Source: an optimization exercise on an open RTL-to-GDS flow (aim: small area). Production flows keep margins and buffers that such runs may drop. RTL that was checked went through simulation tests only; none was proved equivalent to the original. Some runs may be left out. An edit can pass the tests and still lose a function that they never use. No functional check of the RTL was part of run 2. Power and IR drop assume default switching activity.

[flow/config.mk]
export PLATFORM = sky130hd
export DESIGN_NAME = top_calc_accum_final
export DESIGN_NICKNAME = top_calc_accum_final
export VERILOG_FILES = /design/flow/design.v
export SDC_FILE = /design/flow/constraint.sdc
export NUM_CORES = 4
export LEC_CHECK = 0
export ABC_AREA = 1
export CAP_MARGIN = 20
export CORE_MARGIN = 2
export CORE_UTILIZATION = 40
export CTS_BUF_LIST = sky130_fd_sc_hd__clkbuf_8
export SLEW_MARGIN = 20
[flow/constraint.sdc]
create_clock -name core_clock -period 40.0 [get_ports {clk}]
set_input_delay 8.0000 -clock core_clock [delete_from_list [all_inputs] [get_ports {clk}]]
set_output_delay 8.0000 -clock core_clock [all_outputs]
set_load 0.01 [all_outputs]
[flow/design.v]
module top_calc_accum_final (
    input  wire clk,
    input  wire reset,
    input  wire [1:0] op_sel_raw,
    input  wire [7:0] data_in_raw,
    input  wire calc_btn_raw,
    output wire [6:0] disp0,
    output wire [6:0] disp1,
    output wire [6:0] disp2,
    output wire [6:0] disp3,
    output wire [6:0] disp4,
    output wire neg_flag,
    output wire error_flag,
    output wire [7:0] acc_out
);
    reg [1:0] op_s1, op;
    reg [7:0] d_s1, d;
    reg [7:0] acc;
    reg [6:0] frac;
    reg       err_q;
    reg [2:0] mode, cnt;
    wire [7:0] acc_n;
    wire [6:0] frac_n;
    wire       err_n;
    wire [2:0] mode_n, cnt_n;
    wire       hund;
    calc_core u_core (
        .reset(reset), .btn(calc_btn_raw), .op(op), .d(d),
        .acc(acc), .frac(frac), .err_q(err_q), .mode(mode), .cnt(cnt),
        .acc_n(acc_n), .frac_n(frac_n), .err_n(err_n), .mode_n(mode_n), .cnt_n(cnt_n),
        .disp0(disp0), .disp1(disp1), .disp2(disp2), .disp3(disp3), .hund(hund)
    );
    always @(posedge clk) begin
        op_s1 <= op_sel_raw;
        op    <= op_s1;
        d_s1  <= data_in_raw;
        d     <= d_s1;
        acc   <= acc_n;
        frac  <= frac_n;
        err_q <= err_n;
        mode  <= mode_n;
        cnt   <= cnt_n;
    end
    assign disp4      = {hund, 2'b00, hund, hund, hund, 1'b1};
    assign acc_out    = acc;
    assign neg_flag   = ~acc[7];
    assign error_flag = err_q;
endmodule
module calc_core (
    input  wire       reset,
    input  wire       btn,
    input  wire [1:0] op,
    input  wire [7:0] d,
    input  wire [7:0] acc,
    input  wire [6:0] frac,
    input  wire       err_q,
    input  wire [2:0] mode,
    input  wire [2:0] cnt,
    output wire [7:0] acc_n,
    output wire [6:0] frac_n,
    output wire       err_n,
    output reg  [2:0] mode_n,
    output reg  [2:0] cnt_n,
    output wire [6:0] disp0, disp1, disp2, disp3,
    output wire       hund
);
    localparam LOW = 3'd0, RM1 = 3'd1, R0 = 3'd3, R1 = 3'd4, R2 = 3'd5,
               PULSE = 3'd7, ACC = 3'd6, HIGH = 3'd2;
    wire is_low = (mode == LOW);
    wire v = is_low ? (cnt != 3'd0) : (cnt == 3'd0);
    wire tgt = is_low ? btn : ~btn;
    wire cfull = (cnt == 3'd7);
    always @(*) begin
        cnt_n = tgt ? cnt + 3'd1 : 3'd0;
        case (mode)
            LOW:  mode_n = (tgt & cfull) ? RM1 : LOW;
            HIGH: mode_n = (tgt & cfull) ? LOW : HIGH;
            RM1: mode_n = R0;
            R0: mode_n = R1;
            R1: mode_n = R2;
            R2: mode_n = PULSE;
            PULSE: mode_n = ACC;
            default: mode_n = HIGH;    
        endcase
        if ((mode == LOW || mode == HIGH) && tgt && cfull) cnt_n = 3'd0;
        if (reset) begin
            mode_n = LOW;
            cnt_n = btn ? (v ? 3'd2 : 3'd1) : 3'd0;
        end
    end
    wire pulse = (mode == PULSE);
    wire acc_en = (mode == ACC) & ~err_q;
    wire [7:0] sel;
    wire refuse, ferr;
    wire [6:0] fnew;
    dp2 u_dp (.op(op), .d(d), .acc(acc), .frac(frac), .sel(sel), .refuse(refuse), .fnew(fnew), .ferr(ferr));
    dispM u_dm (.acc(acc), .disp2(disp2), .disp3(disp3), .u4(hund));
    dispF u_df (.frac(frac), .disp0(disp0), .disp1(disp1));
    assign acc_n  = reset ? 8'd0 : (acc_en ? sel : acc);
    assign frac_n = reset ? 7'd0 : ((pulse & ~ferr) ? fnew : frac);
    assign err_n  = reset ? 1'b0 : (pulse ? refuse : err_q);
endmodule
module dp2 (
  input wire [1:0] op,
  input wire [7:0] d,
  input wire [7:0] acc,
  input wire [6:0] frac,
  output wire [7:0] sel,
  output wire refuse,
  output wire [6:0] fnew,
  output wire ferr
);
  wire new_n43, new_n44, new_n45, new_n46, new_n47, new_n48, new_n49, new_n50, new_n51, new_n52, new_n53, new_n54, new_n55, new_n56, new_n57, new_n58, new_n59, new_n60, new_n61, new_n62, new_n63, new_n64, new_n65, new_n66, new_n67, new_n68, new_n69, new_n70, new_n71, new_n72, new_n73, new_n75, new_n76, new_n77, new_n78, new_n79, new_n80, new_n81, new_n83, new_n84, new_n85, new_n86, new_n87, new_n88, new_n89, new_n90, new_n91, new_n92, new_n93, new_n94, new_n95, new_n96, new_n97, new_n98, new_n99, new_n100, new_n101, new_n102, new_n104, new_n105, new_n106, new_n107, new_n108, new_n109, new_n110, new_n111, new_n112, new_n113, new_n114, new_n115, new_n116, new_n118, new_n119, new_n120, new_n121, new_n122, new_n123, new_n124, new_n125, new_n126, new_n127, new_n128, new_n129, new_n130, new_n132, new_n133, new_n134, new_n135, new_n136, new_n137, new_n138, new_n139, new_n140, new_n141, new_n142, new_n143, new_n144, new_n145, new_n146, new_n147, new_n148, new_n149, new_n150, new_n151, new_n152, new_n154, new_n155, new_n156, new_n157, new_n158, new_n159, new_n160, new_n161, new_n162, new_n163, new_n164, new_n165, new_n166, new_n168, new_n170, new_n171, new_n172, new_n173, new_n174, new_n175, new_n176, new_n177, new_n178, new_n179, new_n180, new_n181, new_n182, new_n183, new_n185, new_n186, new_n187, new_n188, new_n189, new_n190, new_n192, new_n193, new_n194, new_n195, new_n196, new_n197, new_n198, new_n199, new_n200, new_n201, new_n202, new_n203, new_n204, new_n205, new_n206, new_n207, new_n208, new_n209, new_n210, new_n211, new_n212, new_n213, new_n214, new_n215, new_n216, new_n217, new_n218, new_n219, new_n220, new_n221, new_n222, new_n223, new_n224, new_n225, new_n226, new_n227, new_n228, new_n229, new_n230, new_n231, new_n232, new_n234, new_n235, new_n236, new_n237, new_n238, new_n239, new_n240, new_n241, new_n242, new_n243, new_n244, new_n245, new_n246, new_n247, new_n248, new_n249, new_n250, new_n251, new_n252, new_n253, new_n254, new_n255, new_n256, new_n257, new_n258, new_n259, new_n260, new_n261, new_n262, new_n263, new_n264, new_n265, new_n266, new_n267, new_n268, new_n269, new_n270, new_n271, new_n272, new_n273, new_n274, new_n275, new_n276, new_n277, new_n278, new_n279, new_n280, new_n281, new_n282, new_n283, new_n284, new_n285, new_n286, new_n287, new_n288, new_n289, new_n290, new_n291, new_n292, new_n293, new_n294, new_n295, new_n296, new_n297, new_n298, new_n299, new_n300, new_n301, new_n302, new_n303, new_n304, new_n305, new_n306, new_n307, new_n308, new_n309, new_n310, new_n311, new_n312, new_n313, new_n314, new_n315, new_n316, new_n317, new_n318, new_n319, new_n320, new_n321, new_n323, new_n324, new_n325, new_n326, new_n327, new_n328, new_n329, new_n331, new_n332, new_n333, new_n334, new_n335, new_n337, new_n338, new_n339, new_n340, new_n341, new_n342, new_n343, new_n345, new_n346, new_n347, new_n349, new_n350, new_n351, new_n352, new_n353, new_n354, new_n355, new_n356, new_n357, new_n358, new_n359, new_n360, new_n361, new_n362, new_n363, new_n364, new_n365, new_n366, new_n367, new_n368, new_n369, new_n370;
  assign new_n43 = ~op[1] & d[0] ;
  assign new_n44 = acc[0] & ~new_n43;
  assign new_n45 = ~acc[0] & new_n43;
  assign new_n46 = ~new_n44 & ~new_n45;
  assign new_n47 = op[0] & op[1] ;
  assign new_n48 = new_n46 & ~new_n47;
  assign new_n49 = ~op[0] & op[1] ;
  assign new_n50 = ~acc[6] & ~acc[7] ;
  assign new_n51 = acc[6] & acc[7] ;
  assign new_n52 = ~new_n50 & ~new_n51;
  assign new_n53 = new_n49 & ~new_n52;
  assign new_n54 = ~new_n48 & ~new_n53;
  assign new_n55 = acc[0] & ~new_n54;
  assign new_n56 = ~op[1] & ~d[0] ;
  assign new_n57 = acc[0] & acc[7] ;
  assign new_n58 = ~new_n56 & ~new_n57;
  assign new_n59 = op[0] & ~new_n58;
  assign new_n60 = ~new_n55 & ~new_n59;
  assign new_n61 = op[0] & ~op[1] ;
  assign new_n62 = ~d[1] & ~new_n61;
  assign new_n63 = ~op[0] & ~op[1] ;
  assign new_n64 = d[1] & ~new_n63;
  assign new_n65 = ~new_n62 & ~new_n64;
  assign new_n66 = ~acc[1] & ~new_n65;
  assign new_n67 = ~new_n53 & ~new_n65;
  assign new_n68 = acc[1] & ~new_n67;
  assign new_n69 = ~new_n66 & ~new_n68;
  assign new_n70 = new_n60 & new_n69;
  assign new_n71 = ~new_n60 & ~new_n69;
  assign new_n72 = ~new_n70 & ~new_n71;
  assign new_n73 = new_n47 & new_n72;
  assign sel[0] = new_n54 & ~new_n73;
  assign new_n75 = ~new_n66 & ~new_n70;
  assign new_n76 = acc[2] & ~new_n53;
  assign new_n77 = ~new_n75 & new_n76;
  assign new_n78 = new_n75 & ~new_n76;
  assign new_n79 = ~new_n77 & ~new_n78;
  assign new_n80 = new_n47 & ~new_n79;
  assign new_n81 = ~new_n47 & ~new_n72;
  assign sel[1] = new_n80 | new_n81;
  assign new_n83 = ~d[2] & ~new_n61;
  assign new_n84 = d[2] & ~new_n63;
  assign new_n85 = ~new_n83 & ~new_n84;
  assign new_n86 = ~new_n79 & new_n85;
  assign new_n87 = acc[2] & ~new_n77;
  assign new_n88 = ~new_n86 & ~new_n87;
  assign new_n89 = ~d[3] & ~new_n61;
  assign new_n90 = d[3] & ~new_n63;
  assign new_n91 = ~new_n89 & ~new_n90;
  assign new_n92 = ~new_n53 & ~new_n91;
  assign new_n93 = acc[3] & ~new_n92;
  assign new_n94 = ~acc[3] & ~new_n91;
  assign new_n95 = ~new_n93 & ~new_n94;
  assign new_n96 = ~new_n88 & new_n95;
  assign new_n97 = new_n88 & ~new_n95;
  assign new_n98 = ~new_n96 & ~new_n97;
  assign new_n99 = new_n47 & ~new_n98;
  assign new_n100 = new_n79 & ~new_n85;
  assign new_n101 = ~new_n86 & ~new_n100;
  assign new_n102 = ~new_n47 & ~new_n101;
  assign sel[2] = ~new_n99 & ~new_n102;
  assign new_n104 = ~new_n93 & ~new_n96;
  assign new_n105 = ~d[4] & ~new_n61;
  assign new_n106 = d[4] & ~new_n63;
  assign new_n107 = ~new_n105 & ~new_n106;
  assign new_n108 = ~acc[4] & ~new_n107;
  assign new_n109 = ~new_n53 & ~new_n107;
  assign new_n110 = acc[4] & ~new_n109;
  assign new_n111 = ~new_n108 & ~new_n110;
  assign new_n112 = new_n104 & new_n111;
  assign new_n113 = ~new_n104 & ~new_n111;
  assign new_n114 = ~new_n112 & ~new_n113;
  assign new_n115 = new_n47 & ~new_n114;
  assign new_n116 = ~new_n47 & new_n98;
  assign sel[3] = new_n115 | new_n116;
  assign new_n118 = ~new_n108 & ~new_n112;
  assign new_n119 = ~d[5] & ~new_n61;
  assign new_n120 = d[5] & ~new_n63;
  assign new_n121 = ~new_n119 & ~new_n120;
  assign new_n122 = ~new_n53 & ~new_n121;
  assign new_n123 = acc[5] & ~new_n122;
  assign new_n124 = ~acc[5] & ~new_n121;
  assign new_n125 = ~new_n123 & ~new_n124;
  assign new_n126 = new_n118 & ~new_n125;
  assign new_n127 = ~new_n118 & new_n125;
  assign new_n128 = ~new_n126 & ~new_n127;
  assign new_n129 = new_n47 & ~new_n128;
  assign new_n130 = ~new_n47 & ~new_n114;
  assign sel[4] = new_n129 | new_n130;
  assign new_n132 = new_n118 & ~new_n124;
  assign new_n133 = ~new_n123 & ~new_n132;
  assign new_n134 = ~d[6] & ~new_n61;
  assign new_n135 = d[6] & ~new_n63;
  assign new_n136 = ~new_n134 & ~new_n135;
  assign new_n137 = acc[6] & new_n136;
  assign new_n138 = ~acc[4] & ~acc[5] ;
  assign new_n139 = acc[6] & new_n138;
  assign new_n140 = ~acc[0] & ~acc[1] ;
  assign new_n141 = ~acc[2] & ~acc[3] ;
  assign new_n142 = new_n140 & new_n141;
  assign new_n143 = new_n139 & new_n142;
  assign new_n144 = new_n53 & ~new_n143;
  assign new_n145 = ~acc[6] & ~new_n136;
  assign new_n146 = ~new_n144 & ~new_n145;
  assign new_n147 = ~new_n137 & new_n146;
  assign new_n148 = new_n133 & ~new_n147;
  assign new_n149 = ~new_n133 & new_n147;
  assign new_n150 = ~new_n148 & ~new_n149;
  assign new_n151 = new_n47 & ~new_n150;
  assign new_n152 = ~new_n47 & new_n128;
  assign sel[5] = ~new_n151 & ~new_n152;
  assign new_n154 = ~new_n47 & new_n150;
  assign new_n155 = ~op[0] & ~d[7] ;
  assign new_n156 = op[0] & d[7] ;
  assign new_n157 = ~new_n155 & ~new_n156;
  assign new_n158 = ~op[1] & new_n157;
  assign new_n159 = new_n133 & ~new_n137;
  assign new_n160 = ~new_n145 & ~new_n159;
  assign new_n161 = new_n158 & ~new_n160;
  assign new_n162 = ~new_n158 & new_n160;
  assign new_n163 = ~new_n49 & new_n162;
  assign new_n164 = ~new_n161 & ~new_n163;
  assign new_n165 = acc[7] & ~new_n164;
  assign new_n166 = ~acc[7] & new_n164;
  assign sel[7] = ~new_n165 & ~new_n166;
  assign new_n168 = new_n47 & sel[7] ;
  assign sel[6] = new_n154 | new_n168;
  assign new_n170 = acc[7] & new_n161;
  assign new_n171 = ~new_n157 & new_n160;
  assign new_n172 = ~d[3] & ~d[4] ;
  assign new_n173 = ~d[5] & ~d[6] ;
  assign new_n174 = new_n172 & new_n173;
  assign new_n175 = ~d[1] & ~d[2] ;
  assign new_n176 = new_n56 & new_n175;
  assign new_n177 = new_n174 & new_n176;
  assign new_n178 = acc[7] & ~new_n177;
  assign new_n179 = ~acc[7] & new_n177;
  assign new_n180 = ~new_n178 & ~new_n179;
  assign new_n181 = new_n171 & new_n180;
  assign new_n182 = new_n49 & ~new_n144;
  assign new_n183 = ~new_n181 & ~new_n182;
  assign refuse = new_n170 | ~new_n183;
  assign new_n185 = ~op[1] & frac[0] ;
  assign new_n186 = acc[7] & frac[0] ;
  assign new_n187 = frac[1] & new_n186;
  assign new_n188 = ~frac[1] & ~new_n186;
  assign new_n189 = new_n47 & ~new_n188;
  assign new_n190 = ~new_n187 & new_n189;
  assign fnew[0] = new_n185 | new_n190;
  assign new_n192 = acc[7] & ~frac[4] ;
  assign new_n193 = ~frac[5] & new_n192;
  assign new_n194 = ~frac[1] & ~frac[2] ;
  assign new_n195 = ~frac[0] & new_n194;
  assign new_n196 = ~frac[3] & new_n195;
  assign new_n197 = new_n193 & new_n196;
  assign new_n198 = acc[7] & ~frac[6] ;
  assign new_n199 = ~acc[7] & frac[6] ;
  assign new_n200 = ~new_n198 & ~new_n199;
  assign new_n201 = new_n46 & ~new_n200;
  assign new_n202 = ~new_n197 & new_n201;
  assign new_n203 = new_n72 & new_n202;
  assign new_n204 = ~new_n101 & new_n203;
  assign new_n205 = ~new_n98 & new_n204;
  assign new_n206 = new_n114 & new_n205;
  assign new_n207 = new_n128 & new_n206;
  assign new_n208 = ~new_n150 & new_n207;
  assign new_n209 = new_n171 & ~new_n208;
  assign new_n210 = ~op[1] & acc[7] ;
  assign new_n211 = new_n209 & new_n210;
  assign new_n212 = ~new_n161 & ~new_n208;
  assign new_n213 = ~acc[7] & ~new_n162;
  assign new_n214 = ~new_n212 & new_n213;
  assign new_n215 = ~new_n211 & ~new_n214;
  assign new_n216 = frac[1] & ~new_n215;
  assign new_n217 = ~new_n187 & ~new_n216;
  assign new_n218 = frac[2] & ~new_n217;
  assign new_n219 = ~frac[2] & new_n217;
  assign new_n220 = ~new_n218 & ~new_n219;
  assign new_n221 = acc[0] & new_n47;
  assign new_n222 = new_n220 & new_n221;
  assign new_n223 = ~acc[0] & new_n47;
  assign new_n224 = ~new_n220 & new_n223;
  assign new_n225 = frac[0] & ~new_n215;
  assign new_n226 = ~frac[1] & ~new_n225;
  assign new_n227 = frac[0] & new_n216;
  assign new_n228 = ~new_n226 & ~new_n227;
  assign new_n229 = ~op[1] & ~new_n228;
  assign new_n230 = ~frac[0] & new_n49;
  assign new_n231 = ~new_n229 & ~new_n230;
  assign new_n232 = ~new_n224 & new_n231;
  assign fnew[1] = ~new_n222 & new_n232;
  assign new_n234 = ~new_n195 & ~new_n215;
  assign new_n235 = frac[3] & new_n234;
  assign new_n236 = ~frac[3] & ~new_n234;
  assign new_n237 = ~new_n235 & ~new_n236;
  assign new_n238 = new_n47 & new_n237;
  assign new_n239 = ~new_n216 & ~new_n225;
  assign new_n240 = frac[2] & ~new_n239;
  assign new_n241 = ~frac[2] & new_n239;
  assign new_n242 = ~new_n240 & ~new_n241;
  assign new_n243 = op[1] & new_n220;
  assign new_n244 = new_n242 & ~new_n243;
  assign new_n245 = new_n49 & new_n228;
  assign new_n246 = ~new_n222 & ~new_n245;
  assign new_n247 = ~new_n244 & new_n246;
  assign new_n248 = new_n238 & ~new_n247;
  assign new_n249 = ~new_n238 & new_n247;
  assign new_n250 = ~new_n248 & ~new_n249;
  assign new_n251 = ~new_n196 & ~new_n215;
  assign new_n252 = ~frac[4] & ~new_n251;
  assign new_n253 = ~new_n215 & ~new_n252;
  assign new_n254 = frac[5] & ~new_n253;
  assign new_n255 = ~frac[5] & new_n253;
  assign new_n256 = ~new_n254 & ~new_n255;
  assign new_n257 = new_n49 & new_n256;
  assign new_n258 = ~new_n220 & new_n242;
  assign new_n259 = frac[4] & new_n251;
  assign new_n260 = ~new_n252 & ~new_n259;
  assign new_n261 = new_n237 & new_n260;
  assign new_n262 = new_n258 & new_n261;
  assign new_n263 = new_n256 & new_n262;
  assign new_n264 = ~new_n256 & ~new_n262;
  assign new_n265 = ~new_n263 & ~new_n264;
  assign new_n266 = new_n221 & new_n265;
  assign new_n267 = new_n220 & new_n261;
  assign new_n268 = new_n266 & ~new_n267;
  assign new_n269 = ~frac[6] & ~new_n215;
  assign new_n270 = frac[6] & new_n215;
  assign new_n271 = ~new_n269 & ~new_n270;
  assign new_n272 = ~new_n265 & new_n271;
  assign new_n273 = frac[5] & ~frac[6] ;
  assign new_n274 = ~frac[5] & frac[6] ;
  assign new_n275 = ~new_n273 & ~new_n274;
  assign new_n276 = new_n265 & new_n275;
  assign new_n277 = ~new_n272 & ~new_n276;
  assign new_n278 = new_n47 & ~new_n277;
  assign new_n279 = ~new_n268 & new_n278;
  assign new_n280 = new_n268 & new_n277;
  assign new_n281 = new_n49 & ~new_n260;
  assign new_n282 = ~op[1] & new_n256;
  assign new_n283 = ~new_n281 & ~new_n282;
  assign new_n284 = ~new_n280 & new_n283;
  assign new_n285 = ~new_n279 & new_n284;
  assign new_n286 = new_n223 & ~new_n265;
  assign new_n287 = ~op[1] & new_n260;
  assign new_n288 = new_n49 & new_n237;
  assign new_n289 = ~new_n287 & ~new_n288;
  assign new_n290 = ~new_n266 & new_n289;
  assign new_n291 = ~new_n286 & new_n290;
  assign new_n292 = new_n258 & ~new_n260;
  assign new_n293 = op[1] & ~new_n292;
  assign new_n294 = new_n237 & ~new_n293;
  assign new_n295 = new_n49 & new_n242;
  assign new_n296 = new_n47 & new_n260;
  assign new_n297 = ~new_n262 & new_n296;
  assign new_n298 = ~new_n295 & ~new_n297;
  assign new_n299 = ~new_n294 & new_n298;
  assign new_n300 = ~new_n250 & new_n299;
  assign new_n301 = new_n291 & new_n300;
  assign new_n302 = new_n285 & ~new_n301;
  assign new_n303 = ~new_n257 & ~new_n302;
  assign new_n304 = ~new_n291 & ~new_n299;
  assign new_n305 = new_n250 & new_n304;
  assign new_n306 = ~new_n285 & ~new_n305;
  assign new_n307 = ~new_n47 & ~new_n256;
  assign new_n308 = ~new_n277 & ~new_n307;
  assign new_n309 = ~new_n221 & ~new_n271;
  assign new_n310 = ~new_n308 & new_n309;
  assign new_n311 = ~new_n49 & ~new_n310;
  assign new_n312 = ~new_n306 & new_n311;
  assign new_n313 = ~new_n221 & new_n308;
  assign new_n314 = ~new_n271 & new_n306;
  assign new_n315 = ~new_n313 & ~new_n314;
  assign new_n316 = ~new_n312 & new_n315;
  assign new_n317 = ~new_n303 & ~new_n316;
  assign new_n318 = new_n303 & ~new_n310;
  assign new_n319 = ~new_n317 & ~new_n318;
  assign new_n320 = ~new_n250 & new_n319;
  assign new_n321 = new_n250 & ~new_n319;
  assign fnew[2] = new_n320 | new_n321;
  assign new_n323 = new_n222 & new_n237;
  assign new_n324 = ~new_n310 & ~new_n323;
  assign new_n325 = new_n299 & new_n324;
  assign new_n326 = ~new_n299 & ~new_n324;
  assign new_n327 = ~new_n325 & ~new_n326;
  assign new_n328 = ~new_n320 & new_n327;
  assign new_n329 = new_n320 & ~new_n327;
  assign fnew[3] = new_n328 | new_n329;
  assign new_n331 = new_n320 & ~new_n325;
  assign new_n332 = ~new_n320 & ~new_n326;
  assign new_n333 = ~new_n331 & ~new_n332;
  assign new_n334 = new_n291 & ~new_n333;
  assign new_n335 = ~new_n291 & new_n333;
  assign fnew[4] = ~new_n334 & ~new_n335;
  assign new_n337 = ~new_n303 & ~new_n310;
  assign new_n338 = ~new_n305 & new_n310;
  assign new_n339 = ~new_n337 & ~new_n338;
  assign new_n340 = new_n316 & ~new_n339;
  assign new_n341 = ~new_n303 & ~new_n304;
  assign new_n342 = new_n338 & ~new_n341;
  assign new_n343 = ~new_n285 & ~new_n342;
  assign fnew[5] = ~new_n340 & ~new_n343;
  assign new_n345 = ~new_n257 & ~new_n316;
  assign new_n346 = new_n257 & new_n316;
  assign new_n347 = ~new_n337 & ~new_n346;
  assign fnew[6] = ~new_n345 & new_n347;
  assign new_n349 = frac[6] & ~new_n46;
  assign new_n350 = ~new_n72 & new_n349;
  assign new_n351 = new_n101 & new_n350;
  assign new_n352 = new_n98 & new_n351;
  assign new_n353 = ~new_n114 & new_n352;
  assign new_n354 = ~new_n128 & new_n353;
  assign new_n355 = new_n150 & new_n354;
  assign new_n356 = new_n170 & ~new_n355;
  assign new_n357 = ~acc[7] & new_n209;
  assign new_n358 = frac[1] & frac[2] ;
  assign new_n359 = frac[3] & new_n358;
  assign new_n360 = new_n193 & ~new_n359;
  assign new_n361 = new_n354 & new_n360;
  assign new_n362 = ~frac[3] & new_n194;
  assign new_n363 = frac[4] & frac[5] ;
  assign new_n364 = ~new_n362 & new_n363;
  assign new_n365 = acc[7] & ~new_n364;
  assign new_n366 = ~frac[6] & ~new_n365;
  assign new_n367 = new_n143 & ~new_n366;
  assign new_n368 = new_n182 & ~new_n367;
  assign new_n369 = ~new_n361 & new_n368;
  assign new_n370 = ~new_n357 & ~new_n369;
  assign ferr = new_n356 | ~new_n370;
endmodule
module dispM (
  input wire [7:0] acc,
  output wire [6:0] disp2,
  output wire [6:0] disp3,
  output wire u4
);
  wire new_n24, new_n25, new_n26, new_n27, new_n28, new_n29, new_n30, new_n31, new_n32, new_n33, new_n34, new_n35, new_n36, new_n37, new_n38, new_n39, new_n40, new_n41, new_n42, new_n43, new_n44, new_n45, new_n46, new_n47, new_n48, new_n49, new_n50, new_n51, new_n52, new_n53, new_n54, new_n55, new_n56, new_n57, new_n58, new_n59, new_n60, new_n61, new_n63, new_n64, new_n65, new_n66, new_n67, new_n68, new_n69, new_n71, new_n73, new_n76, new_n77, new_n78, new_n81, new_n82, new_n83, new_n84, new_n85, new_n86, new_n87, new_n88, new_n89, new_n90, new_n91, new_n92, new_n93, new_n94, new_n95, new_n96, new_n97, new_n99, new_n100, new_n101, new_n102, new_n104, new_n105, new_n106, new_n107, new_n108, new_n109, new_n110, new_n112, new_n116, new_n118;
  assign new_n24 = ~acc[4] & acc[6] ;
  assign new_n25 = acc[2] & new_n24;
  assign new_n26 = acc[4] & ~acc[6] ;
  assign new_n27 = ~acc[2] & new_n26;
  assign new_n28 = ~new_n25 & ~new_n27;
  assign new_n29 = ~acc[3] & acc[5] ;
  assign new_n30 = acc[3] & ~acc[5] ;
  assign new_n31 = ~new_n29 & ~new_n30;
  assign new_n32 = new_n28 & new_n31;
  assign new_n33 = acc[4] & ~new_n30;
  assign new_n34 = ~acc[4] & ~new_n29;
  assign new_n35 = ~new_n33 & ~new_n34;
  assign new_n36 = ~new_n28 & new_n35;
  assign new_n37 = ~new_n32 & ~new_n36;
  assign new_n38 = ~acc[1] & new_n37;
  assign new_n39 = acc[1] & ~new_n37;
  assign new_n40 = ~new_n38 & ~new_n39;
  assign new_n41 = ~acc[0] & ~new_n40;
  assign new_n42 = ~acc[0] & acc[7] ;
  assign new_n43 = acc[2] & ~new_n26;
  assign new_n44 = ~new_n24 & ~new_n43;
  assign new_n45 = acc[1] & ~new_n44;
  assign new_n46 = ~acc[1] & new_n44;
  assign new_n47 = ~new_n45 & ~new_n46;
  assign new_n48 = new_n31 & new_n47;
  assign new_n49 = ~new_n29 & new_n44;
  assign new_n50 = ~new_n30 & ~new_n44;
  assign new_n51 = new_n28 & ~new_n50;
  assign new_n52 = ~new_n49 & new_n51;
  assign new_n53 = new_n47 & ~new_n52;
  assign new_n54 = ~new_n31 & ~new_n53;
  assign new_n55 = ~new_n48 & ~new_n54;
  assign new_n56 = ~new_n42 & new_n55;
  assign new_n57 = ~new_n41 & new_n56;
  assign new_n58 = ~new_n37 & ~new_n55;
  assign new_n59 = ~new_n52 & ~new_n58;
  assign new_n60 = ~new_n55 & new_n59;
  assign new_n61 = new_n42 & new_n60;
  assign disp2[0] = new_n57 | new_n61;
  assign new_n63 = acc[7] & ~new_n40;
  assign new_n64 = ~acc[0] & ~new_n63;
  assign new_n65 = new_n55 & ~new_n64;
  assign new_n66 = ~acc[7] & new_n40;
  assign new_n67 = ~new_n42 & ~new_n63;
  assign new_n68 = ~new_n66 & new_n67;
  assign new_n69 = ~new_n59 & new_n68;
  assign disp2[1] = new_n65 | new_n69;
  assign new_n71 = new_n40 & ~new_n59;
  assign disp2[2] = acc[0] | new_n71;
  assign new_n73 = acc[0] & ~new_n55;
  assign disp2[3] = disp2[2] & ~new_n73;
  assign disp2[4] = ~acc[0] & disp2[1] ;
  assign new_n76 = new_n41 & new_n56;
  assign new_n77 = ~new_n64 & ~new_n68;
  assign new_n78 = ~new_n59 & new_n77;
  assign disp2[5] = new_n76 | new_n78;
  assign disp2[6] = ~new_n68 & disp2[3] ;
  assign new_n81 = ~new_n41 & ~new_n68;
  assign new_n82 = new_n60 & ~new_n81;
  assign new_n83 = new_n37 & ~new_n82;
  assign new_n84 = acc[5] & ~acc[6] ;
  assign new_n85 = ~acc[5] & acc[6] ;
  assign new_n86 = ~new_n84 & ~new_n85;
  assign new_n87 = ~acc[5] & ~acc[7] ;
  assign new_n88 = acc[5] & acc[7] ;
  assign new_n89 = ~new_n87 & ~new_n88;
  assign new_n90 = ~new_n86 & new_n89;
  assign new_n91 = ~new_n35 & ~new_n90;
  assign new_n92 = new_n83 & ~new_n91;
  assign new_n93 = ~acc[4] & ~acc[7] ;
  assign new_n94 = acc[4] & acc[7] ;
  assign new_n95 = ~new_n93 & ~new_n94;
  assign new_n96 = new_n86 & ~new_n95;
  assign new_n97 = ~new_n83 & ~new_n96;
  assign disp3[0] = ~new_n92 & ~new_n97;
  assign new_n99 = new_n86 & new_n95;
  assign new_n100 = new_n35 & new_n86;
  assign new_n101 = ~new_n95 & ~new_n100;
  assign new_n102 = new_n83 & new_n101;
  assign disp3[1] = new_n99 | new_n102;
  assign new_n104 = acc[3] & ~new_n83;
  assign new_n105 = ~acc[7] & new_n83;
  assign new_n106 = ~new_n104 & ~new_n105;
  assign new_n107 = acc[4] & new_n84;
  assign new_n108 = ~new_n106 & new_n107;
  assign new_n109 = ~acc[5] & new_n24;
  assign new_n110 = new_n106 & new_n109;
  assign disp3[5] = new_n108 | new_n110;
  assign new_n112 = new_n90 & ~disp3[5] ;
  assign disp3[2] = new_n83 | new_n112;
  assign disp3[3] = ~new_n92 & disp3[2] ;
  assign disp3[4] = disp3[1] & ~disp3[2] ;
  assign new_n116 = new_n83 & ~new_n86;
  assign disp3[6] = disp3[3] & ~new_n116;
  assign new_n118 = new_n86 & new_n89;
  assign u4 = ~new_n92 & new_n118;
endmodule
module dispF (
  input wire [6:0] frac,
  output wire [6:0] disp0,
  output wire [6:0] disp1
);
  wire new_n22, new_n23, new_n24, new_n25, new_n26, new_n27, new_n28, new_n29, new_n30, new_n31, new_n32, new_n33, new_n34, new_n35, new_n36, new_n37, new_n38, new_n39, new_n40, new_n41, new_n42, new_n43, new_n44, new_n45, new_n46, new_n47, new_n48, new_n49, new_n50, new_n51, new_n52, new_n54, new_n55, new_n56, new_n57, new_n59, new_n60, new_n61, new_n63, new_n66, new_n67, new_n68, new_n71, new_n72, new_n73, new_n74, new_n75, new_n76, new_n77, new_n78, new_n79, new_n80, new_n81, new_n82, new_n83, new_n86, new_n87, new_n88, new_n89, new_n91;
  assign new_n22 = ~frac[3] & frac[5] ;
  assign new_n23 = frac[4] & ~frac[6] ;
  assign new_n24 = ~frac[2] & new_n23;
  assign new_n25 = ~new_n22 & ~new_n24;
  assign new_n26 = ~frac[4] & frac[6] ;
  assign new_n27 = ~new_n23 & ~new_n26;
  assign new_n28 = frac[2] & ~frac[6] ;
  assign new_n29 = new_n22 & ~new_n28;
  assign new_n30 = ~new_n27 & new_n29;
  assign new_n31 = ~new_n25 & ~new_n30;
  assign new_n32 = ~frac[2] & new_n26;
  assign new_n33 = frac[2] & new_n27;
  assign new_n34 = ~new_n32 & ~new_n33;
  assign new_n35 = frac[3] & ~frac[5] ;
  assign new_n36 = new_n26 & new_n35;
  assign new_n37 = new_n34 & ~new_n36;
  assign new_n38 = ~new_n31 & new_n37;
  assign new_n39 = ~frac[0] & ~new_n38;
  assign new_n40 = ~new_n26 & ~new_n33;
  assign new_n41 = ~new_n30 & ~new_n35;
  assign new_n42 = new_n40 & ~new_n41;
  assign new_n43 = ~new_n22 & ~new_n35;
  assign new_n44 = ~new_n40 & new_n43;
  assign new_n45 = ~new_n42 & ~new_n44;
  assign new_n46 = ~frac[1] & ~new_n45;
  assign new_n47 = ~new_n22 & new_n34;
  assign new_n48 = new_n22 & ~new_n40;
  assign new_n49 = ~new_n47 & ~new_n48;
  assign new_n50 = ~frac[1] & ~new_n49;
  assign new_n51 = new_n45 & ~new_n50;
  assign new_n52 = ~new_n46 & ~new_n51;
  assign disp0[0] = ~new_n39 & new_n52;
  assign new_n54 = ~new_n38 & new_n45;
  assign new_n55 = frac[1] & new_n54;
  assign new_n56 = frac[0] & ~new_n46;
  assign new_n57 = ~new_n51 & ~new_n56;
  assign disp0[1] = ~new_n55 & ~new_n57;
  assign new_n59 = new_n49 & new_n55;
  assign new_n60 = ~new_n46 & ~new_n59;
  assign new_n61 = ~new_n38 & ~new_n60;
  assign disp0[2] = frac[0] | new_n61;
  assign new_n63 = frac[0] & ~new_n52;
  assign disp0[3] = disp0[2] & ~new_n63;
  assign disp0[4] = disp0[1] & ~disp0[2] ;
  assign new_n66 = new_n39 & new_n52;
  assign new_n67 = frac[0] & ~new_n38;
  assign new_n68 = ~new_n60 & new_n67;
  assign disp0[5] = new_n66 | new_n68;
  assign disp0[6] = disp0[3] & ~new_n67;
  assign new_n71 = frac[5] & ~frac[6] ;
  assign new_n72 = new_n38 & ~new_n45;
  assign new_n73 = ~new_n54 & ~new_n72;
  assign new_n74 = ~new_n46 & ~new_n73;
  assign new_n75 = new_n71 & new_n74;
  assign new_n76 = ~frac[3] & ~new_n28;
  assign new_n77 = frac[4] & ~new_n76;
  assign new_n78 = ~frac[3] & new_n32;
  assign new_n79 = ~new_n77 & ~new_n78;
  assign new_n80 = ~new_n75 & new_n79;
  assign new_n81 = ~frac[5] & frac[6] ;
  assign new_n82 = ~new_n71 & ~new_n81;
  assign new_n83 = ~new_n71 & ~new_n74;
  assign disp1[3] = new_n80 & ~new_n83;
  assign disp1[6] = ~new_n81 & disp1[3] ;
  assign new_n86 = ~frac[4] & ~disp1[6] ;
  assign new_n87 = ~new_n27 & ~disp1[3] ;
  assign new_n88 = new_n86 & ~new_n87;
  assign new_n89 = ~new_n82 & ~new_n88;
  assign disp1[0] = new_n80 & ~new_n89;
  assign new_n91 = new_n82 & new_n86;
  assign disp1[1] = ~new_n89 & ~new_n91;
  assign disp1[2] = new_n74 | disp1[6] ;
  assign disp1[4] = disp1[1] & ~disp1[2] ;
  assign disp1[5] = ~new_n82 & new_n87;
endmodule
[flow/flow/run.sh]
#!/bin/bash
# Own layout flow: the standard synthesis, then an area-oriented re-mapping of the
# combinational logic (registers untouched), then the standard layout steps with
# minimum-size port buffers.  Each tool's output goes to a log of its own here.
set -euo pipefail
W=$PWD
R=$W/orfs/results/$FLOW_PLATFORM/top_calc_accum_final/base
LIB=$FLOW_HOME/platforms/$FLOW_PLATFORM/lib/sky130_fd_sc_hd__tt_025C_1v80.lib

bash standard.sh synth > $W/log_1_synth.txt 2>&1
cp $R/1_2_yosys.v $W/std_1_2_yosys.v

DONT=""
for c in $(grep -oE 'cell *\( *"?sky130_fd_sc_hd__(lpflow_[a-z0-9_]+|probe[a-z0-9_]*)' $LIB | sed -E 's/.*(sky130_fd_sc_hd__[a-z0-9_]+)/\1/' | sort -u); do
  DONT="$DONT -dont_use $c"
done
LIB=$LIB IN=$W/std_1_2_yosys.v OUT=$W/remap_1_2_yosys.v ABCSCR=$W/flow/remap.abc DONT="$DONT" \
  yosys -c $W/flow/remap.tcl > $W/log_2_remap.txt 2>&1
# refuse to go on if the re-mapping lost logic
python3 - "$W/std_1_2_yosys.v" "$W/remap_1_2_yosys.v" <<'PY'
import re, sys
a, b = (open(f).read() for f in sys.argv[1:3])
ff = lambda s: sorted(re.findall(r'sky130_fd_sc_hd__(dfxtp_\d|edfxtp_\d|dfrtp_\d)\s+(\S+)', s))
assert ff(a) == ff(b), "registers differ"
assert len(re.findall(r'sky130_fd_sc_hd__', b)) > len(ff(b)) + 20, "logic missing"
PY
cp $W/remap_1_2_yosys.v $R/1_2_yosys.v
rm -f $R/1_synth.odb $R/1_synth.sdc
bash standard.sh "BUFFER_PORTS_ARGS=-buffer_cell sky130_fd_sc_hd__buf_1" "CTS_ARGS=-sink_clustering_enable -repair_clock_nets -buf_list sky130_fd_sc_hd__clkbuf_8 -dont_use_dummy_load" finish > $W/log_3_layout.txt 2>&1
[flow/flow/remap.abc]
strash
&get -n
&dc2
&dch -f
&nf -R 5000 -F 50 -A 50 -E 3000 -C 32
&put
topo
[flow/flow/remap.tcl]
# Re-map the combinational cells of the standard synthesis for area.
# Registers (and their instance names) are kept as they are.
yosys read_liberty -ignore_miss_func $::env(LIB)
yosys read_verilog $::env(IN)
yosys hierarchy -top top_calc_accum_final
foreach m {sky130_fd_sc_hd__dfxtp_1 sky130_fd_sc_hd__dfxtp_2 sky130_fd_sc_hd__dfxtp_4 sky130_fd_sc_hd__edfxtp_1 sky130_fd_sc_hd__dfrtp_1} {
  if {[llength [yosys tee -q -s result.string select -list $m]]} { }
  catch { yosys setattr -mod -set keep_hierarchy 1 $m }
}
yosys flatten
yosys opt -purge
yosys tee -o remap_stat_before.txt stat
yosys abc -liberty $::env(LIB) {*}$::env(DONT) -script $::env(ABCSCR)
yosys opt_clean -purge
yosys hilomap -singleton -hicell sky130_fd_sc_hd__conb_1 HI -locell sky130_fd_sc_hd__conb_1 LO
yosys cd top_calc_accum_final
yosys select w:* i:* o:* %u %d
yosys rename -hide
yosys select -clear
yosys cd
yosys opt_clean -purge
yosys rename -enumerate -pattern n%_ w:*
yosys tee -o remap_stat.txt stat -liberty $::env(LIB)
yosys select top_calc_accum_final
yosys write_verilog -noattr -noexpr -selected $::env(OUT)
[flow/standard.sh]
#!/bin/bash
# synth_recipe.tcl (not shown) runs the flow's synth.tcl, then flattens the netlist and writes it again
# the make line also repeats each setting of config.mk as NAME=value (left out here)
make -C /OpenROAD-flow-scripts/flow DESIGN_CONFIG=/design/flow/config.mk WORK_HOME=/design/flow/orfs CLKGATE_MAP_FILE= SYNTH_SCRIPT=/design/flow/synth_recipe.tcl "${@:-finish}"
==> flow_summary.rst, run 1 <==
.. list-table::
   :header-rows: 1

   * - Metric
     - Value
   * - Status
     - timing/DRC/antenna clean
   * - Flop2flop setup slack
     - 31.24 ns
   * - Startpoint kind of the worst setup timing path
     - flop
   * - Clock tree root driver cell
     - clkbuf_8
   * - Number of top-level pins
     - 58
   * - Final RePlAce weighted congestion
     - 0.925
   * - Number of antenna violations at the first check in global routing
     - 0
   * - Leakage power
     - 1.11 nW
   * - Data arrival, critical path
     - 3.97 ns
   * - Syn-to-layout area delta
     - 14.3%
   * - Count of unresolved DRC violations after routing
     - 0
   * - Max VDD drop
     - 0.0235 mV
   * - Placed instance count
     - 551
   * - Total clock buffers created by CTS
     - 5
   * - Peak Freq
     - 0.0835 GHz
   * - GR met3 Demand/Resource
     - 2.43%
   * - Beginning of the worst register-to-register path
     - op[1]$_DFF_P_
   * - HP Class
     - flop to flop
   * - Placed cell areas
     - 0.00317 sq mm
   * - Aggregate routed wire length
     - 7.39 mm
   * - Cell count after synthesis
     - 399
   * - Largest net degree at the start of global routing
     - 23
   * - Horizontal extent of the die
     - 88.2 um
   * - Drt first-iter violations
     - 211
   * - Chip height
     - 88.2 um
   * - Final worst clock skew
     - 0.0204 ns
   * - Power per Cell Area
     - 25.6 mW/mm^2
   * - First-pass GRT wire length
     - 12.1 mm
   * - CTS tree
     - done
   * - Global route total overflow
     - 0
   * - Post-route cell area
     - 0.00324 sq mm
   * - Worst Hold Depth
     - 0
   * - Count of standard-cell rows
     - 30
   * - Routed vias
     - 3033
   * - Met1 layer usage reported by global route
     - 26.7%
   * - Post-Place Worst Slack
     - 28.39 ns
   * - Worst Path Max Fanout
     - 12
   * - Synth Area per Inst
     - 7.11 sq um
   * - Number of H-tree levels
     - 2
   * - Slew at the pin closest to its max-slew limit
     - 0.894 ns
   * - Number of hold-slack violations in the final timing report
     - 0
   * - Effective utilization at floorplan
     - 41.5%
   * - Element type at the critical path end
     - output port
   * - Setup repair after global routing missed its margin
     - false
   * - Max-Cap Viols
     - 0
   * - Fin cells
     - 556
   * - Startpoint of the lowest-slack hold path
     - op_s1[1]$_DFF_P_
   * - Crit path setup slack, layout
     - 28.03 ns
   * - Detailed Place HPWL
     - 5.61 mm
   * - Worst r2r dst
     - frac[4]$_SDFFE_PP0P_
   * - Cell area after synthesis
     - 0.00284 sq mm
   * - DIE AREA
     - 0.00778 sq mm
   * - Data required time of the worst path
     - 32.00 ns
   * - Hold Crit Endpoint
     - op[1]$_DFF_P_
   * - Ratio of final minimum period to clock period
     - 29.9%
   * - Setup repair bufs after CTS
     - 0
   * - Avg Vias per Cell
     - 5.46
   * - Total of endpoints with negative setup slack in the final report
     - 0
   * - Worst relative slew slack
     - 39.9%
   * - Post-cts gate resize count
     - 0
   * - Remaining number of nets flagged by the antenna check after routing
     - 0
   * - Num Clock Sinks
     - 42
   * - Port Buf Inserts
     - 54
   * - Maximum buffer depth of the clock tree
     - 2
   * - Via count of the first global-routing pass
     - 2626
   * - Total routing resource utilization after global routing
     - 19.5%
   * - Area of the core
     - 0.00683 sq mm
   * - Ratio of cells with drive above 1 in the final layout
     - 1.52%
   * - ANT cells
     - 0
   * - Yosys Warn Count
     - 2
   * - Post-Route Setup TNS
     - 0 ns
   * - Routed len/inst
     - 13.3 um
   * - Fill count
     - 729
   * - Shortest period the worst path allows
     - 11.97 ns
   * - Clock-pin slew reported for the worst setup and hold paths after clock tree synthesis
     - 0.07 ns
[run 1: per-layer routing]
| metal | vias up | wire length (um) |
|---|---|---|
| met5 | - | 0 |
| met4 | 0 | 72 |
| met3 | 6 | 457 |
| met2 | 89 | 3360 |
| met1 | 1375 | 3500 |
| li1 | 1563 | - |
[run 1: how the worst max path moves through the flow]
stage / depth (start not counted) / startpoint / slack, ns / to
detailed placement: 15 / frac[6]$_SDFFE_PP0P_ / 28.39 / disp1[4]
global placement: 17 / acc[3]$_SDFFE_PP0P_ / 28.52 / disp3[6]
global route: 15 / frac[6]$_SDFFE_PP0P_ / 27.62 / disp1[4]
floorplan: 16 / acc[6]$_SDFFE_PP0P_ / 28.61 / disp3[6]
CTS: 15 / frac[6]$_SDFFE_PP0P_ / 28.06 / disp1[4]
finish: 15 / frac[6]$_SDFFE_PP0P_ / 28.03 / disp1[4]
[run 1: metrics by stage]
step / util, % / hold WS [ns]
CTS: 47.5 / 0.332
global placement: 46.4 / 0.311
global route: 47.5 / 0.337
detailed placement: 46.4 / 0.312
finish: 47.5 / 0.330
floorplan: - / 0.310
[run 1: sequential cells by signal, indices dropped and copies added (netlist names)]
name	cells
d_s1	8
acc	8
op_s1	2
mode	3
cnt	3
d	8
op	2
frac	7
err_q	1
[run 1: critical path: stages (launching register included)]
cell,delay [ns]
dfxtp_1,0.65
clkinv_1,0.18
a21oi_1,0.18
clkinv_1,0.09
or3_1,0.33
a211oi_1,0.57
and3_1,0.25
nor2_1,0.06
o21ai_0,0.22
a21oi_1,0.11
a21boi_0,0.17
or2_0,0.27
a21oi_1,0.18
o21a_1,0.15
nor2b_1,0.13
buf_1,0.16
[run 1: placed cells by master, fill, tap and decap left out, types with 2 or more instances in the layout]
cell       n
a31oi_1    2
a31o_1     2
o32ai_1    3
a211oi_1  11
buf_1     53
and2_0     5
nand2b_1   5
o22ai_1    8
nor2_1    57
a22oi_1    2
conb_1     3
o21ai_0   32
dfxtp_1   42
or2_0      3
clkbuf_8   5
nand4_1    2
o21bai_1   2
a222oi_1   2
o211ai_1   2
xor2_1    15
and3_1     5
clkinv_1  20
nand2_1   43
o31ai_1    6
nor4_1     4
a21boi_0   3
nor3_1    20
or3_1      2
a21oi_1   41
xnor2_1   21
mux2i_1    2
o21a_1     8
nor2b_1    9
nand3_1    7
[run 1: layout make-up]
type / count / area [sq um] / share of cell area, %
inverters: 20 / 75.1 / 2.31
well taps: 96 / 120 / 3.70
repair buffers: 55 / 211 / 6.52
multi-input cells: 338 / 1930 / 59.4
clock buffers: 5 / 68.8 / 2.12
flip-flops and latches: 42 / 841 / 25.9
[run 1: power by group]
part	switching (W)	internal (W)
logic	0.00000749	0.00000451
registers	0.00000241	0.0000443
clock network	0.0000130	0.0000113
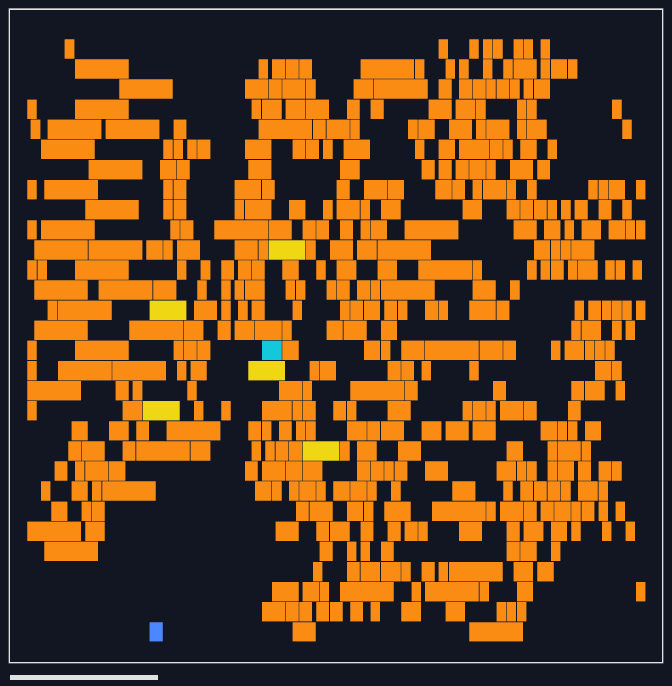
**Above:** run 1 (cell sizes after repair).
Bar = 20 um.
| colour | size | cells |
|---|---|---|
| blue | _2 cells | 1 |
| orange | _0 and _1 cells | 453 |
| cyan | _3 and _4 cells | 1 |
| yellow | _6 and larger | 5 |

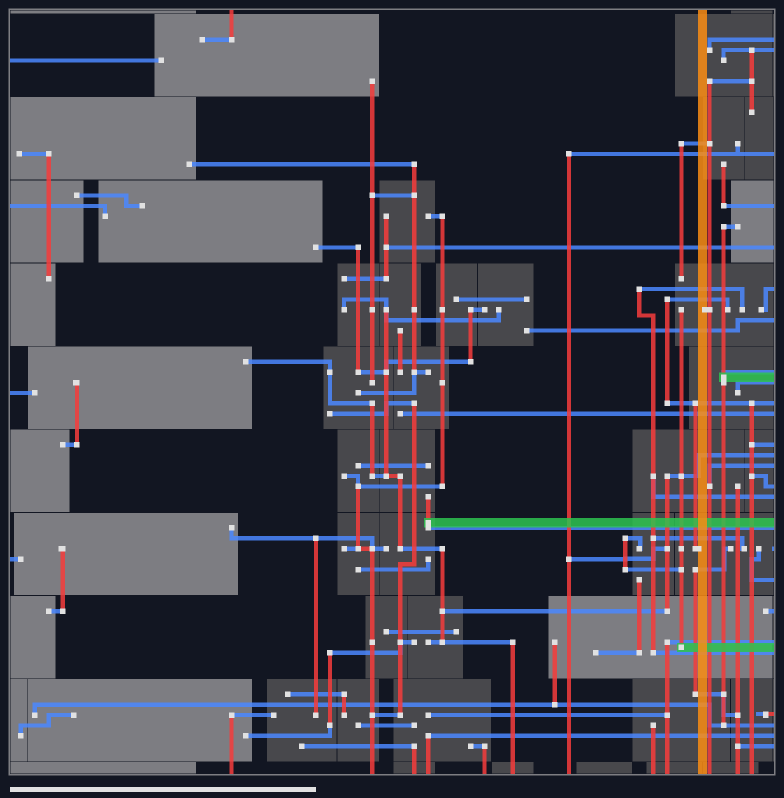
**Above:** run 1 (close-up of the layout).
Bar = 10 um. Region (10, 54) to (35, 79) um. Cells in grey, sequential cells in the stronger grey; small squares are vias.
| colour | layer |
|---|---|
| green | metal 3 |
| red | metal 2 |
| blue | metal 1 |
| orange | metal 4 |
most frequent: dfxtp_1 (7), nand2_1 (5), nor2_1 (5)
cells with their middle in the window: 33
netlist names of flops here include: d (6), acc (1)
sequential cells in the window: 7

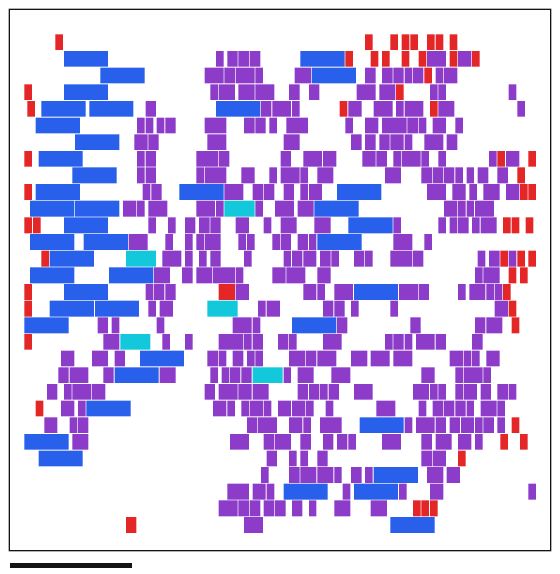
**Above:** run 1 (cell classes on the final placement).
Bar = 20 um.
| colour | class | cells |
|---|---|---|
| red | other buffers and delay cells | 55 |
| cyan | clock drivers | 5 |
| purple | combinational and other logic | 358 |
| blue | flops | 42 |

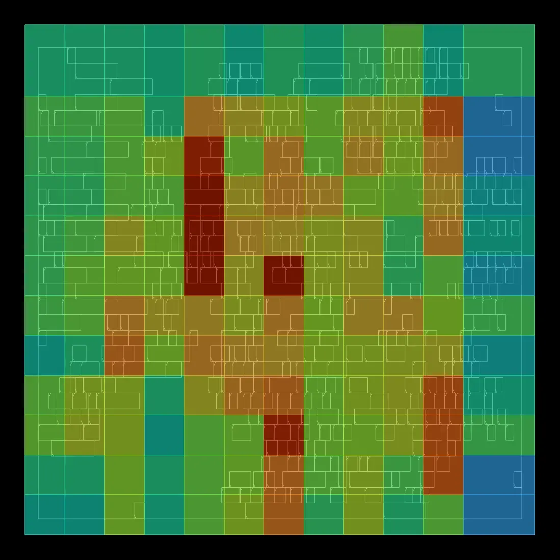
**Above:** run 1 (routing congestion).
most utilized layer in the global route result: met2
met2 Track Usage GR: 32.3%

## Run 2: what changed since run 1
--- a/flow/design.v
+++ b/flow/design.v
@@ -60,44 +60,18 @@
     output wire [6:0] frac_n,
     output wire       err_n,
-    output reg  [2:0] mode_n,
-    output reg  [2:0] cnt_n,
+    output wire [2:0] mode_n,
+    output wire [2:0] cnt_n,
     output wire [6:0] disp0, disp1, disp2, disp3,
     output wire       hund
 );
-    localparam LOW = 3'd0, RM1 = 3'd1, R0 = 3'd3, R1 = 3'd4, R2 = 3'd5,
-               PULSE = 3'd7, ACC = 3'd6, HIGH = 3'd2;
-    wire is_low = (mode == LOW);
-    wire v = is_low ? (cnt != 3'd0) : (cnt == 3'd0);
-    wire tgt = is_low ? btn : ~btn;
-    wire cfull = (cnt == 3'd7);
-    always @(*) begin
-        cnt_n = tgt ? cnt + 3'd1 : 3'd0;
-        case (mode)
-            LOW:  mode_n = (tgt & cfull) ? RM1 : LOW;
-            HIGH: mode_n = (tgt & cfull) ? LOW : HIGH;
-            RM1: mode_n = R0;
-            R0: mode_n = R1;
-            R1: mode_n = R2;
-            R2: mode_n = PULSE;
-            PULSE: mode_n = ACC;
-            default: mode_n = HIGH;    
-        endcase
-        if ((mode == LOW || mode == HIGH) && tgt && cfull) cnt_n = 3'd0;
-        if (reset) begin
-            mode_n = LOW;
-            cnt_n = btn ? (v ? 3'd2 : 3'd1) : 3'd0;
-        end
-    end
-    wire pulse = (mode == PULSE);
-    wire acc_en = (mode == ACC) & ~err_q;
     wire [7:0] sel;
     wire refuse, ferr;
     wire [6:0] fnew;
     dp2 u_dp (.op(op), .d(d), .acc(acc), .frac(frac), .sel(sel), .refuse(refuse), .fnew(fnew), .ferr(ferr));
+    ctl5 u_ctl (.sel(sel), .refuse(refuse), .ferr(ferr), .fnew(fnew), .reset(reset), .btn(btn), .op(op), .d(d), .dummy(),
+                .acc(acc), .frac(frac), .err_q(err_q), .mode(mode), .cnt(cnt),
+                .acc_n(acc_n), .frac_n(frac_n), .err_n(err_n), .mode_n(mode_n), .cnt_n(cnt_n));
     dispM u_dm (.acc(acc), .disp2(disp2), .disp3(disp3), .u4(hund));
     dispF u_df (.frac(frac), .disp0(disp0), .disp1(disp1));
-    assign acc_n  = reset ? 8'd0 : (acc_en ? sel : acc);
-    assign frac_n = reset ? 7'd0 : ((pulse & ~ferr) ? fnew : frac);
-    assign err_n  = reset ? 1'b0 : (pulse ? refuse : err_q);
 endmodule
 module dp2 (
@@ -442,4 +416,123 @@
   assign ferr = new_n356 | ~new_n370;
 endmodule
+module ctl5 (
+  input wire [7:0] sel,
+  input wire refuse,
+  input wire ferr,
+  input wire [6:0] fnew,
+  input wire reset,
+  input wire btn,
+  input wire [1:0] op,
+  input wire [7:0] d,
+  input wire [7:0] acc,
+  input wire [6:0] frac,
+  input wire err_q,
+  input wire [2:0] mode,
+  input wire [2:0] cnt,
+  output wire [7:0] acc_n,
+  output wire [6:0] frac_n,
+  output wire err_n,
+  output wire [2:0] mode_n,
+  output wire [2:0] cnt_n,
+  output wire dummy
+);
+  wire new_n76, new_n77, new_n78, new_n79, new_n80, new_n81, new_n82, new_n84, new_n85, new_n87, new_n88, new_n90, new_n91, new_n93, new_n94, new_n96, new_n97, new_n99, new_n100, new_n102, new_n103, new_n105, new_n106, new_n107, new_n108, new_n109, new_n110, new_n112, new_n113, new_n115, new_n116, new_n118, new_n119, new_n121, new_n122, new_n124, new_n125, new_n127, new_n128, new_n130, new_n131, new_n132, new_n134, new_n135, new_n136, new_n137, new_n138, new_n139, new_n140, new_n141, new_n142, new_n143, new_n144, new_n145, new_n147, new_n148, new_n149, new_n151, new_n152, new_n154, new_n155, new_n156, new_n157, new_n158, new_n159, new_n160, new_n161, new_n162, new_n164, new_n165, new_n166, new_n168, new_n169;
+  assign new_n76 = mode[1] & mode[2] ;
+  assign new_n77 = ~err_q & ~mode[0] ;
+  assign new_n78 = new_n76 & new_n77;
+  assign new_n79 = ~reset & ~new_n78;
+  assign new_n80 = acc[0] & new_n79;
+  assign new_n81 = ~reset & new_n78;
+  assign new_n82 = sel[0] & new_n81;
+  assign acc_n[0] = new_n80 | new_n82;
+  assign new_n84 = acc[1] & new_n79;
+  assign new_n85 = sel[1] & new_n81;
+  assign acc_n[1] = new_n84 | new_n85;
+  assign new_n87 = acc[2] & new_n79;
+  assign new_n88 = sel[2] & new_n81;
+  assign acc_n[2] = new_n87 | new_n88;
+  assign new_n90 = acc[3] & new_n79;
+  assign new_n91 = sel[3] & new_n81;
+  assign acc_n[3] = new_n90 | new_n91;
+  assign new_n93 = acc[4] & new_n79;
+  assign new_n94 = sel[4] & new_n81;
+  assign acc_n[4] = new_n93 | new_n94;
+  assign new_n96 = acc[5] & new_n79;
+  assign new_n97 = sel[5] & new_n81;
+  assign acc_n[5] = new_n96 | new_n97;
+  assign new_n99 = acc[6] & new_n79;
+  assign new_n100 = sel[6] & new_n81;
+  assign acc_n[6] = new_n99 | new_n100;
+  assign new_n102 = acc[7] & new_n79;
+  assign new_n103 = sel[7] & new_n81;
+  assign acc_n[7] = new_n102 | new_n103;
+  assign new_n105 = mode[0] & new_n76;
+  assign new_n106 = ~ferr & new_n105;
+  assign new_n107 = ~reset & ~new_n106;
+  assign new_n108 = frac[0] & new_n107;
+  assign new_n109 = ~reset & new_n106;
+  assign new_n110 = fnew[0] & new_n109;
+  assign frac_n[0] = new_n108 | new_n110;
+  assign new_n112 = frac[1] & new_n107;
+  assign new_n113 = fnew[1] & new_n109;
+  assign frac_n[1] = new_n112 | new_n113;
+  assign new_n115 = frac[2] & new_n107;
+  assign new_n116 = fnew[2] & new_n109;
+  assign frac_n[2] = new_n115 | new_n116;
+  assign new_n118 = frac[3] & new_n107;
+  assign new_n119 = fnew[3] & new_n109;
+  assign frac_n[3] = new_n118 | new_n119;
+  assign new_n121 = frac[4] & new_n107;
+  assign new_n122 = fnew[4] & new_n109;
+  assign frac_n[4] = new_n121 | new_n122;
+  assign new_n124 = frac[5] & new_n107;
+  assign new_n125 = fnew[5] & new_n109;
+  assign frac_n[5] = new_n124 | new_n125;
+  assign new_n127 = frac[6] & new_n107;
+  assign new_n128 = fnew[6] & new_n109;
+  assign frac_n[6] = new_n127 | new_n128;
+  assign new_n130 = ~refuse & new_n105;
+  assign new_n131 = ~err_q & ~new_n105;
+  assign new_n132 = ~reset & ~new_n131;
+  assign err_n = ~new_n130 & new_n132;
+  assign new_n134 = ~reset & ~mode[1] ;
+  assign new_n135 = mode[2] & new_n134;
+  assign new_n136 = cnt[0] & cnt[1] ;
+  assign new_n137 = cnt[2] & new_n136;
+  assign new_n138 = ~mode[0] & ~mode[1] ;
+  assign new_n139 = ~mode[2] & new_n138;
+  assign new_n140 = ~btn & ~new_n139;
+  assign new_n141 = btn & new_n139;
+  assign new_n142 = ~new_n140 & ~new_n141;
+  assign new_n143 = new_n137 & ~new_n142;
+  assign new_n144 = ~mode[0] & ~new_n143;
+  assign new_n145 = new_n134 & ~new_n144;
+  assign mode_n[0] = new_n135 | new_n145;
+  assign new_n147 = mode[1] & ~mode[2] ;
+  assign new_n148 = ~new_n144 & new_n147;
+  assign new_n149 = ~reset & ~new_n138;
+  assign mode_n[1] = ~new_n148 & new_n149;
+  assign new_n151 = ~reset & mode[0] ;
+  assign new_n152 = mode[1] & new_n151;
+  assign mode_n[2] = new_n135 | new_n152;
+  assign new_n154 = reset & btn;
+  assign new_n155 = ~cnt[0] & ~cnt[1] ;
+  assign new_n156 = ~cnt[2] & new_n155;
+  assign new_n157 = new_n139 & ~new_n156;
+  assign new_n158 = ~new_n139 & new_n156;
+  assign new_n159 = ~new_n157 & ~new_n158;
+  assign new_n160 = new_n154 & new_n159;
+  assign new_n161 = ~reset & ~new_n142;
+  assign new_n162 = ~cnt[0] & new_n161;
+  assign cnt_n[0] = new_n160 | new_n162;
+  assign new_n164 = new_n154 & ~new_n159;
+  assign new_n165 = ~new_n136 & ~new_n155;
+  assign new_n166 = new_n161 & new_n165;
+  assign cnt_n[1] = new_n164 | new_n166;
+  assign new_n168 = ~cnt[2] & ~new_n136;
+  assign new_n169 = ~new_n137 & ~new_n168;
+  assign cnt_n[2] = new_n161 & new_n169;
+  assign dummy = 1'b0;
+endmodule
 module dispM (
   input wire [7:0] acc,
==> flow_summary.rst, run 2 <==
.. list-table::
   :header-rows: 1

   * - Metric
     - Value
   * - Horizontal extent of the die
     - 88.4 um
   * - Avg Vias per Cell
     - 5.50
   * - Yosys Warn Count
     - 1
   * - Cell area after synthesis
     - 0.00285 sq mm
   * - Startpoint kind of the worst setup timing path
     - flop
   * - Critical Path Source
     - frac[6]$_DFF_P_
   * - Setup repair after global routing missed its margin
     - false
   * - Ratio of cells with drive above 1 in the final layout
     - 1.54%
   * - Startpoint of the lowest-slack hold path
     - op_s1[1]$_DFF_P_
   * - Routed len/inst
     - 13.2 um
   * - Status
     - timing/DRC/antenna clean
   * - Final worst clock skew
     - 0.0285 ns
   * - Detailed Place HPWL
     - 5.51 mm
   * - Post-cts gate resize count
     - 0
   * - Worst r2r dst
     - frac[4]$_DFF_P_
   * - Worst Path Max Fanout
     - 12
   * - Count of standard-cell rows
     - 30
   * - Area of the core
     - 0.00683 sq mm
   * - Ratio of final minimum period to clock period
     - 29.3%
   * - Final RePlAce weighted congestion
     - 0.863
   * - Slew at the pin closest to its max-slew limit
     - 0.784 ns
   * - First-pass GRT wire length
     - 12.1 mm
   * - Data arrival, critical path
     - 3.71 ns
   * - Max-Cap Viols
     - 0
   * - HP Class
     - flop to flop
   * - Peak Freq
     - 0.0854 GHz
   * - Total clock buffers created by CTS
     - 5
   * - ANT cells
     - 0
   * - Drt first-iter violations
     - 152
   * - Max VDD drop
     - 0.0192 mV
   * - Fill count
     - 725
   * - Routed vias
     - 3035
   * - Beginning of the worst register-to-register path
     - op[1]$_DFF_P_
   * - Top Registers
     - acc (8), d (8), d_s1 (8)
   * - DIE AREA
     - 0.00782 sq mm
   * - Most common cell after layout, fill and taps aside
     - buf_1
   * - Final number of max-transition violations
     - 0
   * - Largest net degree at the start of global routing
     - 18
   * - Num Clock Sinks
     - 42
   * - Commonest cells after routing, fill and taps aside
     - buf_1, nor2_1, nand2_1
   * - End point of the critical path
     - disp1[4]
   * - Setup repair bufs after CTS
     - 0
   * - Effective utilization at floorplan
     - 41.7%
   * - Cell count after synthesis
     - 394
   * - Post-Route Setup TNS
     - 0 ns
   * - Clock-pin slew reported for the worst setup and hold paths after clock tree synthesis
     - 0.06 ns
   * - Maximum buffer depth of the clock tree
     - 2
   * - Worst relative slew slack
     - 47.3%
   * - Synth Area per Inst
     - 7.24 sq um
   * - Global route total overflow
     - 0
   * - Total of endpoints with negative setup slack in the final report
     - 0
   * - Leakage power
     - 1.16 nW
   * - Number of hold-slack violations in the final timing report
     - 0
   * - Chip height
     - 88.4 um
   * - Number of top-level pins
     - 58
   * - Utilization after layout
     - 47.7%
   * - Aggregate routed wire length
     - 7.28 mm
   * - Flop2flop setup slack
     - 31.94 ns
   * - Count of unresolved DRC violations after routing
     - 0
   * - Power per Cell Area
     - 23.2 mW/mm^2
   * - Element type at the critical path end
     - output port
   * - Number of H-tree levels
     - 2
   * - Remaining number of nets flagged by the antenna check after routing
     - 0
   * - Clock tree root driver cell
     - clkbuf_8
   * - Port Buf Inserts
     - 54
   * - Number of antenna violations at the first check in global routing
     - 0
   * - Shortest period the worst path allows
     - 11.71 ns
[run 2: cell type report]
class                   instances  area, sq um  share of cell area (%)
multi-input cells             335         1950                    59.7
flip-flops and latches         42          841                    25.8
repair buffers                 56          215                    6.60
well taps                      96          120                    3.69
clock buffers                   5         68.8                    2.11
inverters                      18         67.6                    2.07
[run 2: how the worst min path moves through the flow]
stage / endpoint / slack, ns / cells past startpoint
after floorplan: d[0]$_DFF_P_ / 0.31 / 0
after global placement: op[1]$_DFF_P_ / 0.31 / 0
after detailed placement: op[1]$_DFF_P_ / 0.31 / 0
after CTS: op[1]$_DFF_P_ / 0.33 / 0
after global routing: d[7]$_DFF_P_ / 0.33 / 0
final: op[1]$_DFF_P_ / 0.33 / 0
[run 2: per-stage QoR]
step | power [W] | cells | cell area, sq um | worst slack, ns | hold slack (ns)
finish | 0.0000756 | 552 | 3260 | 28.29 | 0.326
global route | 0.0000798 | 552 | 3260 | 27.69 | 0.333
detailed placement | 0.0000523 | 547 | 3190 | 28.64 | 0.312
floorplan | 0.0000502 | 395 | 2860 | 28.72 | 0.310
global placement | 0.0000523 | 546 | 3190 | 28.73 | 0.313
CTS | 0.0000765 | 552 | 3260 | 28.30 | 0.326
[run 2: critical path, cell delays in order (launching register included)]
cell	delay, ns
dfxtp_1	0.57
xnor2_1	0.17
or3_1	0.41
a211oi_1	0.51
nor2_1	0.11
o21ai_0	0.30
o21ai_0	0.18
a21oi_1	0.23
a21boi_0	0.27
clkinv_1	0.12
nand2_1	0.10
a21oi_1	0.08
o21a_1	0.13
nor2b_1	0.13
buf_1	0.12
[run 2: routing by layer]
layer	up-vias	GRT usage [%]	part of all wire [%]
li1	1542	-	-
met1	1395	27.5	49
met2	90	30.7	45
met3	8	2.80	4.8
met4	0	5.37	1.2
met5	-	0	0
[run 2: power breakdown]
group | total, W | leakage [nW] | internal (W) | switching (W)
Clock | 0.0000241 | 0.0359 | 0.0000112 | 0.0000129
Combinational | 0.00000715 | 0.776 | 0.00000255 | 0.00000460
Sequential | 0.0000444 | 0.346 | 0.0000432 | 0.00000111
Total | 0.0000756 | 1.16 | 0.0000570 | 0.0000186
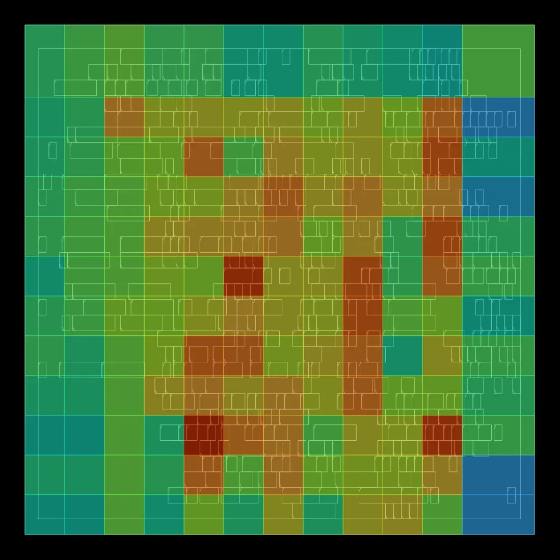
**Above:** run 2 (routing congestion).
total routing resource utilization after global routing: 19.3%
met2 Track Usage GR: 30.7%

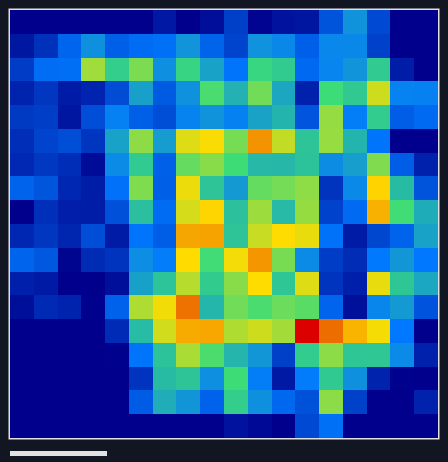
**Above:** run 2 (routed metal per tile).
Bar = 20 um. 18 x 18 tiles, from dark blue (low) to red (high), scaled to the fullest tile. Values are wire area over tile area, all layers added.
tiles over half the peak: 20%
emptiest ninth of the die: south-west
fullest tile: 0.53
mean over tiles: 0.15
nearly empty tiles: 18%
densest ninth of the die: centre

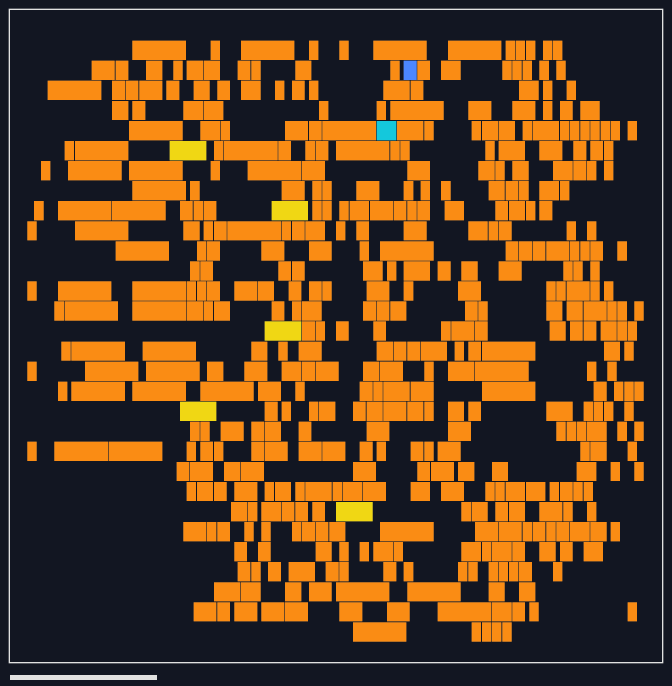
**Above:** run 2 (cell sizes after repair).
Bar = 20 um.
| colour | size | cells |
|---|---|---|
| blue | _2 cells | 1 |
| yellow | _6 and larger | 5 |
| orange | _0 and _1 cells | 449 |
| cyan | _3 and _4 cells | 1 |
Non-clk bufs: 56
crit path setup slack, layout: 28.29 ns
post-route cell area: 0.00326 sq mm
Syn-to-layout area delta: 14.3%

--- run 3: outline of the changes from run 2 ---
flow/design.v: 721 -> 717 lines; modules unchanged: 5
  dp2: edited, 341 -> 337 lines
==> flow/flow/run.sh (replaced) <==
#!/bin/bash
# Own layout flow: the standard synthesis, then an area-oriented re-mapping of the
# combinational logic (registers untouched, several ABC scripts tried, the smallest
# result kept), then the standard layout steps with minimum-size port buffers and a
# smaller clock tree.  Each tool's output goes to a log of its own here.
set -euo pipefail
W=$PWD
R=$W/orfs/results/$FLOW_PLATFORM/top_calc_accum_final/base
LIB=$FLOW_HOME/platforms/$FLOW_PLATFORM/lib/sky130_fd_sc_hd__tt_025C_1v80.lib

bash standard.sh synth > $W/log_1_synth.txt 2>&1
cp $R/1_2_yosys.v $W/std_1_2_yosys.v

DONT=""
for c in $(grep -oE 'cell *\( *"?sky130_fd_sc_hd__(lpflow_[a-z0-9_]+|probe[a-z0-9_]*)' $LIB | sed -E 's/.*(sky130_fd_sc_hd__[a-z0-9_]+)/\1/' | sort -u); do
  DONT="$DONT -dont_use $c"
done
remap_one() {
  local s=$1 n
  n=$(basename $s .abc)
  mkdir -p $W/$n
  if (cd $W/$n && LIB=$LIB IN=$W/std_1_2_yosys.v OUT=$W/$n/out.v ABCSCR=$s DONT="$DONT" \
        timeout 1200 yosys -c $W/flow/remap.tcl > $W/log_2_$n.txt 2>&1) &&
     python3 $W/flow/check_remap.py $W/std_1_2_yosys.v $W/$n/out.v >> $W/log_2_$n.txt 2>&1; then
    echo "$n $(grep 'Chip area for top' $W/$n/remap_stat.txt | awk '{print $NF}')" > $W/$n/area.txt
  fi
}
i=0
for s in $W/flow/remap_*.abc; do
  remap_one $s &
  i=$((i + 1))
  if (( i % 4 == 0 )); then wait; fi
done
wait
best=""; bestarea=""
for s in $W/flow/remap_*.abc; do
  n=$(basename $s .abc)
  if [[ -f $W/$n/area.txt ]]; then
    a=$(awk '{print $2}' $W/$n/area.txt)
    echo "$n $a" >> $W/log_2_remap_choice.txt
    if [[ -n "$a" ]] && { [[ -z "$bestarea" ]] || python3 -c "import sys; sys.exit(0 if $a < $bestarea else 1)"; }; then
      best=$n; bestarea=$a
    fi
  else
    echo "$n failed" >> $W/log_2_remap_choice.txt
  fi
done
echo "chosen $best $bestarea" >> $W/log_2_remap_choice.txt
if [[ -n "$best" ]]; then
  cp $W/$best/out.v $W/remap_1_2_yosys.v
  cp $W/remap_1_2_yosys.v $R/1_2_yosys.v
  rm -f $R/1_synth.odb $R/1_synth.sdc
fi
bash standard.sh "BUFFER_PORTS_ARGS=-buffer_cell sky130_fd_sc_hd__buf_1" \
  "CTS_ARGS=-sink_clustering_enable -repair_clock_nets -buf_list sky130_fd_sc_hd__clkbuf_8 -dont_use_dummy_load" finish > $W/log_3_layout.txt 2>&1
==> flow/flow/check_remap.py (new file) <==
import re, sys
a, b = (open(f).read() for f in sys.argv[1:3])
ff = lambda s: sorted(re.findall(r'(sky130_fd_sc_hd__(?:dfxtp|edfxtp|dfrtp|dfstp|sdf\w*)_\d)\s+(\S+)\s*\(', s))
assert ff(a) == ff(b), "registers differ"
assert len(re.findall(r'sky130_fd_sc_hd__\w+\s+\S+\s*\(', b)) > len(ff(b)) + 20, "logic missing"
print("check ok", len(ff(b)), "registers")
==> flow/flow/remap_a.abc (new file) <==
strash
&get -n
&dc2
&dch -f
&nf -R 5000 -F 50 -A 50 -E 3000 -C 32
&put
topo
==> flow/flow/remap_b.abc (new file) <==
strash
dc2
dc2
&get -n
&dch -f
&nf -R 2000 -F 10 -A 10
&put
topo
==> flow/flow/remap_c.abc (new file) <==
strash
&get -n
&deepsyn -T 150 -S 1
&dc2
&dch -f
&nf -R 3000 -F 20 -A 20 -E 1000
&put
topo
==> flow/flow/remap_d.abc (new file) <==
strash
&get -n
&deepsyn -T 150 -S 2
&dch -f
&nf -R 5000 -F 50 -A 50 -E 3000 -C 32
&put
topo
==> flow/flow/remap_e.abc (new file) <==
strash
&get -n
&dch -f
&nf -R 2000 -F 10 -A 10
&put
topo
==> flow/flow/remap_s3.abc (new file) <==
strash
&get -n
&deepsyn -T 150 -S 3
&dc2
&dch -f
&nf -R 3000 -F 20 -A 20 -E 1000
&put
topo
==> flow/flow/remap_s4.abc (new file) <==
strash
&get -n
&deepsyn -T 150 -S 4
&dc2
&dch -f
&nf -R 3000 -F 20 -A 20 -E 1000
&put
topo
==> flow/flow/remap_s5.abc (new file) <==
strash
&get -n
&deepsyn -T 150 -S 5
&dc2
&dch -f
&nf -R 3000 -F 20 -A 20 -E 1000
&put
topo
==> flow/flow/remap_s6.abc (new file) <==
strash
&get -n
&deepsyn -T 150 -S 6
&dc2
&dch -f
&nf -R 3000 -F 20 -A 20 -E 1000
&put
topo
--- a/flow/config.mk
+++ b/flow/config.mk
@@ -10,4 +10,3 @@
 export CORE_MARGIN = 2
 export CORE_UTILIZATION = 40
-export CTS_BUF_LIST = sky130_fd_sc_hd__clkbuf_8
 export SLEW_MARGIN = 20
removed: flow/flow/remap.abc
==> flow_summary.rst, run 3 <==
.. list-table::
   :header-rows: 1

   * - Metric
     - Value
   * - Count of standard-cell rows
     - 30
   * - Worst Path Max Fanout
     - 9
   * - Clock group share of total power
     - 31.9%
   * - Effective utilization at floorplan
     - 41.2%
   * - Detailed Place HPWL
     - 5.45 mm
   * - Drt first pass iters
     - 5
   * - Final total power
     - 0.0000747 W
   * - Placed instance count
     - 531
   * - Most frequent CP cell
     - a21oi_1
   * - Drt first-iter violations
     - 206
   * - Number of hold-slack violations in the final timing report
     - 0
   * - Largest net degree at the start of global routing
     - 18
   * - Status
     - timing/DRC/antenna clean
   * - Most common cell after layout, fill and taps aside
     - buf_1
   * - Area of the core
     - 0.00679 sq mm
   * - Port Buf Inserts
     - 54
   * - Crit Path Category
     - flop to output port
   * - Worst relative slew slack
     - 41.6%
   * - Synth Area per Inst
     - 7.40 sq um
   * - Yosys Warn Count
     - 1
   * - Power per Cell Area
     - 23.3 mW/mm^2
   * - Remaining number of nets flagged by the antenna check after routing
     - 0
   * - Number of top-level pins
     - 58
   * - Final number of max-transition violations
     - 0
   * - Commonest cells after routing, fill and taps aside
     - buf_1, dfxtp_1, o21ai_0
   * - Final-stage net count
     - 455
   * - Shortest period the worst path allows
     - 12.04 ns
   * - Element type at the critical path end
     - output port
   * - Fin cells
     - 536
   * - Post-Route Setup TNS
     - 0 ns
   * - Startpoint kind of the worst setup timing path
     - flop
   * - Switching power of the nets
     - 0.0000179 W
   * - Ratio of cells with drive above 1 in the final layout
     - 1.59%
   * - Number of H-tree levels
     - 2
   * - Total of endpoints with negative setup slack in the final report
     - 0
   * - Slew at the pin closest to its max-slew limit
     - 0.866 ns
   * - Global route total overflow
     - 0
   * - Maximum buffer depth of the clock tree
     - 2
   * - First-pass GRT wire length
     - 11.7 mm
   * - Latest clock arrival within the worst-skew pair
     - 0.29 ns
   * - Top Registers
     - acc (8), d (8), d_s1 (8)
   * - Final worst clock skew
     - 0.0214 ns
   * - Num Clock Sinks
     - 42
   * - Max-Cap Viols
     - 0
   * - Chip height
     - 87.7 um
   * - Peak Freq
     - 0.0831 GHz
   * - ANT cells
     - 0
   * - Cell area after synthesis
     - 0.00280 sq mm
   * - Data arrival, critical path
     - 4.04 ns
   * - Max VDD drop
     - 0.0202 mV
   * - Cell count after synthesis
     - 378
   * - Cell internal power dissipation
     - 0.0000569 W
   * - CP Cell Sequence
     - clkinv_1, nand2_1, nor2_1, a21oi_1, mux2i_1, xor2_1, a21oi_1, a21oi_1, a21oi_1, o31a_1, nand2_1, o21ai_0, a31oi_1, a21oi_1, o21bai_1, and2_0, a21boi_0, buf_1
   * - HP Class
     - flop to flop
   * - Slowest Stage Delay on Critical Path
     - 0.49 ns
   * - Leakage power
     - 1.13 nW
   * - Cell type of the slowest stage on the worst timing path
     - dfxtp_1
   * - Aggregate routed wire length
     - 7.14 mm
   * - Total clock buffers created by CTS
     - 5
   * - Post-cts gate resize count
     - 0
   * - Count of unresolved DRC violations after routing
     - 0
   * - Switching Share
     - 23.9%
   * - CTS tree
     - done
   * - Seq pwr share
     - 59.3%
   * - Horizontal extent of the die
     - 87.7 um
   * - Number of hold-repair buffers added at the cts stage
     - 0
   * - Clock-pin slew reported for the worst setup and hold paths after clock tree synthesis
     - 0.08 ns
   * - Worst Hold Slack
     - 0.326 ns
   * - Avg Vias per Cell
     - 5.54
   * - Setup repair bufs after CTS
     - 0
   * - Setup repair after global routing missed its margin
     - false
   * - DIE AREA
     - 0.00768 sq mm
   * - Ratio of final minimum period to clock period
     - 30.1%
   * - Combinational fraction of design power
     - 8.8%
   * - Final RePlAce weighted congestion
     - 0.794
   * - Total routing resource utilization after global routing
     - 19.1%
   * - Via count of the first global-routing pass
     - 2478
   * - Data required time of the worst path
     - 32.00 ns
   * - Routed vias
     - 2970
   * - Clock tree root driver cell
     - clkbuf_8
   * - Number of antenna violations at the first check in global routing
     - 0
[run 3: layout make-up]
class	instances	area, sq um
fill	702	3580
multi-input combinational	317	1890
sequential	42	841
timing repair buffer	56	218
tap	96	120
inverter	20	75.1
clock buffer	5	68.8
[run 3: power groups by stage]
stage / logic (W) / registers (W) / clock network [W]
floorplan: 0.00000477 / 0.0000450 / 0
global placement: 0.00000646 / 0.0000452 / 0
detailed placement: 0.00000656 / 0.0000453 / 0
CTS: 0.00000657 / 0.0000443 / 0.0000248
global route: 0.00000750 / 0.0000445 / 0.0000267
finish: 0.00000659 / 0.0000443 / 0.0000239
[run 3: worst paths after layout]
check,from,to,slack [ns],cells after the start
worst min-delay path,d_s1[0]$_DFF_P_,d[0]$_DFF_P_,0.33,0
worst min register to register,d_s1[0]$_DFF_P_,d[0]$_DFF_P_,0.33,0
worst max register to register,acc[0]$_DFF_P_,frac[4]$_DFF_P_,31.94,32
worst max-delay path,acc[6]$_DFF_P_,disp3[6],27.96,18
[run 3: stage by stage]
stage	worst slack (ns)	cell area (sq um)
2_1_floorplan	28.42	2800
3_3_place_gp	28.52	3140
3_5_place_dp	28.30	3140
4_1_cts	27.96	3210
5_1_grt	27.54	3210
6_report	27.96	3210
[run 3: worst max-delay path, delay by kind of cell, from the launching register on]
family | cells | cell delay (ns)
buf+inv | 2 | 0.35
mux | 1 | 0.40
simple gates | 4 | 0.41
compound gates | 10 | 1.71
flops | 1 | 0.49
xor+xnor | 1 | 0.37
[run 3: per-layer routing]
metal  track usage [%]  wire length, um  up-vias
met5                 0                0        -
met4              6.85              136        0
met3              2.92              417       13
met2              30.6             3200      102
met1              25.9             3390     1353
li1                  -                -     1502
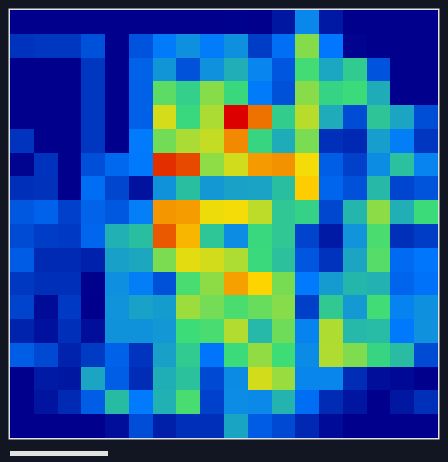
**Above:** run 3 (routed metal per tile).
Bar = 20 um. 18 x 18 tiles, from dark blue (low) to red (high), scaled to the fullest tile. Values are wire area over tile area, all layers added.
mean over tiles: 0.15
nearly empty tiles: 18%
fullest tile: 0.54
densest ninth of the die: centre
tiles over half the peak: 19%
emptiest ninth of the die: north-west

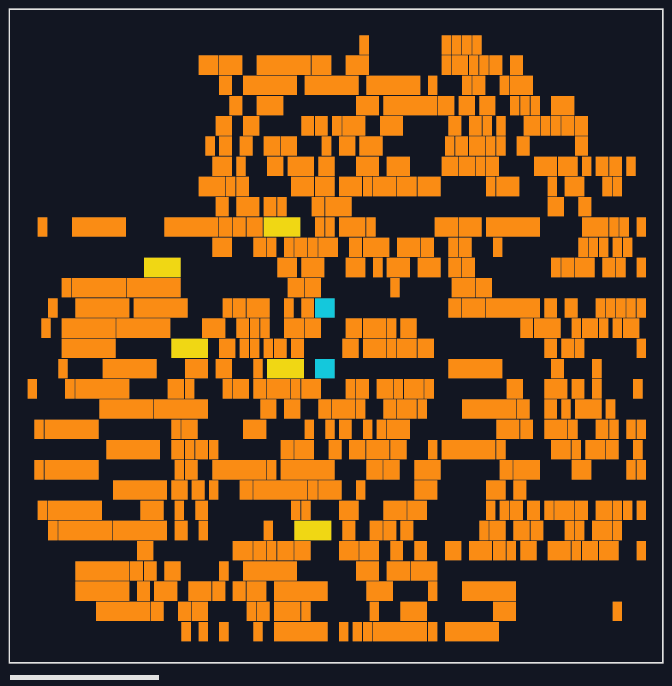
**Above:** run 3 (cell sizes after repair).
Bar = 20 um.
| colour | size | cells |
|---|---|---|
| yellow | _6 and larger | 5 |
| cyan | _3 and _4 cells | 2 |
| orange | _0 and _1 cells | 433 |
post-route cell area: 0.00321 sq mm
Syn-to-layout area delta: 14.7%
crit path setup slack, layout: 27.96 ns

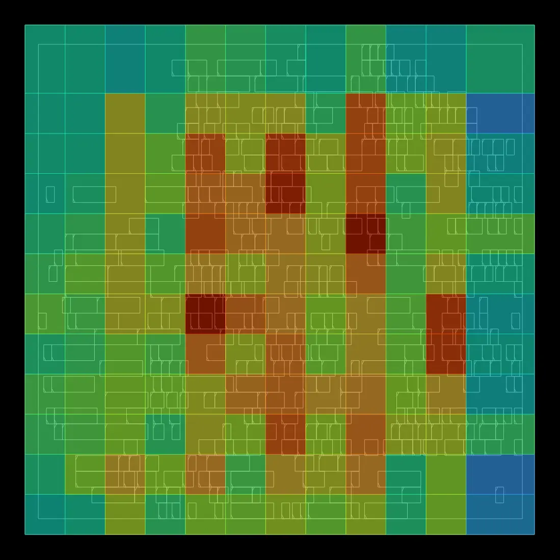
**Above:** run 3 (routing congestion).
routed len/inst: 13.3 um
utilization after layout: 47.2%

-- separate check: timing with driven ports --
The flow's constraints put no driver on any port. The routed layouts listed below were extracted and timed again, unchanged, in two steps. Step 1 (the two cells are an assumption about what drives the block):
set clk [get_ports {clk}]
set_driving_cell -lib_cell sky130_fd_sc_hd__clkbuf_16 $clk
set_driving_cell -lib_cell sky130_fd_sc_hd__buf_2 [delete_from_list [all_inputs] $clk]
Step 2 times the ports against the registers' clock, not the clock port: input delays grow and output delays shrink by t, the midpoint of the rising clock arrivals with the driver on. Slacks: no drivers / after step 1 / after step 2; pairs: no drivers / after step 1.
| run | shift t [ns] | slack for setup (ns) | latest minus earliest clock arrival (ns) | worst register clock-pin slew, ns | cell pins on the clock port's net |
|---|---|---|---|---|---|
| run 1 | 0.311 | 28.028 / 27.998 / 28.309 | 0.020 / 0.020 | 0.09 / 0.09 | 1 |
| run 2 | 0.318 | 28.294 / 28.267 / 28.584 | 0.028 / 0.029 | 0.09 / 0.09 | 1 |
| run 3 | 0.312 | 27.960 / 27.932 / 28.244 | 0.022 / 0.021 | 0.08 / 0.08 | 1 |
After both steps every run listed still meets setup and hold.
